This is an optimization exercise on Yosys and OpenROAD, whose aim is small area, not a production implementation. In this exercise RTL edits were held to simulation tests only and were not proved equivalent to the original. Some runs may be left out. An edit can pass the tests and still lose a function that they never use. No activity file was given, so power comes from the tool's default toggle rates.

--- design/flow/config.mk ---
export PLATFORM = sky130hd
export DESIGN_NAME = vending_machine
export DESIGN_NICKNAME = vending_machine
export VERILOG_FILES = /design/flow/design.v
export SDC_FILE = /design/flow/constraint.sdc
export NUM_CORES = 4
export LEC_CHECK = 0
export CAP_MARGIN = 20
export CORE_MARGIN = 2
export CORE_UTILIZATION = 40
export SLEW_MARGIN = 20
--- design/flow/constraint.sdc ---
create_clock -name core_clock -period 10.0 [get_ports {clk}]
set_input_delay 2.0000 -clock core_clock [delete_from_list [all_inputs] [get_ports {clk}]]
set_output_delay 2.0000 -clock core_clock [all_outputs]
set_load 0.01 [all_outputs]
--- design/flow/design.v ---
`timescale 1ns / 1ps
module gen_clk_100hz(
    input clk, rst,
    output reg clk_100hz,
    output tick_100hz
    );
    parameter clk_1khz_limit = 9;
    integer cnt_1khz;
    parameter clk_100hz_limit = 2;
    integer cnt_100hz;
    reg clk_1khz;
    wire tick_1khz = !(cnt_1khz < clk_1khz_limit) && !clk_1khz;
    assign tick_100hz = tick_1khz && !(cnt_100hz < clk_100hz_limit) && !clk_100hz;
    always @(negedge rst, posedge clk) begin
        if (!rst) begin
            cnt_1khz <= 0;
            clk_1khz <= 0;
        end 
        else if (cnt_1khz < clk_1khz_limit) begin
            cnt_1khz <= cnt_1khz + 1;
        end 
        else begin
            cnt_1khz <= 0;
            clk_1khz <= ~clk_1khz;
        end
    end
    always @(negedge rst, posedge clk) begin
        if (!rst) begin
            cnt_100hz <= 0;
            clk_100hz <= 0;
        end 
        else if (tick_1khz) begin
            if (cnt_100hz < clk_100hz_limit) begin
                cnt_100hz <= cnt_100hz + 1;
            end 
            else begin
                cnt_100hz <= 0;
                clk_100hz <= ~clk_100hz;
            end
        end
    end
endmodule
`timescale 1ns / 1ps
module one_shot_en_sw(
    input clk, enable,
    output reg eout
    );
    reg enable_prev;
    always @(posedge clk) begin
        if (enable && !enable_prev) eout <= 1;
        else eout <= 0;
        enable_prev <= enable;
    end
endmodule
module one_shot_en_sw_ce(
    input clk, ce, enable,
    output reg eout
    );
    reg enable_prev;
    always @(posedge clk) begin
        if (ce) begin
            if (enable && !enable_prev) eout <= 1;
            else eout <= 0;
            enable_prev <= enable;
        end
    end
endmodule
`timescale 1ns / 1ps
module main_logic(
    input clk, rst,
    input [11:0] button_sw_oneshot,
    output reg [7:0] display_money_binary,
    output reg [3:0] note_state,
    output reg [2:0] note_played,
    output reg [3:0] prod_count_current,
    output reg [8*16-1:0] line1_text, line2_text,
    output reg [6:0] ddram_address
    );
    parameter coin_btn_cnt_limit = 20000;
    parameter return_cnt_limit = 10000;
    parameter note_1_limit = 1000;
    parameter note_2_limit = 2000;
    parameter note_3_limit = 3000;
    parameter note_4_limit = 4000;
    parameter warning_cnt_limit = 20000;
    wire move_up_sw, move_down_sw;
    assign move_up_sw = button_sw_oneshot[10];
    assign move_down_sw = button_sw_oneshot[4];
    wire select_toggle_sw;
    assign select_toggle_sw = button_sw_oneshot[7];
    wire [2:0] coin_sw;
    assign coin_sw = button_sw_oneshot[2:0];
    wire buy_sw;
    assign buy_sw = button_sw_oneshot[9];
    wire return_sw;
    assign return_sw = button_sw_oneshot[3];
    wire prod_add_sw;
    assign prod_add_sw = button_sw_oneshot[5];
    wire admin_mode_sw;
    assign admin_mode_sw = button_sw_oneshot[11];
    parameter cursor_upper_limit = 0;
    parameter cursor_lower_limit = 3;
    parameter prod1_id = 1;
    parameter prod2_id = 2;
    parameter prod3_id = 3;
    parameter prod4_id = 4;
    parameter prod1_price = 10;
    parameter prod2_price = 12;
    parameter prod3_price = 15;
    parameter prod4_price = 18;
    parameter prod_limit = 9;
    parameter prod1_init_count = 9;
    parameter prod2_init_count = 1;
    parameter prod3_init_count = 0;
    parameter prod4_init_count = 4;
    parameter note_100w = 1;
    parameter note_500w = 2;
    parameter note_1000w = 3;
    parameter note_prod1 = 4;
    parameter note_prod2 = 5;
    parameter note_prod3 = 6;
    parameter note_prod4 = 7;
    parameter note_buy_prod1 = 8;
    parameter note_buy_prod2 = 9;
    parameter note_buy_prod3 = 10;
    parameter note_buy_prod4 = 11;
    parameter note_warn = 12;
    parameter warn_none             = 0;
    parameter warn_not_enough_money = 1;
    parameter warn_buy_product      = 2;
    parameter warn_admin_mode       = 3;
    parameter [8*16-1:0] not_enough_money_line1 = {
        8'h4e, 8'h6f, 8'h74, 8'h20, 8'h65, 8'h6e, 8'h6f, 8'h75, 8'h67, 8'h68, 8'h20, 
        8'h6d, 8'h6f, 8'h6e, 8'h65, 8'h79
    };
    parameter [8*16-1:0] not_enough_money_line2 = {
        8'h66, 8'h6f, 8'h72, 8'h20,
        8'h20, 8'h20, 8'h20, 8'h20, 8'h20, 8'h20, 8'h20, 8'h20, 8'h20, 8'h20, 8'h20, 8'h20
    };
    parameter [8*16-1:0] buy_product_line1 = {
        8'h54, 8'h68, 8'h61, 8'h6e, 8'h6b, 8'h20, 8'h79, 8'h6f, 8'h75, 8'h20, 8'h66, 8'h6f, 8'h72,
        8'h20, 8'h20, 8'h20
    };
    parameter [8*16-1:0] buy_product_line2 = {
        8'h62, 8'h75, 8'h79, 8'h69, 8'h6e, 8'h67, 8'h20,
        8'h20, 8'h20, 8'h20, 8'h20, 8'h20, 8'h20, 8'h20, 8'h20, 8'h20
    };
    parameter [8*16-1:0] admin_mode_line1 = {
        8'h59, 8'h6f, 8'h75, 8'h20, 8'h61, 8'h72, 8'h65, 8'h20, 8'h6f, 8'h6e, 8'h20,
        8'h20, 8'h20, 8'h20, 8'h20, 8'h20
    };
    parameter [8*16-1:0] admin_mode_line2 = {
        8'h61, 8'h64, 8'h6d, 8'h69, 8'h6e, 8'h20, 8'h6d, 8'h6f, 8'h64, 8'h65,
        8'h20, 8'h20, 8'h20, 8'h20, 8'h20, 8'h20
    };
    parameter [8*2*4-1:0] prod_num = {
        8'h31, 8'h2e, 
        8'h32, 8'h2e, 
        8'h33, 8'h2e,
        8'h34, 8'h2e
    };
    parameter [8*5*4-1:0] product = {
        8'h43, 8'h6f, 8'h6b, 8'h65, 8'h20,
        8'h57, 8'h61, 8'h74, 8'h65, 8'h72,
        8'h4a, 8'h75, 8'h69, 8'h63, 8'h65,
        8'h43, 8'h69, 8'h64, 8'h65, 8'h72
        };
    parameter [8*2*4-1:0] price_text = {
        8'h31, 8'h30,  
        8'h31, 8'h32,  
        8'h31, 8'h35,  
        8'h31, 8'h38   
        };
    parameter [8*16-1:0] line1_init_text = {
        prod_num[8*2*4-1:8*2*3], product[8*5*4-1:8*5*3], 8'h20,
        price_text[8*2*4-1:8*2*3], 
        8'h30, 8'h30, 8'h57, 8'h20, 8'h20, 8'h5e
    };
    parameter [8*16-1:0] line2_init_text = {
        prod_num[8*2*3-1:8*2*2], product[8*5*3-1:8*5*2], 8'h20,
        price_text[8*2*3-1:8*2*2], 
        8'h30, 8'h30, 8'h57, 8'h20, 8'h20, 8'h76
    };
    integer coin_btn_cnt;
    integer return_cnt;
    integer note_cnt;
    integer warning_cnt;
    reg [2:0] cursor_pos;
    reg selected;
    reg [2:0] selected_item;
    reg [7:0] inserted_money;
    reg [7*9-1:0] total_money_history;
    reg history_disabled;
    reg coin_btn_state;
    reg return_state;
    reg [2:0] warning_state;
    reg [2:0] warning_prod_id;
    reg admin_mode_state;
    reg [2:0] line1_prod, line2_prod;
    reg [3:0] prod1_count, prod2_count, prod3_count, prod4_count;
    reg [7:0] display_money_binary_r;
    reg [3:0] note_state_r;
    reg [2:0] note_played_r;
    reg [3:0] prod_count_current_r;
    reg [8*16-1:0] line1_text_r, line2_text_r;
    reg [6:0] ddram_address_r;
    always @(negedge rst, posedge clk) begin
        if (!rst) begin
            selected_item <= 0; cursor_pos <= 0; selected <= 0;
            inserted_money <= 0; total_money_history <= 0;
            history_disabled <= 0; display_money_binary_r <= 0;
            prod_count_current_r <= prod1_init_count;
            prod1_count <= prod1_init_count;
            prod2_count <= prod2_init_count;
            prod3_count <= prod3_init_count;
            prod4_count <= prod4_init_count;
            coin_btn_state <= 0; return_state <= 0; admin_mode_state <= 0;
            warning_state <= warn_none; warning_prod_id <= 0;
            note_state_r <= 0; note_played_r <= 0;
            coin_btn_cnt <= 0; return_cnt <= 0; 
            note_cnt <= 0; warning_cnt <= 0;
            ddram_address_r <= 7'hd;
            line1_text_r <= line1_init_text;
            line2_text_r <= line2_init_text;
            display_money_binary <= 0;
            note_state <= 0; note_played <= 0;
            prod_count_current <= prod1_init_count;
            ddram_address <= 7'hd;
            line1_text <= line1_init_text;
            line2_text <= line2_init_text;
        end
        else begin
            if (move_up_sw || move_down_sw) begin
                if (move_up_sw) begin
                    if (cursor_pos > cursor_upper_limit) begin
                        cursor_pos = cursor_pos - 1;
                        ddram_address_r = 7'hd;
                    end
                end
                else if (move_down_sw) begin
                    if (cursor_pos < cursor_lower_limit) begin
                        cursor_pos = cursor_pos + 1;
                        ddram_address_r = 7'h4d;
                    end
                end
                case (cursor_pos)
                    0 : prod_count_current_r = prod1_count;
                    1 : prod_count_current_r = prod2_count;
                    2 : prod_count_current_r = prod3_count;
                    3 : prod_count_current_r = prod4_count;
                    default : prod_count_current_r = 0;
                endcase
            end
            else if (select_toggle_sw) begin
                if (selected_item != 0 && cursor_pos + 1 == selected_item) begin
                    selected_item = 0;
                    selected = 0;
                end
                else begin
                    case (cursor_pos)
                        0 : begin
                            if (prod1_count != 0) begin
                                selected_item = prod1_id;
                                note_state_r = note_prod1;
                                warning_prod_id = prod1_id;
                                selected = 1;
                            end 
                        end
                        1 : begin
                            if (prod2_count != 0) begin
                                selected_item = prod2_id;
                                note_state_r = note_prod2;
                                warning_prod_id = prod2_id;
                                selected = 1;
                            end 
                        end
                        2 : begin
                            if (prod3_count != 0) begin
                                selected_item = prod3_id;
                                note_state_r = note_prod3;
                                warning_prod_id = prod3_id;
                                selected = 1;
                            end 
                        end
                        3 : begin
                            if (prod4_count != 0) begin
                                selected_item = prod4_id;
                                note_state_r = note_prod4;
                                warning_prod_id = prod4_id;
                                selected = 1;
                            end 
                        end
                        default : selected_item = 0;
                    endcase
                end
            end
            else if (coin_sw != 0) begin
                case (coin_sw)
                    3'b100 : inserted_money = 1;
                    3'b010 : inserted_money = 5;
                    3'b001 : inserted_money = 10;
                    default : inserted_money = 0;
                endcase
                if (total_money_history[7*9-1:7*8] + inserted_money < 100) begin
                    case (coin_sw)
                        3'b100 : note_state_r = note_100w;
                        3'b010 : note_state_r = note_500w;
                        3'b001 : note_state_r = note_1000w;
                        default : note_state_r = 0;
                    endcase
                    total_money_history[7*8-1:0] = total_money_history[7*9-1:7*1];
                    total_money_history[7*9-1:7*8] = total_money_history[7*8-1:7*7] + inserted_money;
                    display_money_binary_r = inserted_money;
                    coin_btn_state = 1;
                end
                else 
                    inserted_money = 0;
            end
            else if (buy_sw) begin
                case (selected_item)
                    prod1_id: begin
                        if (prod1_count > 0 && total_money_history[7*9-1:7*8] >= prod1_price) begin
                            prod1_count = prod1_count - 1;
                            total_money_history[7*9-1:7*8] = total_money_history[7*9-1:7*8] - prod1_price;
                            warning_state = warn_buy_product;
                            prod_count_current_r = prod1_count;
                            note_state_r = note_buy_prod1;
                        end
                        else if (total_money_history[7*9-1:7*8] < prod1_price) begin
                            warning_state = warn_not_enough_money;
                            note_state_r = note_warn;
                        end
                        else if (prod1_count == 0) begin
                            note_state_r = note_warn;
                        end
                    end
                    prod2_id: begin
                        if (prod2_count > 0 && total_money_history[7*9-1:7*8] >= prod2_price) begin
                            prod2_count = prod2_count - 1;
                            total_money_history[7*9-1:7*8] = total_money_history[7*9-1:7*8] - prod2_price;
                            warning_state = warn_buy_product;
                            prod_count_current_r = prod2_count;
                            note_state_r = note_buy_prod2;
                        end
                        else if (total_money_history[7*9-1:7*8] < prod2_price) begin
                            warning_state = warn_not_enough_money;
                            note_state_r = note_warn;
                        end
                        else if (prod2_count == 0) begin
                            note_state_r = note_warn;
                        end
                    end
                    prod3_id: begin
                        if (prod3_count > 0 && total_money_history[7*9-1:7*8] >= prod3_price) begin
                            prod3_count = prod3_count - 1;
                            total_money_history[7*9-1:7*8] = total_money_history[7*9-1:7*8] - prod3_price;
                            warning_state = warn_buy_product;
                            prod_count_current_r = prod3_count;
                            note_state_r = note_buy_prod3;
                        end
                        else if (total_money_history[7*9-1:7*8] < prod3_price) begin
                            warning_state = warn_not_enough_money;
                            note_state_r = note_warn;
                        end
                        else if (prod3_count == 0) begin
                            note_state_r = note_warn;
                        end
                    end
                    prod4_id: begin
                        if (prod4_count > 0 && total_money_history[7*9-1:7*8] >= prod4_price) begin
                            prod4_count = prod4_count - 1;
                            total_money_history[7*9-1:7*8] = total_money_history[7*9-1:7*8] - prod4_price;
                            warning_state = warn_buy_product;
                            prod_count_current_r = prod4_count;
                            note_state_r = note_buy_prod4;
                        end
                        else if (total_money_history[7*9-1:7*8] < prod4_price) begin
                            warning_state = warn_not_enough_money;
                            note_state_r = note_warn;
                        end
                        else if (prod4_count == 0) begin
                            note_state_r = note_warn;
                        end
                    end
                endcase
                if (selected_item != 0) begin
                    total_money_history[7*8-1:7*0] = 0;
                    history_disabled = 1;
                    selected_item = 0;
                    selected = 0;
                end
                display_money_binary_r = total_money_history[7*9-1:7*8];
            end
            else if (return_sw) begin
                display_money_binary_r = total_money_history[7*9-1:7*8];
                return_state = 1;
            end
            else if (prod_add_sw) begin
                if (admin_mode_state) begin
                    case (cursor_pos)
                        0 : begin
                            if (prod1_count < prod_limit) begin
                                prod1_count = prod1_count + 1;
                                prod_count_current_r = prod1_count;
                            end
                        end
                        1 : begin
                            if (prod2_count < prod_limit) begin
                                prod2_count = prod2_count + 1;
                                prod_count_current_r = prod2_count;
                            end
                        end
                        2 : begin
                            if (prod3_count < prod_limit) begin
                                prod3_count = prod3_count + 1;
                                prod_count_current_r = prod3_count;
                            end
                        end
                        3 : begin
                            if (prod4_count < prod_limit) begin
                                prod4_count = prod4_count + 1;
                                prod_count_current_r = prod4_count;
                            end
                        end
                    endcase
                end
            end
            else if (admin_mode_sw) begin
                admin_mode_state = ~admin_mode_state;
                if (admin_mode_state) warning_state = warn_admin_mode;
            end
            if (coin_btn_state) begin
                if (coin_btn_cnt == coin_btn_cnt_limit) begin
                    coin_btn_cnt = 0;
                    coin_btn_state = 0;
                    display_money_binary_r = total_money_history[7*9-1:7*8];
                end 
                else coin_btn_cnt = coin_btn_cnt + 1;
            end
            else if (return_state) begin
                if (return_cnt == return_cnt_limit) begin
                    return_cnt = 0;
                    if (!history_disabled) begin
                        total_money_history[7*9-1:7*1] = total_money_history[7*8-1:7*0];
                        total_money_history[7*1-1:7*0] = 8'd0;
                        display_money_binary_r = total_money_history[7*9-1:7*8];
                        if (total_money_history == 0) return_state = 0;                 
                    end
                    else begin
                        if (total_money_history[7*9-1:7*8] != 0) begin
                            total_money_history[7*9-1:7*8] = total_money_history[7*9-1:7*8] - 1;
                            display_money_binary_r = total_money_history[7*9-1:7*8];
                        end
                        else begin
                            return_state = 0;
                            history_disabled = 0;
                        end
                    end
                end
                else return_cnt = return_cnt + 1;
            end
            if (note_state_r != 0) begin
                if (note_cnt == note_4_limit) begin
                    note_cnt = 0;
                    note_state_r = 0;
                    note_played_r = 0;
                end
                else begin
                    if (note_cnt < note_1_limit) note_played_r = 1;
                    else if (note_cnt < note_2_limit) note_played_r = 2;
                    else if (note_cnt < note_3_limit) note_played_r = 3;
                    else if (note_cnt < note_4_limit) note_played_r = 4;
                    else note_played_r = 0;
                    note_cnt = note_cnt + 1;
                end
            end
            if (warning_state != 0) begin
                if (warning_cnt == warning_cnt_limit) begin
                    warning_cnt = 0;
                    warning_prod_id = 0;
                    warning_state = 0;
                end
                else warning_cnt = warning_cnt + 1;
            end
            case (warning_state)
                warn_none : begin
                    case (cursor_pos)
                        0 : begin
                            line1_prod = prod1_id;
                            line2_prod = prod2_id;
                        end
                        1 : begin
                            if (ddram_address_r == 7'h4d) begin
                                line1_prod = prod1_id;
                                line2_prod = prod2_id;
                            end
                            else if (ddram_address_r == 7'hd) begin
                                line1_prod = prod2_id;
                                line2_prod = prod3_id;
                            end
                        end
                        2 : begin
                            if (ddram_address_r == 7'h4d) begin
                                line1_prod = prod2_id;
                                line2_prod = prod3_id;
                            end
                            else if (ddram_address_r == 7'hd) begin
                                line1_prod = prod3_id;
                                line2_prod = prod4_id;
                            end
                        end
                        3 : begin
                            line1_prod = prod3_id;
                            line2_prod = prod4_id;
                        end
                        default : begin
                            line1_prod = prod1_id;
                            line2_prod = prod2_id;
                        end
                    endcase
                    case (line1_prod)
                        1 : begin
                            line1_text_r[8*16-1:8*14] = prod_num[8*2*4-1:8*2*3]; 
                            line1_text_r[8*14-1:8*9] = product[8*5*4-1:8*5*3];
                            line1_text_r[8*8-1:8*6] = price_text[8*2*4-1:8*2*3];
                            if (admin_mode_state) line1_text_r[8*2-1:8*1] = 8'h30 + prod1_count;
                            else begin
                                if (prod1_count == 0) line1_text_r[8*2-1:8*1] = 8'h58;  
                                else line1_text_r[8*2-1:8*1] = 8'h20;  
                            end
                            if (line1_prod == selected_item) line1_text_r[8*3-1:8*2] = 8'h2a;  
                            else line1_text_r[8*3-1:8*2] = 8'h20;  
                        end
                        2 : begin
                            line1_text_r[8*16-1:8*14] = prod_num[8*2*3-1:8*2*2]; 
                            line1_text_r[8*14-1:8*9] = product[8*5*3-1:8*5*2];
                            line1_text_r[8*8-1:8*6] = price_text[8*2*3-1:8*2*2];
                            if (admin_mode_state) line1_text_r[8*2-1:8*1] = 8'h30 + prod2_count;
                            else begin
                                if (prod2_count == 0) line1_text_r[8*2-1:8*1] = 8'h58;  
                                else line1_text_r[8*2-1:8*1] = 8'h20;  
                            end
                            if (line1_prod == selected_item) line1_text_r[8*3-1:8*2] = 8'h2a;  
                            else line1_text_r[8*3-1:8*2] = 8'h20;  
                        end
                        3 : begin
                            line1_text_r[8*16-1:8*14] = prod_num[8*2*2-1:8*2*1];
                            line1_text_r[8*14-1:8*9] = product[8*5*2-1:8*5*1];
                            line1_text_r[8*8-1:8*6] = price_text[8*2*2-1:8*2*1];
                            if (admin_mode_state) line1_text_r[8*2-1:8*1] = 8'h30 + prod3_count;
                            else begin
                                if (prod3_count == 0) line1_text_r[8*2-1:8*1] = 8'h58;  
                                else line1_text_r[8*2-1:8*1] = 8'h20;  
                            end
                            if (line1_prod == selected_item) line1_text_r[8*3-1:8*2] = 8'h2a;  
                            else line1_text_r[8*3-1:8*2] = 8'h20;  
                        end
                        4 : begin
                            line1_text_r[8*16-1:8*14] = prod_num[8*2*1-1:8*2*0];
                            line1_text_r[8*14-1:8*9] = product[8*5*1-1:8*5*0];
                            line1_text_r[8*8-1:8*6] = price_text[8*2*1-1:8*2*0];
                            if (admin_mode_state) line1_text_r[8*2-1:8*1] = 8'h30 + prod4_count;
                            else begin
                                if (prod4_count == 0) line1_text_r[8*2-1:8*1] = 8'h58;  
                                else line1_text_r[8*2-1:8*1] = 8'h20;  
                            end
                            if (line1_prod == selected_item) line1_text_r[8*3-1:8*2] = 8'h2a;  
                            else line1_text_r[8*3-1:8*2] = 8'h20;  
                        end
                        default : begin
                            line1_text_r[8*16-1:8*14] = prod_num[8*2*4-1:8*2*3];
                            line1_text_r[8*14-1:8*9] = product[8*5*4-1:8*5*3];
                            line1_text_r[8*8-1:8*6] = price_text[8*2*4-1:8*2*3];
                            line1_text_r[8*3-1:8*2] = 8'h20;  
                            line1_text_r[8*2-1:8*1] = 8'h20;  
                        end
                    endcase
                    case (line2_prod)
                        1 : begin
                            line2_text_r[8*16-1:8*14] = prod_num[8*2*4-1:8*2*3];
                            line2_text_r[8*14-1:8*9] = product[8*5*4-1:8*5*3];
                            line2_text_r[8*8-1:8*6] = price_text[8*2*4-1:8*2*3];
                            if (admin_mode_state) line2_text_r[8*2-1:8*1] = 8'h30 + prod1_count;
                            else begin
                                if (prod1_count == 0) line2_text_r[8*2-1:8*1] = 8'h58;  
                                else line2_text_r[8*2-1:8*1] = 8'h20;  
                            end
                            if (line2_prod == selected_item) line2_text_r[8*3-1:8*2] = 8'h2a;  
                            else line2_text_r[8*3-1:8*2] = 8'h20;  
                        end
                        2 : begin
                            line2_text_r[8*16-1:8*14] = prod_num[8*2*3-1:8*2*2];
                            line2_text_r[8*14-1:8*9] = product[8*5*3-1:8*5*2];
                            line2_text_r[8*8-1:8*6] = price_text[8*2*3-1:8*2*2];
                            if (admin_mode_state) line2_text_r[8*2-1:8*1] = 8'h30 + prod2_count;
                            else begin
                                if (prod2_count == 0) line2_text_r[8*2-1:8*1] = 8'h58;  
                                else line2_text_r[8*2-1:8*1] = 8'h20;  
                            end
                            if (line2_prod == selected_item) line2_text_r[8*3-1:8*2] = 8'h2a;  
                            else line2_text_r[8*3-1:8*2] = 8'h20;  
                        end
                        3 : begin
                            line2_text_r[8*16-1:8*14] = prod_num[8*2*2-1:8*2*1];
                            line2_text_r[8*14-1:8*9] = product[8*5*2-1:8*5*1];
                            line2_text_r[8*8-1:8*6] = price_text[8*2*2-1:8*2*1];
                            if (admin_mode_state) line2_text_r[8*2-1:8*1] = 8'h30 + prod3_count;
                            else begin
                                if (prod3_count == 0) line2_text_r[8*2-1:8*1] = 8'h58;  
                                else line2_text_r[8*2-1:8*1] = 8'h20;  
                            end
                            if (line2_prod == selected_item) line2_text_r[8*3-1:8*2] = 8'h2a;  
                            else line2_text_r[8*3-1:8*2] = 8'h20;  
                        end
                        4 : begin
                            line2_text_r[8*16-1:8*14] = prod_num[8*2*1-1:8*2*0];
                            line2_text_r[8*14-1:8*9] = product[8*5*1-1:8*5*0];
                            line2_text_r[8*8-1:8*6] = price_text[8*2*1-1:8*2*0];
                            if (admin_mode_state) line2_text_r[8*2-1:8*1] = 8'h30 + prod4_count;
                            else begin
                                if (prod4_count == 0) line2_text_r[8*2-1:8*1] = 8'h58;  
                                else line2_text_r[8*2-1:8*1] = 8'h20;  
                            end
                            if (line2_prod == selected_item) line2_text_r[8*3-1:8*2] = 8'h2a;  
                            else line2_text_r[8*3-1:8*2] = 8'h20;  
                        end
                        default : begin
                            line2_text_r[8*16-1:8*14] = prod_num[8*2*3-1:8*2*2];
                            line2_text_r[8*14-1-1:8*9] = product[8*5*3-1:8*5*2];
                            line2_text_r[8*8-1:8*6] = price_text[8*2*3-1:8*2*2];
                            line2_text_r[8*3-1:8*2] = 8'h20;  
                            line2_text_r[8*2-1:8*1] = 8'h20;  
                        end
                    endcase
                    line1_text_r[8*9-1:8*8] = 8'h20;  
                    line1_text_r[8*6-1:8*3] = {8'h30, 8'h30, 8'h57};  
                    line1_text_r[8*1-1:8*0] = 8'h5e;  
                    line2_text_r[8*9-1:8*8] = 8'h20;  
                    line2_text_r[8*6-1:8*3] = {8'h30, 8'h30, 8'h57};  
                    line2_text_r[8*1-1:8*0] = 8'h76;  
                end
                warn_not_enough_money : begin
                    line1_text_r = not_enough_money_line1;
                    line2_text_r = not_enough_money_line2;
                    case (warning_prod_id)
                        prod1_id : line2_text_r[8*12-1:8*7] = product[8*5*4-1:8*5*3];
                        prod2_id : line2_text_r[8*12-1:8*7] = product[8*5*3-1:8*5*2];
                        prod3_id : line2_text_r[8*12-1:8*7] = product[8*5*2-1:8*5*1];
                        prod4_id : line2_text_r[8*12-1:8*7] = product[8*5*1-1:8*5*0];
                    endcase
                end
                warn_buy_product : begin
                    line1_text_r = buy_product_line1;
                    line2_text_r = buy_product_line2;
                    case (warning_prod_id)
                        prod1_id : line2_text_r[8*8-1:8*3] = product[8*5*4-1:8*5*3];
                        prod2_id : line2_text_r[8*8-1:8*3] = product[8*5*3-1:8*5*2];
                        prod3_id : line2_text_r[8*8-1:8*3] = product[8*5*2-1:8*5*1];
                        prod4_id : line2_text_r[8*8-1:8*3] = product[8*5*1-1:8*5*0];
                    endcase
                end
                warn_admin_mode : begin
                    line1_text_r = admin_mode_line1;
                    line2_text_r = admin_mode_line2;
                end
            endcase
            display_money_binary <= display_money_binary_r;
            note_state <= note_state_r; note_played <= note_played_r;
            prod_count_current <= prod_count_current_r;
            ddram_address <= ddram_address_r;
            line1_text <= line1_text_r;
            line2_text <= line2_text_r;
        end
    end
endmodule
`timescale 1ns / 1ps
module money_to_fnd_array(
    input clk, rst,
    input [7:0] display_money_binary,
    output reg [7:0] seg_com, seg_array
    );
    reg [4*3-1:0] display_money_bcd;
    parameter binary_w = 8;
    integer i, j;
    reg [4*3-1:0] bcd_work;
    always @(negedge rst, posedge clk) begin
        if (!rst) display_money_bcd <= 0;
        else begin
            bcd_work = display_money_bcd;
            for(i = 0; i <= binary_w+(binary_w-4)/3; i = i+1) bcd_work[i] = 0;
            bcd_work[binary_w-1:0] = display_money_binary;
            for(i = 0; i <= binary_w-4; i = i+1) begin
                for(j = 0; j <= i/3; j = j+1) begin
                    if (bcd_work[binary_w-i+4*j -: 4] > 4)
                    bcd_work[binary_w-i+4*j -: 4] = bcd_work[binary_w-i+4*j -: 4] + 4'd3;
                end
            end
            display_money_bcd <= bcd_work;
        end
    end
    parameter d0 = 8'b1111_1100;
    parameter d1 = 8'b0110_0000;
    parameter d2 = 8'b1101_1010;
    parameter d3 = 8'b1111_0010;
    parameter d4 = 8'b0110_0110;
    parameter d5 = 8'b1011_0110;
    parameter d6 = 8'b1011_1110;
    parameter d7 = 8'b1110_0000;
    parameter d8 = 8'b1111_1110;
    parameter d9 = 8'b1111_0110;
    parameter com0 = 8'b1111_1110;
    parameter com1 = 8'b1111_1101;
    parameter com2 = 8'b1111_1011;
    parameter com3 = 8'b1111_0111;
    reg [2:0] fnd_array_cnt;
    always @(negedge rst, posedge clk) begin
        if (!rst) fnd_array_cnt <= 0;
        else begin
            if (fnd_array_cnt == 3) fnd_array_cnt <= 0;
            else fnd_array_cnt <= fnd_array_cnt + 1;
        end
    end
    always @(negedge rst, posedge clk) begin
        if (!rst) begin
            seg_com <= com0;
            seg_array <= d0;
        end
        else begin
            case (fnd_array_cnt)
                0 : begin
                    seg_com <= com0;
                    seg_array <= d0;
                end
                1 : begin
                    seg_com <= com1;
                    seg_array <= d0;
                end
                2 : begin
                    seg_com <= com2;
                    case (display_money_bcd[4*1-1:4*0])
                        4'd0 : seg_array <= d0;
                        4'd1 : seg_array <= d1;
                        4'd2 : seg_array <= d2;
                        4'd3 : seg_array <= d3;
                        4'd4 : seg_array <= d4;
                        4'd5 : seg_array <= d5;
                        4'd6 : seg_array <= d6;
                        4'd7 : seg_array <= d7;
                        4'd8 : seg_array <= d8;
                        4'd9 : seg_array <= d9;
                        default : seg_array <= d0;
                    endcase
                end
                3 : begin
                    seg_com <= com3;
                    case (display_money_bcd[4*2-1:4*1])
                        4'd0 : seg_array <= d0;
                        4'd1 : seg_array <= d1;
                        4'd2 : seg_array <= d2;
                        4'd3 : seg_array <= d3;
                        4'd4 : seg_array <= d4;
                        4'd5 : seg_array <= d5;
                        4'd6 : seg_array <= d6;
                        4'd7 : seg_array <= d7;
                        4'd8 : seg_array <= d8;
                        4'd9 : seg_array <= d9;
                        default : seg_array <= d0;
                    endcase
                end
            endcase
        end
    end
endmodule
`timescale 1ns / 1ps
module item_based_piezo(
    input clk, rst,
    input [3:0] note_state,
    input [2:0] note_played,
    output reg piezo
    );
    reg [11:0] piezo_limit;
    parameter xx = 12'd0;
    parameter do_ = 12'd38;
    parameter re = 12'd34;
    parameter mi = 12'd30;
    parameter fa = 12'd29;
    parameter so = 12'd26;
    parameter la = 12'd23;
    parameter ti = 12'd20;
    parameter high_do = 12'd19;
    parameter note_100w = 1;
    parameter note_500w = 2;
    parameter note_1000w = 3;
    parameter note_prod1 = 4;
    parameter note_prod2 = 5;
    parameter note_prod3 = 6;
    parameter note_prod4 = 7;
    parameter note_buy_prod1 = 8;
    parameter note_buy_prod2 = 9;
    parameter note_buy_prod3 = 10;
    parameter note_buy_prod4 = 11;
    parameter note_warn = 12;
    parameter [12*4-1:0] note_100w_lut = { do_, mi, so, so };
    parameter [12*4-1:0] note_500w_lut = { re, fa, la, la };
    parameter [12*4-1:0] note_1000w_lut = { mi, so, ti, ti };
    parameter [12*4-1:0] note_prod1_lut = { do_, xx, do_, xx };
    parameter [12*4-1:0] note_prod2_lut = { re, xx, re, xx };
    parameter [12*4-1:0] note_prod3_lut = { mi, xx, mi, xx };
    parameter [12*4-1:0] note_prod4_lut = { fa, xx, fa, xx };
    parameter [12*4-1:0] note_buy_prod1_lut = { do_, re, mi, fa };
    parameter [12*4-1:0] note_buy_prod2_lut = { re, mi, fa, so };
    parameter [12*4-1:0] note_buy_prod3_lut = { mi, fa, so, la };
    parameter [12*4-1:0] note_buy_prod4_lut = { fa, so, la, ti };
    parameter [12*4-1:0] note_warn_lut = { ti, ti, ti, ti };
    always @(negedge rst, posedge clk) begin
        if (!rst) begin
            piezo_limit <= xx;
        end
        else begin
            case (note_played)
                1 : begin
                    case (note_state)
                        note_100w : piezo_limit <= note_100w_lut[12*4-1:12*3];
                        note_500w : piezo_limit <= note_500w_lut[12*4-1:12*3];
                        note_1000w : piezo_limit <= note_1000w_lut[12*4-1:12*3];
                        note_prod1 : piezo_limit <= note_prod1_lut[12*4-1:12*3];
                        note_prod2 : piezo_limit <= note_prod2_lut[12*4-1:12*3];
                        note_prod3 : piezo_limit <= note_prod3_lut[12*4-1:12*3];
                        note_prod4 : piezo_limit <= note_prod4_lut[12*4-1:12*3];
                        note_buy_prod1 : piezo_limit <= note_buy_prod1_lut[12*4-1:12*3];
                        note_buy_prod2 : piezo_limit <= note_buy_prod2_lut[12*4-1:12*3];
                        note_buy_prod3 : piezo_limit <= note_buy_prod3_lut[12*4-1:12*3];
                        note_buy_prod4 : piezo_limit <= note_buy_prod4_lut[12*4-1:12*3];
                        note_warn : piezo_limit <= note_warn_lut[12*4-1:12*3];
                        default : piezo_limit <= xx;
                    endcase
                end
                2 : begin
                    case (note_state)
                        note_100w : piezo_limit <= note_100w_lut[12*3-1:12*2];
                        note_500w : piezo_limit <= note_500w_lut[12*3-1:12*2];
                        note_1000w : piezo_limit <= note_1000w_lut[12*3-1:12*2];
                        note_prod1 : piezo_limit <= note_prod1_lut[12*3-1:12*2];
                        note_prod2 : piezo_limit <= note_prod2_lut[12*3-1:12*2];
                        note_prod3 : piezo_limit <= note_prod3_lut[12*3-1:12*2];
                        note_prod4 : piezo_limit <= note_prod4_lut[12*3-1:12*2];
                        note_buy_prod1 : piezo_limit <= note_buy_prod1_lut[12*3-1:12*2];
                        note_buy_prod2 : piezo_limit <= note_buy_prod2_lut[12*3-1:12*2];
                        note_buy_prod3 : piezo_limit <= note_buy_prod3_lut[12*3-1:12*2];
                        note_buy_prod4 : piezo_limit <= note_buy_prod4_lut[12*3-1:12*2];
                        note_warn : piezo_limit <= note_warn_lut[12*3-1:12*2];
                        default : piezo_limit <= xx;
                    endcase
                end
                3 : begin
                    case (note_state)
                        note_100w : piezo_limit <= note_100w_lut[12*2-1:12*1];
                        note_500w : piezo_limit <= note_500w_lut[12*2-1:12*1];
                        note_1000w : piezo_limit <= note_1000w_lut[12*2-1:12*1];
                        note_prod1 : piezo_limit <= note_prod1_lut[12*2-1:12*1];
                        note_prod2 : piezo_limit <= note_prod2_lut[12*2-1:12*1];
                        note_prod3 : piezo_limit <= note_prod3_lut[12*2-1:12*1];
                        note_prod4 : piezo_limit <= note_prod4_lut[12*2-1:12*1];
                        note_buy_prod1 : piezo_limit <= note_buy_prod1_lut[12*2-1:12*1];
                        note_buy_prod2 : piezo_limit <= note_buy_prod2_lut[12*2-1:12*1];
                        note_buy_prod3 : piezo_limit <= note_buy_prod3_lut[12*2-1:12*1];
                        note_buy_prod4 : piezo_limit <= note_buy_prod4_lut[12*2-1:12*1];
                        note_warn : piezo_limit <= note_warn_lut[12*2-1:12*1];
                        default : piezo_limit <= xx;
                    endcase
                end
                4 : begin
                    case (note_state)
                        note_100w : piezo_limit <= note_100w_lut[12*1-1:12*0];
                        note_500w : piezo_limit <= note_500w_lut[12*1-1:12*0];
                        note_1000w : piezo_limit <= note_1000w_lut[12*1-1:12*0];
                        note_prod1 : piezo_limit <= note_prod1_lut[12*1-1:12*0];
                        note_prod2 : piezo_limit <= note_prod2_lut[12*1-1:12*0];
                        note_prod3 : piezo_limit <= note_prod3_lut[12*1-1:12*0];
                        note_prod4 : piezo_limit <= note_prod4_lut[12*1-1:12*0];
                        note_buy_prod1 : piezo_limit <= note_buy_prod1_lut[12*1-1:12*0];
                        note_buy_prod2 : piezo_limit <= note_buy_prod2_lut[12*1-1:12*0];
                        note_buy_prod3 : piezo_limit <= note_buy_prod3_lut[12*1-1:12*0];
                        note_buy_prod4 : piezo_limit <= note_buy_prod4_lut[12*1-1:12*0];
                        note_warn : piezo_limit <= note_warn_lut[12*1-1:12*0];
                        default : piezo_limit <= xx;
                    endcase
                end
                default : begin
                    piezo_limit <= xx;
                end
            endcase
        end
    end
    integer piezo_cnt;
    always @(negedge rst, posedge clk) begin
        if (!rst) begin
            piezo <= 0;
            piezo_cnt <= 0;
        end 
        else if (piezo_cnt >= piezo_limit/2) begin
            piezo <= ~piezo;
            piezo_cnt <= 0;
        end
        else piezo_cnt <= piezo_cnt + 1;
    end
endmodule
`timescale 1ns / 1ps
module prod_based_led(
    input clk, rst,
    input [3:0] prod_count_current,
    output [3:0] cled_r, cled_g, cled_b
    );
    reg led_r, led_g, led_b;
    always @(negedge rst, posedge clk) begin
        if (!rst) begin
            led_r <= 0;
            led_g <= 0;
            led_b <= 0;
        end 
        else begin
            if (prod_count_current < 1) begin
                led_r <= 0;
                led_g <= 0;
                led_b <= 0;
            end
            else if (prod_count_current < 4) begin
                led_r <= 1;
                led_g <= 0;
                led_b <= 0;
            end
            else if (prod_count_current < 7) begin
                led_r <= 0;
                led_g <= 1;
                led_b <= 0;
            end
            else if (prod_count_current < 9) begin
                led_r <= 0;
                led_g <= 0;
                led_b <= 1;
            end
            else begin
                led_r <= 1;
                led_g <= 1;
                led_b <= 1;
            end
        end
    end
    assign cled_r = {led_r, led_r, led_r, led_r};
    assign cled_g = {led_g, led_g, led_g, led_g};
    assign cled_b = {led_b, led_b, led_b, led_b};
endmodule
`timescale 1ns / 1ps
module text_lcd_display(
    input clk, rst,
    input [11:0] button_sw,
    input [8*16-1:0] line1_text, line2_text,
    input [6:0] ddram_address,
    output lcd_e, 
    output reg lcd_rs, lcd_rw,
    output reg [7:0] lcd_data
    );
    genvar i;
    wire clk_100hz, tick_100hz;
    gen_clk_100hz clk_gen(
        .clk(clk), .rst(rst),
        .clk_100hz(clk_100hz), .tick_100hz(tick_100hz)
    );
    wire [11:0] button_oneshot_sw;
    generate
        for (i = 0; i < 12; i = i + 1) begin
            one_shot_en_sw_ce button_oneshot(
                .clk(clk), .ce(tick_100hz),
                .enable(button_sw[i]),
                .eout(button_oneshot_sw[i])
            );
        end
    endgenerate
    wire [8*16-1:0] line1_text_oneshot, line2_text_oneshot;
    generate
        for (i = 0; i < 8*16; i = i + 1) begin
            one_shot_en_sw_ce line1_text_oneshot_inst(
                .clk(clk), .ce(tick_100hz),
                .enable(line1_text[i]),
                .eout(line1_text_oneshot[i])
            );
            one_shot_en_sw_ce line2_text_oneshot_inst(
                .clk(clk), .ce(tick_100hz),
                .enable(line2_text[i]),
                .eout(line2_text_oneshot[i])
            );
        end
    endgenerate
    reg [3:0] text_lcd_state;
    parameter delay           = 0;
    parameter function_set    = 1;
    parameter entry_mode      = 2;
    parameter disp_onoff      = 3;
    parameter line1           = 4;
    parameter line2           = 5;
    parameter delay_t         = 6;
    parameter clear_disp      = 7;
    parameter delay_cnt         = 70;
    parameter function_set_cnt  = 30;
    parameter entry_mode_cnt    = 30;
    parameter disp_onoff_cnt    = 30;
    parameter line1_cnt         = 20;
    parameter line2_cnt         = 20;
    parameter delay_t_cnt       = 400;
    parameter clear_disp_cnt    = 200;
    integer text_lcd_cnt;
    always @(negedge rst, posedge clk) begin
        if (!rst) text_lcd_state <= delay;
        else if (tick_100hz) begin
            case (text_lcd_state)
                delay :         if (text_lcd_cnt == delay_cnt)           text_lcd_state <= function_set;
                function_set :  if (text_lcd_cnt == function_set_cnt)    text_lcd_state <= disp_onoff;
                disp_onoff :    if (text_lcd_cnt == disp_onoff_cnt)      text_lcd_state <= entry_mode;
                entry_mode :    if (text_lcd_cnt == entry_mode_cnt)      text_lcd_state <= line1;
                line1 :         if (text_lcd_cnt == line1_cnt)           text_lcd_state <= line2;
                line2 :         if (text_lcd_cnt == line2_cnt)           text_lcd_state <= delay_t;
                delay_t : begin
                    if (text_lcd_cnt == delay_t_cnt) text_lcd_state <= delay_t;
                    else if (button_oneshot_sw != 0) text_lcd_state <= line1;
                    else if (line1_text_oneshot != 0 || line2_text_oneshot != 0) text_lcd_state <= line1;
                end
                default : text_lcd_state <= delay;
            endcase
        end
    end
    always @(negedge rst, posedge clk) begin
        if (!rst) text_lcd_cnt <= 0;
        else if (tick_100hz) begin
            case (text_lcd_state)
                delay :         if (text_lcd_cnt == delay_cnt)           text_lcd_cnt <= 0; else text_lcd_cnt <= text_lcd_cnt + 1;
                function_set :  if (text_lcd_cnt == function_set_cnt)    text_lcd_cnt <= 0; else text_lcd_cnt <= text_lcd_cnt + 1;
                disp_onoff :    if (text_lcd_cnt == disp_onoff_cnt)      text_lcd_cnt <= 0; else text_lcd_cnt <= text_lcd_cnt + 1;
                entry_mode :    if (text_lcd_cnt == entry_mode_cnt)      text_lcd_cnt <= 0; else text_lcd_cnt <= text_lcd_cnt + 1;
                line1 :         if (text_lcd_cnt == line1_cnt)           text_lcd_cnt <= 0; else text_lcd_cnt <= text_lcd_cnt + 1;
                line2 :         if (text_lcd_cnt == line2_cnt)           text_lcd_cnt <= 0; else text_lcd_cnt <= text_lcd_cnt + 1;
                delay_t : begin
                    if (text_lcd_cnt == delay_t_cnt) text_lcd_cnt <= 0; 
                    else if (button_oneshot_sw != 0) text_lcd_cnt <= 0;
                    else if (line1_text_oneshot != 0 || line2_text_oneshot != 0) text_lcd_cnt <= 0;
                    else text_lcd_cnt <= text_lcd_cnt + 1;
                end
                default: text_lcd_cnt <= 0;
            endcase
        end
    end
    always @(negedge rst, posedge clk) begin
        if (!rst) begin
            lcd_rs <= 1;
            lcd_rw <= 1;
            lcd_data <= 8'b00000000;
        end else if (tick_100hz) begin
            case (text_lcd_state)
                function_set : begin
                    lcd_rs <= 0;
                    lcd_rw <= 0;
                    lcd_data <= 8'b00111000;
                end 
                disp_onoff : begin
                    lcd_rs <= 0;
                    lcd_rw <= 0;
                    lcd_data <= 8'b00001111;
                end
                entry_mode : begin
                    lcd_rs <= 0;
                    lcd_rw <= 0;
                    lcd_data <= 8'b00000110;
                end
                line1 : begin
                    lcd_rw <= 0;
                    if (text_lcd_cnt == 0) lcd_rs <= 0;
                    else lcd_rs <= 1;
                    case (text_lcd_cnt)
                        0: lcd_data <= 8'b10000000;
                        1 : lcd_data <= line1_text[8*16-1:8*15];
                        2 : lcd_data <= line1_text[8*15-1:8*14];
                        3 : lcd_data <= line1_text[8*14-1:8*13];
                        4 : lcd_data <= line1_text[8*13-1:8*12];
                        5 : lcd_data <= line1_text[8*12-1:8*11];
                        6 : lcd_data <= line1_text[8*11-1:8*10];
                        7 : lcd_data <= line1_text[8*10-1:8*9];
                        8 : lcd_data <= line1_text[8*9-1:8*8];
                        9 : lcd_data <= line1_text[8*8-1:8*7];
                        10 : lcd_data <= line1_text[8*7-1:8*6];
                        11 : lcd_data <= line1_text[8*6-1:8*5];
                        12 : lcd_data <= line1_text[8*5-1:8*4];
                        13 : lcd_data <= line1_text[8*4-1:8*3];
                        14 : lcd_data <= line1_text[8*3-1:8*2];
                        15 : lcd_data <= line1_text[8*2-1:8*1];
                        16 : lcd_data <= line1_text[8*1-1:8*0];
                        default : lcd_data <= 8'h20;  
                    endcase
                end
                line2 : begin
                    lcd_rw <= 0;
                    if (text_lcd_cnt == 0) lcd_rs <= 0;
                    else lcd_rs <= 1;
                    case (text_lcd_cnt)
                        0: lcd_data <= 8'b11000000;
                        1 : lcd_data <= line2_text[8*16-1:8*15];
                        2 : lcd_data <= line2_text[8*15-1:8*14];
                        3 : lcd_data <= line2_text[8*14-1:8*13];
                        4 : lcd_data <= line2_text[8*13-1:8*12];
                        5 : lcd_data <= line2_text[8*12-1:8*11];
                        6 : lcd_data <= line2_text[8*11-1:8*10];
                        7 : lcd_data <= line2_text[8*10-1:8*9];
                        8 : lcd_data <= line2_text[8*9-1:8*8];
                        9 : lcd_data <= line2_text[8*8-1:8*7];
                        10 : lcd_data <= line2_text[8*7-1:8*6];
                        11 : lcd_data <= line2_text[8*6-1:8*5];
                        12 : lcd_data <= line2_text[8*5-1:8*4];
                        13 : lcd_data <= line2_text[8*4-1:8*3];
                        14 : lcd_data <= line2_text[8*3-1:8*2];
                        15 : lcd_data <= line2_text[8*2-1:8*1];
                        16 : lcd_data <= line2_text[8*1-1:8*0];
                        default : lcd_data <= 8'h20;  
                    endcase
                end
                delay_t : begin
                    lcd_rs <= 0;
                    lcd_rw <= 0;
                    lcd_data <= 8'b10000000 + ddram_address;
                end
                clear_disp : begin
                    lcd_rs <= 0;
                    lcd_rw <= 0;
                    lcd_data <= 8'b00000001;
                end
                default: begin
                    lcd_rs <= 1;
                    lcd_rw <= 1;
                    lcd_data <= 8'b00000000;
                end
            endcase
        end
    end
    assign lcd_e = clk_100hz;
endmodule
`timescale 1ns / 1ps
module vending_machine(
    input clk, rst,
    input [11:0] button_sw,
    output [7:0] seg_com, seg_array,
    output piezo,
    output [3:0] cled_r, cled_g, cled_b,
    output lcd_e, lcd_rs, lcd_rw,
    output [7:0] lcd_data
    );
    genvar i;
    wire [11:0] button_sw_oneshot;
    generate
        for (i = 0; i < 12; i = i + 1) begin
            one_shot_en_sw button_sw_oneshot_inst(
                .clk(clk),
                .enable(button_sw[i]),
                .eout(button_sw_oneshot[i])
            );
        end
    endgenerate
    wire [7:0] display_money_binary;
    wire [3:0] note_state;
    wire [2:0] note_played;
    wire [3:0] prod_count_current;
    wire [8*16-1:0] line1_text, line2_text;
    wire [6:0] ddram_address;
    main_logic main_logic(
        .clk(clk), .rst(rst),
        .button_sw_oneshot(button_sw_oneshot),
        .display_money_binary(display_money_binary),
        .note_state(note_state), .note_played(note_played),
        .prod_count_current(prod_count_current),
        .line1_text(line1_text), .line2_text(line2_text),
        .ddram_address(ddram_address)
    );
    money_to_fnd_array fnd_array(
        .clk(clk), .rst(rst),
        .display_money_binary(display_money_binary),
        .seg_com(seg_com), .seg_array(seg_array)
    );
    item_based_piezo item_piezo(
        .clk(clk), .rst(rst),
        .note_state(note_state), .note_played(note_played),
        .piezo(piezo)
    );
    prod_based_led led(
        .clk(clk), .rst(rst),
        .prod_count_current(prod_count_current),
        .cled_r(cled_r), .cled_g(cled_g), .cled_b(cled_b)
    );
    text_lcd_display text_lcd(
        .clk(clk), .rst(rst),
        .button_sw(button_sw),
        .line1_text(line1_text), .line2_text(line2_text),
        .ddram_address(ddram_address),
        .lcd_e(lcd_e), .lcd_rs(lcd_rs), .lcd_rw(lcd_rw),
        .lcd_data(lcd_data)
    );
endmodule
--- design/flow/run.sh ---
#!/bin/bash
# synth_recipe.tcl (not shown) runs the flow's synth.tcl, then flattens the netlist and writes it again
# the make line also repeats each setting of config.mk as NAME=value (left out here)
make -C /OpenROAD-flow-scripts/flow DESIGN_CONFIG=/design/flow/config.mk WORK_HOME=/design/flow/orfs CLKGATE_MAP_FILE= SYNTH_SCRIPT=/design/flow/synth_recipe.tcl finish
==> flow_summary_export.csv, run 1 <==
group,metric,value,unit
synthesis,yosysTopAreaCellShare,0.289,
critical_path,rr_endpoint,"main_logic.line1_text[11]",
timing,tightestPinTransition,1.11,ns
synthesis,synth_compound_area_frac,0.150,
routing,wl_met3,7390,µm
timing,whs,0.393,ns
critical_path,max_stage_delay,0.92,ns
clocking,path_clk_slew,0.06,ns
critical_path,cp-start-kind,"register",
power,p_seq,4570,µW
routing,drt_wl_total,113000,µm
synthesis,synthesis.area,0.0412,mm²
routing,drc,0,
synthesis,synth_top_family_by_area,"simple AND/OR/NAND/NOR gates",
synthesis,synthMuxAreaShare,0.00826,
routing,routedWlPerCell,20.4,µm
cells_and_area,seqAreaFraction,0.470,
clocking,cts_buffers,89,
power,p_clk_frac,0.317,
die,core,0.102,mm²
timing,setup_slack,3.99,ns
cells_and_area,final_common_cell,"dfrtp_1",
timing,tns,0,ns
synthesis,synthArstFlopShare,0.659,
critical_path,startpoint,"main_logic.total_money_history[57]",
critical_path,crit_chain,"inv_1, ha_1, and4bb_2, o211ai_2, o21ai_1, nor4_1, o21a_1, or3_1, clkinv_1, nor3_2, o21ai_1, or4_1, o211ai_1",
clocking,cts_tree,"built",
cells_and_area,nClkBuffers,119,
timing,hold_viol,0,
routing,ant_nets,0,
hold_path,min_delay_path_depth,1,
critical_path,cp_max_fo,23,
critical_path,path_class,"register to register",
critical_path,crit_end,"main_logic.line1_text[11]",
cells_and_area,clock_area_frac,0.0659,
run_status,outcome,"complete, no violations",
cells_and_area,seq_cells,815,
critical_path,cpLargestDelayFamily,"simple AND/OR/NAND/NOR gates",
synthesis,synth.area.top_cells,"dfrtp_1 29%, edfxtp_1 19%, nand2_1 4.0%, dfstp_2 3.9%, nor2_1 2.9%",
routing,first_pass_iters,6,
cells_and_area,drive_gt1_frac,0.0795,
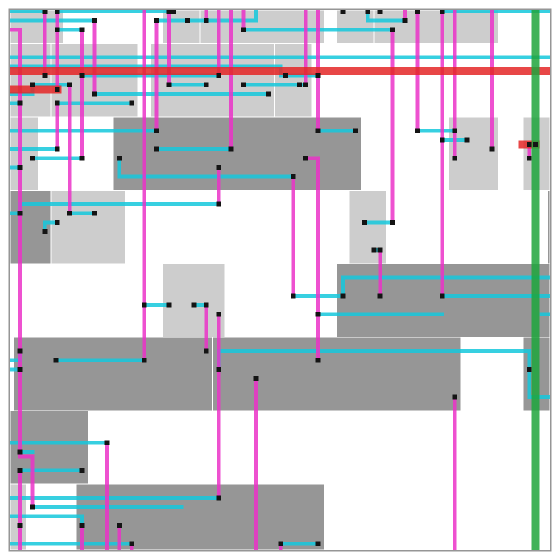
(run_1/closeup.png)
Window x 234 to 254, y 71 to 91 µm. Cells in gray, sequential cells in the stronger gray; small squares are vias.
M4 -> green
M1 -> cyan
M3 -> red
M2 -> magenta
most frequent = dfrtp_1 (4), inv_1 (2)
netlist names of flops here include = main_logic.cursor_pos (2), main_logic.note_cnt (2)
sequential cells in the window = 5
cells with their middle in the window = 13

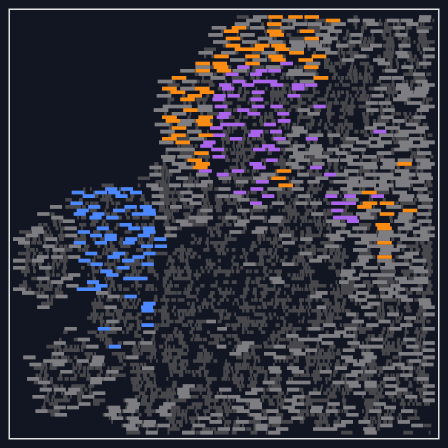
(run_1/ff_map.png)
Other sequential cells in the stronger gray, the rest of the logic in the fainter gray.
text_lcd.genblk2.line2_text_oneshot_inst.eout -> orange  # sequential cells 69
main_logic.line2_text_r -> purple  # sequential cells 73
main_logic.total_money_history -> blue  # sequential cells 63, where west

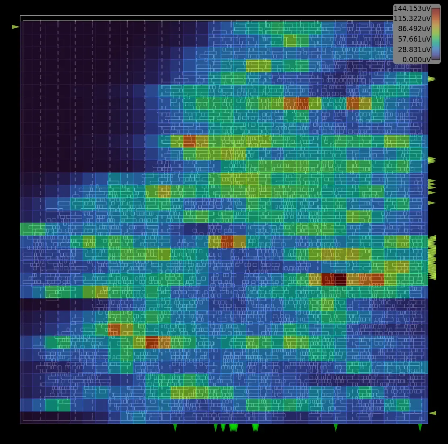
(run_1/ir_map.png)
Pint: 6890 µW
Switching Power: 3820 µW
PD cells: 232 mW/mm²
PnR Total Power: 10700 µW

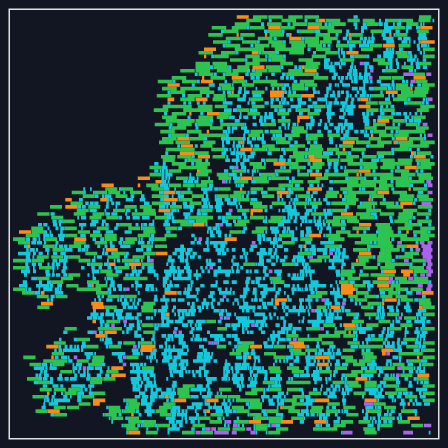
(run_1/class_map.png)
registers -> green  # cells 815
clock drivers and dummy loads -> orange  # cells 167
remaining logic cells -> cyan  # cells 3089
remaining buffers and delay cells -> purple  # cells 93

--- run 2 (changed files replaced; the others as in run 1) ---
==> design/flow/design.v <==
`timescale 1ns / 1ps
module gen_clk_100hz(
    input clk, rst,
    output reg clk_100hz,
    output tick_100hz
    );
    localparam [5:0] SUB_RESET = 6'h2f;   
    localparam [5:0] SUB_LAST  = 6'h14;   
    reg [5:0] sub;
    wire last = (sub == SUB_LAST);
    assign tick_100hz = last && !clk_100hz;
    always @(negedge rst, posedge clk) begin
        if (!rst) begin
            sub <= SUB_RESET;
            clk_100hz <= 0;
        end
        else if (last) begin
            sub <= 6'd0;
            clk_100hz <= ~clk_100hz;
        end
        else sub <= {sub[4:0], ~(sub[5] ^ sub[4])};
    end
endmodule
`timescale 1ns / 1ps
module one_shot_en_sw #(parameter W = 1) (
    input clk,
    input [W-1:0] enable,
    output reg [W-1:0] eout
    );
    reg [W-1:0] enable_prev;
    always @(posedge clk) begin
        eout <= enable & ~enable_prev;
        enable_prev <= enable;
    end
endmodule
`timescale 1ns / 1ps
module main_logic(
    input clk, rst,
    input [11:0] button_sw_oneshot,
    output reg [6:0] display_money_binary,
    output reg [3:0] note_state,
    output reg [2:0] note_played,
    output reg [2:0] led_class,        
    output reg ddram_sel,              
    output [13:0] text_view
    );
    localparam [14:0] COIN_LAST   = 15'h45e6;   
    localparam [13:0] RETURN_LAST = 14'h036a;   
    localparam [9:0]  NOTE_LAST   = 10'h2b2;    
    localparam [14:0] WARN_LAST   = 15'h45e6;   
    wire up = button_sw_oneshot[10];
    wire down = button_sw_oneshot[4];
    wire select_b = button_sw_oneshot[7];
    wire [2:0] coin_sw = button_sw_oneshot[2:0];
    wire buy_b = button_sw_oneshot[9];
    wire return_b = button_sw_oneshot[3];
    wire add_b = button_sw_oneshot[5];
    wire admin_b = button_sw_oneshot[11];
    reg [1:0] cursor_pos;
    reg sel_valid;                     
    reg [1:0] sel_idx;                 
    reg [6:0] top;                     
    reg [55:0] hist;                   
    reg history_disabled;
    reg coin_btn_state, return_state, admin_mode_state;
    reg [14:0] coin_btn_cnt;
    reg [13:0] return_cnt;
    reg [1:0] warning_state;           
    reg warn_valid;                    
    reg [1:0] warn_idx;                
    reg [14:0] warning_cnt;
    reg [9:0] note_cnt;                
    reg [3:0] count0, count1, count2, count3;
    function [2:0] class_of(input [3:0] c);
        if (c < 1) class_of = 3'b000;
        else if (c < 4) class_of = 3'b100;
        else if (c < 7) class_of = 3'b010;
        else if (c < 9) class_of = 3'b001;
        else class_of = 3'b111;
    endfunction
    function [3:0] count_at(input [1:0] i, input [3:0] c0, c1, c2, c3);
        case (i)
            2'd0 : count_at = c0;
            2'd1 : count_at = c1;
            2'd2 : count_at = c2;
            default : count_at = c3;
        endcase
    endfunction
    wire a_move = up | down;
    wire a_sel = !a_move & select_b;
    wire a_coin = !a_move & !select_b & (coin_sw != 0);
    wire rest = !a_move & !select_b & (coin_sw == 0);
    wire a_buy = rest & buy_b;
    wire a_ret = rest & !buy_b & return_b;
    wire a_add = rest & !buy_b & !return_b & add_b;
    wire a_adm = rest & !buy_b & !return_b & !add_b & admin_b;
    wire move_up = up & (cursor_pos != 2'd0);
    wire move_down = !up & down & (cursor_pos != 2'd3);
    wire [1:0] cursor_next = move_up ? cursor_pos - 2'd1 :
                             move_down ? cursor_pos + 2'd1 : cursor_pos;
    wire [1:0] rd_idx = a_move ? cursor_next : a_buy ? sel_idx : cursor_pos;
    wire [3:0] rd = count_at(rd_idx, count0, count1, count2, count3);
    wire rd_zero = (rd == 0);
    reg price_ok, price_eq;            
    always @(*) begin
        case (sel_idx)
            2'd0 : begin price_ok = top >= 10; price_eq = top == 10; end
            2'd1 : begin price_ok = top >= 12; price_eq = top == 12; end
            2'd2 : begin price_ok = top >= 15; price_eq = top == 15; end
            default : begin price_ok = top >= 18; price_eq = top == 18; end
        endcase
    end
    wire buy_sel = a_buy & sel_valid;
    wire buy_ok = buy_sel & !rd_zero & price_ok;
    wire add_ok = a_add & admin_mode_state & (rd != 4'd9);
    wire [3:0] count_new = buy_ok ? rd - 4'd1 : rd + 4'd1;
    wire count_wr = buy_ok | add_ok;
    wire sel_match = sel_valid & (sel_idx == cursor_pos);
    wire sel_clear = a_sel & sel_match;
    wire sel_set = a_sel & !sel_match & !rd_zero;
    reg [6:0] ins;
    reg coin_fits;                     
    always @(*) begin
        case (coin_sw)
            3'b100 : begin ins = 7'd1; coin_fits = top != 99; end
            3'b010 : begin ins = 7'd5; coin_fits = top < 95; end
            3'b001 : begin ins = 7'd10; coin_fits = top < 90; end
            default : begin ins = 7'd0; coin_fits = 1'b1; end
        endcase
    end
    wire coin_ok = a_coin & coin_fits;
    wire cs1 = coin_btn_state | coin_ok;
    wire rs1 = return_state | a_ret;
    wire dis1 = history_disabled | buy_sel;
    wire adm1 = admin_mode_state ^ a_adm;
    wire [1:0] ws1 = a_adm & adm1 ? 2'd3 :
                     buy_ok ? 2'd2 :
                     buy_sel & !price_ok ? 2'd1 : warning_state;
    wire [3:0] note1 = sel_set ? {2'b01, cursor_pos} :
                       coin_ok ? {2'b00, coin_sw == 3'b001 ? 2'd3 : coin_sw == 3'b010 ? 2'd2 :
                                         coin_sw == 3'b100 ? 2'd1 : 2'd0} :
                       buy_ok ? {2'b10, sel_idx} :
                       buy_sel ? 4'd12 : note_state;
    wire coin_last = coin_btn_state & (coin_btn_cnt == COIN_LAST);
    wire ret_last = return_state & (return_cnt == RETURN_LAST);
    wire ret_fire = !cs1 & ret_last;
    wire top1_zero = buy_ok ? price_eq : (top == 0);
    wire ret_shift = ret_fire & !dis1;
    wire countdown = ret_fire & dis1 & !top1_zero;
    wire ret_end = ret_fire & (dis1 ? top1_zero : (hist == 0));
    wire [6:0] add_b_in = coin_ok ? ins : buy_ok ? ~price7(sel_idx) : 7'h7f;
    wire add_cin = buy_ok & !countdown;
    wire [6:0] sum = top + add_b_in + add_cin;
    wire [6:0] top_next = ret_shift ? hist[55:49] :
                          (coin_ok | buy_ok | countdown) ? sum : top;
    function [6:0] price7(input [1:0] i);
        case (i)
            2'd0 : price7 = 7'd10;
            2'd1 : price7 = 7'd12;
            2'd2 : price7 = 7'd15;
            default : price7 = 7'd18;
        endcase
    endfunction
    wire load_disp_top = (cs1 & coin_last) | ret_shift | countdown | a_buy | a_ret;
    wire note_on = (note1 != 0);
    wire note_last = (note_played != 0) & (note_cnt == NOTE_LAST);
    wire note_end = note_on & note_last & (note_played == 3'd4);
    wire warn_last = (warning_state != 0) & (warning_cnt == WARN_LAST);
    always @(negedge rst, posedge clk) begin
        if (!rst) begin
            cursor_pos <= 0; ddram_sel <= 0;
            sel_valid <= 0;
            top <= 0; hist <= 0; history_disabled <= 0;
            coin_btn_state <= 0; return_state <= 0; admin_mode_state <= 0;
            warning_state <= 0; warn_valid <= 0;
            count0 <= 4'd9; count1 <= 4'd1; count2 <= 4'd0; count3 <= 4'd4;
            display_money_binary <= 0;
            note_state <= 0; note_played <= 0;
            led_class <= 3'b111;
        end
        else begin
            cursor_pos <= cursor_next;
            if (move_up) ddram_sel <= 0;
            else if (move_down) ddram_sel <= 1;
            if (sel_clear | buy_sel) sel_valid <= 0;
            else if (sel_set) sel_valid <= 1;
            if (count_wr) begin
                case (rd_idx)
                    2'd0 : count0 <= count_new;
                    2'd1 : count1 <= count_new;
                    2'd2 : count2 <= count_new;
                    default : count3 <= count_new;
                endcase
            end
            if (a_move | count_wr) led_class <= class_of(a_move ? rd : count_new);
            top <= top_next;
            if (coin_ok) hist <= {top, hist[55:7]};
            else if (ret_shift) hist <= {hist[48:0], 7'd0};
            else if (buy_sel) hist <= 0;
            history_disabled <= dis1 & !(ret_fire & dis1 & top1_zero);
            if (load_disp_top) display_money_binary <= top_next;
            else if (coin_ok) display_money_binary <= ins;
            coin_btn_state <= cs1 & !coin_last;
            return_state <= rs1 & !ret_end;
            admin_mode_state <= adm1;
            note_state <= note_end ? 4'd0 : note1;
            if (note_on) begin
                if (note_played == 0) note_played <= 1;
                else if (note_last) note_played <= (note_played == 3'd4) ? 3'd0 : note_played + 3'd1;
            end
            warning_state <= warn_last ? 2'd0 : ws1;
            if (warn_last) warn_valid <= 0;
            else if (sel_set) warn_valid <= 1;
        end
    end
    always @(posedge clk) begin
        if (sel_set) sel_idx <= cursor_pos;
        if (sel_set) warn_idx <= cursor_pos;
        coin_btn_cnt <= coin_btn_state ?
            {coin_btn_cnt[13:0], ~(coin_btn_cnt[14] ^ coin_btn_cnt[13])} : 15'd1;
        warning_cnt <= (warning_state != 0) ?
            {warning_cnt[13:0], ~(warning_cnt[14] ^ warning_cnt[13])} : 15'd1;
        if (return_state) begin
            if (!cs1)
                return_cnt <= ret_last ? 14'd0 :
                    {return_cnt[12:0], ~(return_cnt[13] ^ return_cnt[12] ^ return_cnt[11] ^ return_cnt[1])};
        end
        else return_cnt <= cs1 ? 14'd0 : 14'd1;
        if (note_played == 0) note_cnt <= 10'd0;
        else if (note_on)
            note_cnt <= note_last ? 10'd0 : {note_cnt[8:0], ~(note_cnt[9] ^ note_cnt[6])};
    end
    wire [1:0] w = cursor_pos - ddram_sel;
    wire [1:0] w2 = w + 2'd1;
    wire [3:0] n1 = count_at(w, count0, count1, count2, count3);
    wire [3:0] n2 = count_at(w2, count0, count1, count2, count3);
    wire [3:0] code1 = admin_mode_state ? n1 : {3'b101, n1 != 0};
    wire [3:0] code2 = admin_mode_state ? n2 : {3'b101, n2 != 0};
    wire star1 = sel_valid & (sel_idx == w);
    wire star2 = sel_valid & (sel_idx == w2);
    assign text_view = (warning_state == 2'd0) ?
        {2'd0, w, code1, star1, code2, star2} :
        {warning_state, warn_valid, warn_valid ? warn_idx : 2'd0, 9'd0};
endmodule
`timescale 1ns / 1ps
module money_to_fnd_array(
    input clk, rst,
    input [6:0] display_money_binary,
    output [7:0] seg_com, seg_array
    );
    function [7:0] to_bcd(input [6:0] bin);
        reg [11:0] w;
        integer i, j;
        begin
            w = {5'd0, bin};
            for (i = 0; i <= 4; i = i + 1)
                for (j = 0; j <= i/3; j = j + 1)
                    if (w[8-i+4*j -: 4] > 4)
                        w[8-i+4*j -: 4] = w[8-i+4*j -: 4] + 4'd3;
            to_bcd = w[7:0];
        end
    endfunction
    reg [1:0] shown;
    reg first;
    wire [1:0] scan = first ? 2'd0 : shown + 2'd1;    
    wire [7:0] bcd = to_bcd(display_money_binary);
    reg [3:0] digit_next, digit;
    always @(negedge rst, posedge clk) begin
        if (!rst) begin
            shown <= 0;
            first <= 1;
        end
        else begin
            shown <= scan;
            first <= 0;
        end
    end
    always @(posedge clk) begin
        digit_next <= scan[0] ? bcd[3:0] : bcd[7:4];
        digit <= digit_next;
    end
    localparam [79:0] SEGS = {8'b1111_0110, 8'b1111_1110, 8'b1110_0000, 8'b1011_1110,
                              8'b1011_0110, 8'b0110_0110, 8'b1111_0010, 8'b1101_1010,
                              8'b0110_0000, 8'b1111_1100};
    wire [7:0] seg = SEGS[8*digit +: 8];
    assign seg_com = ~(8'd1 << shown);
    assign seg_array = shown[1] ? seg : 8'b1111_1100;
endmodule
`timescale 1ns / 1ps
module item_based_piezo(
    input clk, rst,
    input [3:0] note_state,
    input [2:0] note_played,
    output reg piezo
    );
    localparam [2:0] xx = 3'd0, do_ = 3'd1, re = 3'd2, mi = 3'd3,
                     fa = 3'd4, so = 3'd5, la = 3'd6, ti = 3'd7;
    function [2:0] note_of(input [3:0] st, input [2:0] pl);
        reg [11:0] lut;
        begin
            case (st)
                4'd1 : lut = {do_, mi, so, so};
                4'd2 : lut = {re, fa, la, la};
                4'd3 : lut = {mi, so, ti, ti};
                4'd4 : lut = {do_, xx, do_, xx};
                4'd5 : lut = {re, xx, re, xx};
                4'd6 : lut = {mi, xx, mi, xx};
                4'd7 : lut = {fa, xx, fa, xx};
                4'd8 : lut = {do_, re, mi, fa};
                4'd9 : lut = {re, mi, fa, so};
                4'd10: lut = {mi, fa, so, la};
                4'd11: lut = {fa, so, la, ti};
                4'd12: lut = {ti, ti, ti, ti};
                default: lut = 12'd0;
            endcase
            case (pl)
                3'd1 : note_of = lut[11:9];
                3'd2 : note_of = lut[8:6];
                3'd3 : note_of = lut[5:3];
                3'd4 : note_of = lut[2:0];
                default: note_of = xx;
            endcase
        end
    endfunction
    reg [2:0] note;
    reg [4:0] half;
    always @(*) begin
        case (note)
            do_ : half = 5'd19;
            re  : half = 5'd17;
            mi  : half = 5'd15;
            fa  : half = 5'd14;
            so  : half = 5'd13;
            la  : half = 5'd11;
            ti  : half = 5'd10;
            default : half = 5'd0;
        endcase
    end
    reg [4:0] piezo_cnt;
    wire flip = (piezo_cnt >= half);
    always @(negedge rst, posedge clk) begin
        if (!rst) begin
            note <= xx;
            piezo <= 0;
        end
        else begin
            note <= note_of(note_state, note_played);
            if (flip) piezo <= ~piezo;
        end
    end
    always @(posedge clk) piezo_cnt <= flip ? 5'd0 : piezo_cnt + 1'b1;
endmodule
`timescale 1ns / 1ps
module prod_based_led(
    input clk, rst,
    input [2:0] led_class,
    output [3:0] cled_r, cled_g, cled_b
    );
    reg led_r, led_g, led_b;
    always @(negedge rst, posedge clk) begin
        if (!rst) {led_r, led_g, led_b} <= 3'b000;
        else {led_r, led_g, led_b} <= led_class;
    end
    assign cled_r = {led_r, led_r, led_r, led_r};
    assign cled_g = {led_g, led_g, led_g, led_g};
    assign cled_b = {led_b, led_b, led_b, led_b};
endmodule
`timescale 1ns / 1ps
module text_lcd_display(
    input clk, rst,
    input [11:0] button_sw,
    input [13:0] text_view,
    input ddram_sel,
    output lcd_e,
    output reg lcd_rs, lcd_rw,
    output reg [7:0] lcd_data
    );
    wire tick_100hz;
    gen_clk_100hz clk_gen(
        .clk(clk), .rst(rst),
        .clk_100hz(lcd_e), .tick_100hz(tick_100hz)
    );
    wire [1:0] mode = text_view[13:12];
    function [7:0] name_char(input [1:0] idx, input [2:0] j);
        reg [39:0] n;
        begin
            case (idx)
                2'd0 : n = "Coke ";
                2'd1 : n = "Water";
                2'd2 : n = "Juice";
                default : n = "Cider";
            endcase
            case (j)
                3'd0 : name_char = n[39:32];
                3'd1 : name_char = n[31:24];
                3'd2 : name_char = n[23:16];
                3'd3 : name_char = n[15:8];
                default : name_char = n[7:0];
            endcase
        end
    endfunction
    function [7:0] stock_char(input [3:0] code);
        if (code < 10) stock_char = 8'h30 + code;
        else if (code == 10) stock_char = "X";
        else stock_char = " ";
    endfunction
    function stock_rise(input [3:0] a, input [3:0] b);
        stock_rise = |(stock_char(b) & ~stock_char(a));
    endfunction
    function [7:0] str_char(input [127:0] str, input [3:0] p);
        str_char = str[8*(15 - p) +: 8];
    endfunction
    function [7:0] text_char(input l, input [3:0] p, input [13:0] v);
        reg [1:0] idx;
        reg [3:0] code;
        reg star;
        reg [2:0] id;
        begin
            idx = v[11:10] + l;
            code = l ? v[4:1] : v[9:6];
            star = l ? v[0] : v[5];
            id = v[11:9];
            text_char = " ";
            case (v[13:12])
                2'd0 : case (p)
                    4'd0 : text_char = 8'h31 + idx;
                    4'd1 : text_char = ".";
                    4'd2, 4'd3, 4'd4, 4'd5, 4'd6 : text_char = name_char(idx, p - 4'd2);
                    4'd7 : text_char = " ";
                    4'd8 : text_char = "1";
                    4'd9 : text_char = (idx == 0) ? "0" : (idx == 1) ? "2" : (idx == 2) ? "5" : "8";
                    4'd10, 4'd11 : text_char = "0";
                    4'd12 : text_char = "W";
                    4'd13 : text_char = star ? "*" : " ";
                    4'd14 : text_char = stock_char(code);
                    default : text_char = l ? "v" : "^";
                endcase
                2'd1 : if (!l) text_char = str_char("Not enough money", p);
                       else if (p < 4) text_char = str_char("for             ", p);
                       else if (p < 9 && id[2]) text_char = name_char(id[1:0], p - 4'd4);
                2'd2 : if (!l) text_char = str_char("Thank you for   ", p);
                       else if (p < 8) text_char = str_char("buying          ", p);
                       else if (p < 13 && id[2]) text_char = name_char(id[1:0], p - 4'd8);
                default : text_char = l ? str_char("admin mode      ", p) : str_char("You are on      ", p);
            endcase
        end
    endfunction
    function text_rise_of(input [13:0] a, input [13:0] b);
        if (a[13:12] != b[13:12]) text_rise_of = 1;
        else case (b[13:12])
            2'd0 : text_rise_of = (a[11:10] != b[11:10]) || stock_rise(a[9:6], b[9:6]) ||
                                  stock_rise(a[4:1], b[4:1]) || (!a[5] && b[5]) || (!a[0] && b[0]);
            2'd3 : text_rise_of = 0;
            default : text_rise_of = (a[11:9] != b[11:9]);
        endcase
    endfunction
    reg [11:0] button_prev;
    reg [13:0] view_prev;
    reg button_rise, text_rise;
    always @(posedge clk) begin
        if (tick_100hz) begin
            button_prev <= button_sw;
            button_rise <= |(button_sw & ~button_prev);
            view_prev <= text_view;
            text_rise <= text_rise_of(view_prev, text_view);
        end
    end
    reg [2:0] text_lcd_state;
    localparam [2:0] delay = 0, function_set = 1, entry_mode = 2, disp_onoff = 3,
                     line1 = 4, line2 = 5, delay_t = 6;
    localparam delay_cnt = 70, function_set_cnt = 30, entry_mode_cnt = 30,
               disp_onoff_cnt = 30, line1_cnt = 20, line2_cnt = 20, delay_t_cnt = 400;
    reg [8:0] text_lcd_cnt;
    reg [8:0] limit;
    always @(*) begin
        case (text_lcd_state)
            delay : limit = delay_cnt;
            function_set, entry_mode, disp_onoff : limit = function_set_cnt;
            line1, line2 : limit = line1_cnt;
            default : limit = delay_t_cnt;
        endcase
    end
    wire at_limit = (text_lcd_cnt == limit);
    always @(negedge rst, posedge clk) begin
        if (!rst) begin
            text_lcd_state <= delay;
            text_lcd_cnt <= 0;
        end
        else if (tick_100hz) begin
            if (text_lcd_state == delay_t) begin
                if (at_limit || button_rise || text_rise) text_lcd_cnt <= 0;
                else text_lcd_cnt <= text_lcd_cnt + 1'b1;
                if (!at_limit && (button_rise || text_rise)) text_lcd_state <= line1;
            end
            else if (text_lcd_state == 3'd7) begin
                text_lcd_state <= delay;
                text_lcd_cnt <= 0;
            end
            else begin
                if (at_limit) begin
                    text_lcd_cnt <= 0;
                    case (text_lcd_state)
                        delay : text_lcd_state <= function_set;
                        function_set : text_lcd_state <= disp_onoff;
                        disp_onoff : text_lcd_state <= entry_mode;
                        entry_mode : text_lcd_state <= line1;
                        line1 : text_lcd_state <= line2;
                        default : text_lcd_state <= delay_t;
                    endcase
                end
                else text_lcd_cnt <= text_lcd_cnt + 1'b1;
            end
        end
    end
    wire [3:0] char_pos = text_lcd_cnt[3:0] - 4'd1;
    reg [7:0] line_byte;
    always @(*) begin
        if (text_lcd_cnt == 0) line_byte = (text_lcd_state == line1) ? 8'h80 : 8'hc0;
        else if (text_lcd_cnt <= 16) line_byte = text_char(text_lcd_state != line1, char_pos, text_view);
        else line_byte = 8'h20;
    end
    always @(negedge rst, posedge clk) begin
        if (!rst) begin
            lcd_rs <= 1;
            lcd_rw <= 1;
            lcd_data <= 8'h00;
        end
        else if (tick_100hz) begin
            case (text_lcd_state)
                function_set : {lcd_rs, lcd_rw, lcd_data} <= {2'b00, 8'b00111000};
                disp_onoff :   {lcd_rs, lcd_rw, lcd_data} <= {2'b00, 8'b00001111};
                entry_mode :   {lcd_rs, lcd_rw, lcd_data} <= {2'b00, 8'b00000110};
                line1, line2 : {lcd_rs, lcd_rw, lcd_data} <= {text_lcd_cnt != 0, 1'b0, line_byte};
                delay_t :      {lcd_rs, lcd_rw, lcd_data} <= {2'b00, ddram_sel ? 8'hcd : 8'h8d};
                default :      {lcd_rs, lcd_rw, lcd_data} <= {2'b11, 8'h00};
            endcase
        end
    end
endmodule
`timescale 1ns / 1ps
module vending_machine(
    input clk, rst,
    input [11:0] button_sw,
    output [7:0] seg_com, seg_array,
    output piezo,
    output [3:0] cled_r, cled_g, cled_b,
    output lcd_e, lcd_rs, lcd_rw,
    output [7:0] lcd_data
    );
    wire [9:0] oneshot;
    one_shot_en_sw #(.W(10)) button_sw_oneshot_inst(
        .clk(clk),
        .enable({button_sw[11:9], button_sw[7], button_sw[5:0]}),
        .eout(oneshot)
    );
    wire [11:0] button_sw_oneshot = {oneshot[9:7], 1'b0, oneshot[6], 1'b0, oneshot[5:0]};
    wire [6:0] display_money_binary;
    wire [3:0] note_state;
    wire [2:0] note_played;
    wire [2:0] led_class;
    wire ddram_sel;
    wire [13:0] text_view;
    main_logic main_logic(
        .clk(clk), .rst(rst),
        .button_sw_oneshot(button_sw_oneshot),
        .display_money_binary(display_money_binary),
        .note_state(note_state), .note_played(note_played),
        .led_class(led_class),
        .ddram_sel(ddram_sel),
        .text_view(text_view)
    );
    money_to_fnd_array fnd_array(
        .clk(clk), .rst(rst),
        .display_money_binary(display_money_binary),
        .seg_com(seg_com), .seg_array(seg_array)
    );
    item_based_piezo item_piezo(
        .clk(clk), .rst(rst),
        .note_state(note_state), .note_played(note_played),
        .piezo(piezo)
    );
    prod_based_led led(
        .clk(clk), .rst(rst),
        .led_class(led_class),
        .cled_r(cled_r), .cled_g(cled_g), .cled_b(cled_b)
    );
    text_lcd_display text_lcd(
        .clk(clk), .rst(rst),
        .button_sw(button_sw),
        .text_view(text_view), .ddram_sel(ddram_sel),
        .lcd_e(lcd_e), .lcd_rs(lcd_rs), .lcd_rw(lcd_rw),
        .lcd_data(lcd_data)
    );
endmodule
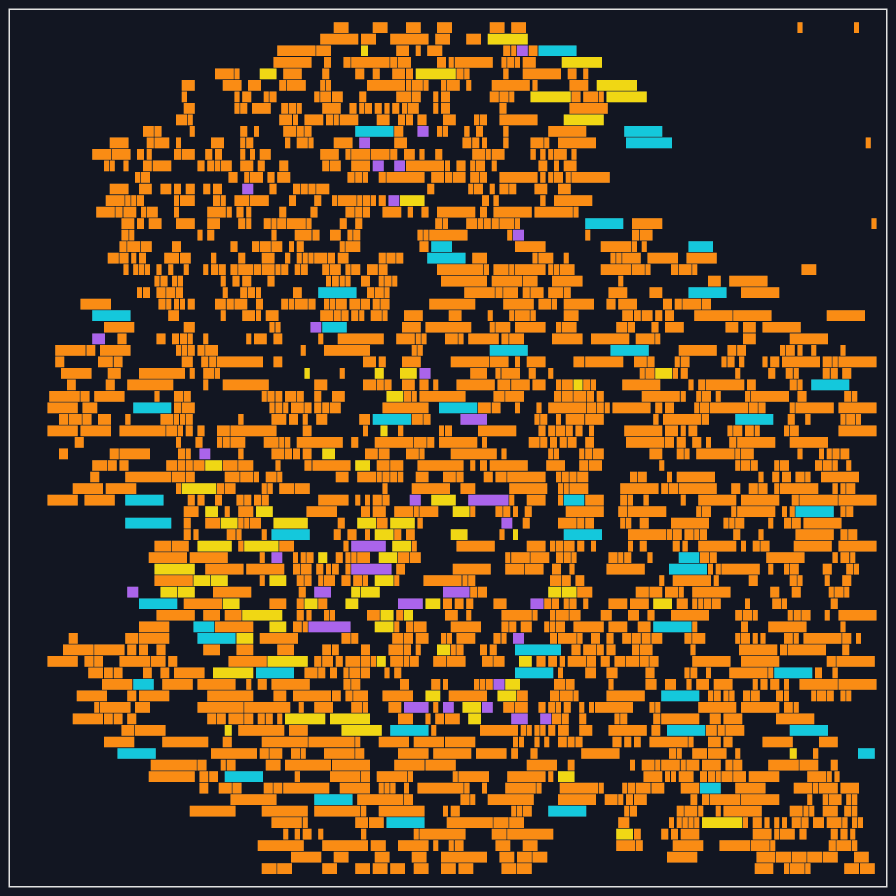
(run_2/sizing.png)
x2 -> yellow  # cells 77, share 4.1%
x1 and smaller -> orange  # cells 1740, share 92%
x3 and x4 -> purple  # cells 32, share 1.7%
x6 and larger -> cyan  # cells 47, share 2.5%

==> run 2 against run 1 <==
Sequential share of layout area down 12 points. First-iteration DRC count decreased by 59%. Hold slack worse by 0.065 ns. Wire length shrank 61%. Via count shrank 56%. Fmax grew 5.2%. Critical endpoint is now main_logic.display_money_binary[6].
==> flow_summary_export.csv, run 2 <==
group,metric,value,unit
routing,drc,0,
cells_and_area,nClkBuffers,50,
critical_path,cp-start-kind,"register",
clocking,cts_tree,"built",
power,p_int,3120,µW
timing,tns,0,ns
synthesis,synth_compound_area_frac,0.197,
critical_path,crit_top_cell,"a21o_1",
timing,whs,0.328,ns
routing,wl_met3,2260,µm
cells_and_area,clock_area_frac,0.0633,
critical_path,cpLargestDelayFamily,"compound AO/OA/AOI/OAI gates",
timing,tightestPinTransition,1.05,ns
power,p_sw,2110,µW
cells_and_area,final_common_cell,"nand2_1",
global_route,antenna_found_initial,0,
routing,ant_nets,0,
cells_and_area,seq_cells,263,
run_status,outcome,"complete, no violations",
synthesis,synth.area.top_cells,"dfrtp_1 20%, dfxtp_1 8.9%, edfxtp_1 8.0%, ha_1 6.5%, nand2_1 4.5%",
hold_path,min_delay_path_depth,0,
cells_and_area,design_area,0.0183,mm²
clocking,path_clk_slew,0.05,ns
synthesis,synth_top_family_by_area,"simple AND/OR/NAND/NOR gates",
critical_path,startpoint,"main_logic.cursor_pos[0]",
synthesis,synthArstFlopShare,0.555,
critical_path,rr_endpoint,"main_logic.display_money_binary[6]",
power,power.density,286,mW/mm²
critical_path,crit_chain,"inv_1, ha_1, a21bo_2, o32a_4, a311oi_4, a211oi_1, nor2_2, a31o_4, clkinv_4, a21o_1, fa_1, fa_1, nor2b_1, o21ai_0, nand2b_1, a21o_1, a21oi_1, xnor2_1, a311oi_1, a211oi_2, a21o_1",
die,core,0.0407,mm²
critical_path,crit_end,"main_logic.display_money_binary[6]",
power,power,5230,µW
timing,hold_viol,0,
clocking,insertion_delay,0.54,ns
timing,setup_slack,4.29,ns
critical_path,max_stage_delay,0.62,ns
routing,routedWlPerCell,18.0,µm
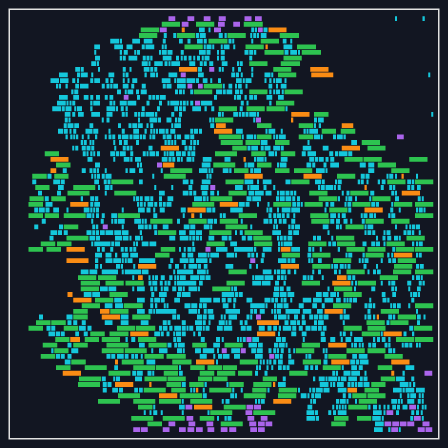
(run_2/class_map.png)
remaining logic cells -> cyan  # cells 1505
remaining buffers and delay cells -> purple  # cells 66
clock drivers and dummy loads -> orange  # cells 62
registers -> green  # cells 263

-- static timing again, ports no longer ideal --
Ports are ideal in the flow. The routed layouts listed here were re-timed in OpenROAD. Step 1 assumes that a clkbuf_16 drives the clock port and a buf_2 every other input. Step 2 times the ports against the registers' clock, not the clock port: input delays grow and output delays shrink by t, the midpoint of the rising clock arrivals with the driver on. a / b / c = ideal / step 1 / step 2; a / b = the first two.
run | shift t [ns] | setup WS [ns] | slew at the worst register clock pin (ns) | pins driven straight from the clock port
run 1 | 0.734 | 3.992 / 3.992 / 3.992 | 0.08 / 0.08 | 1
run 2 | 0.582 | 4.291 / 4.291 / 4.291 | 0.06 / 0.06 | 1
After both steps every run listed still meets setup and hold.
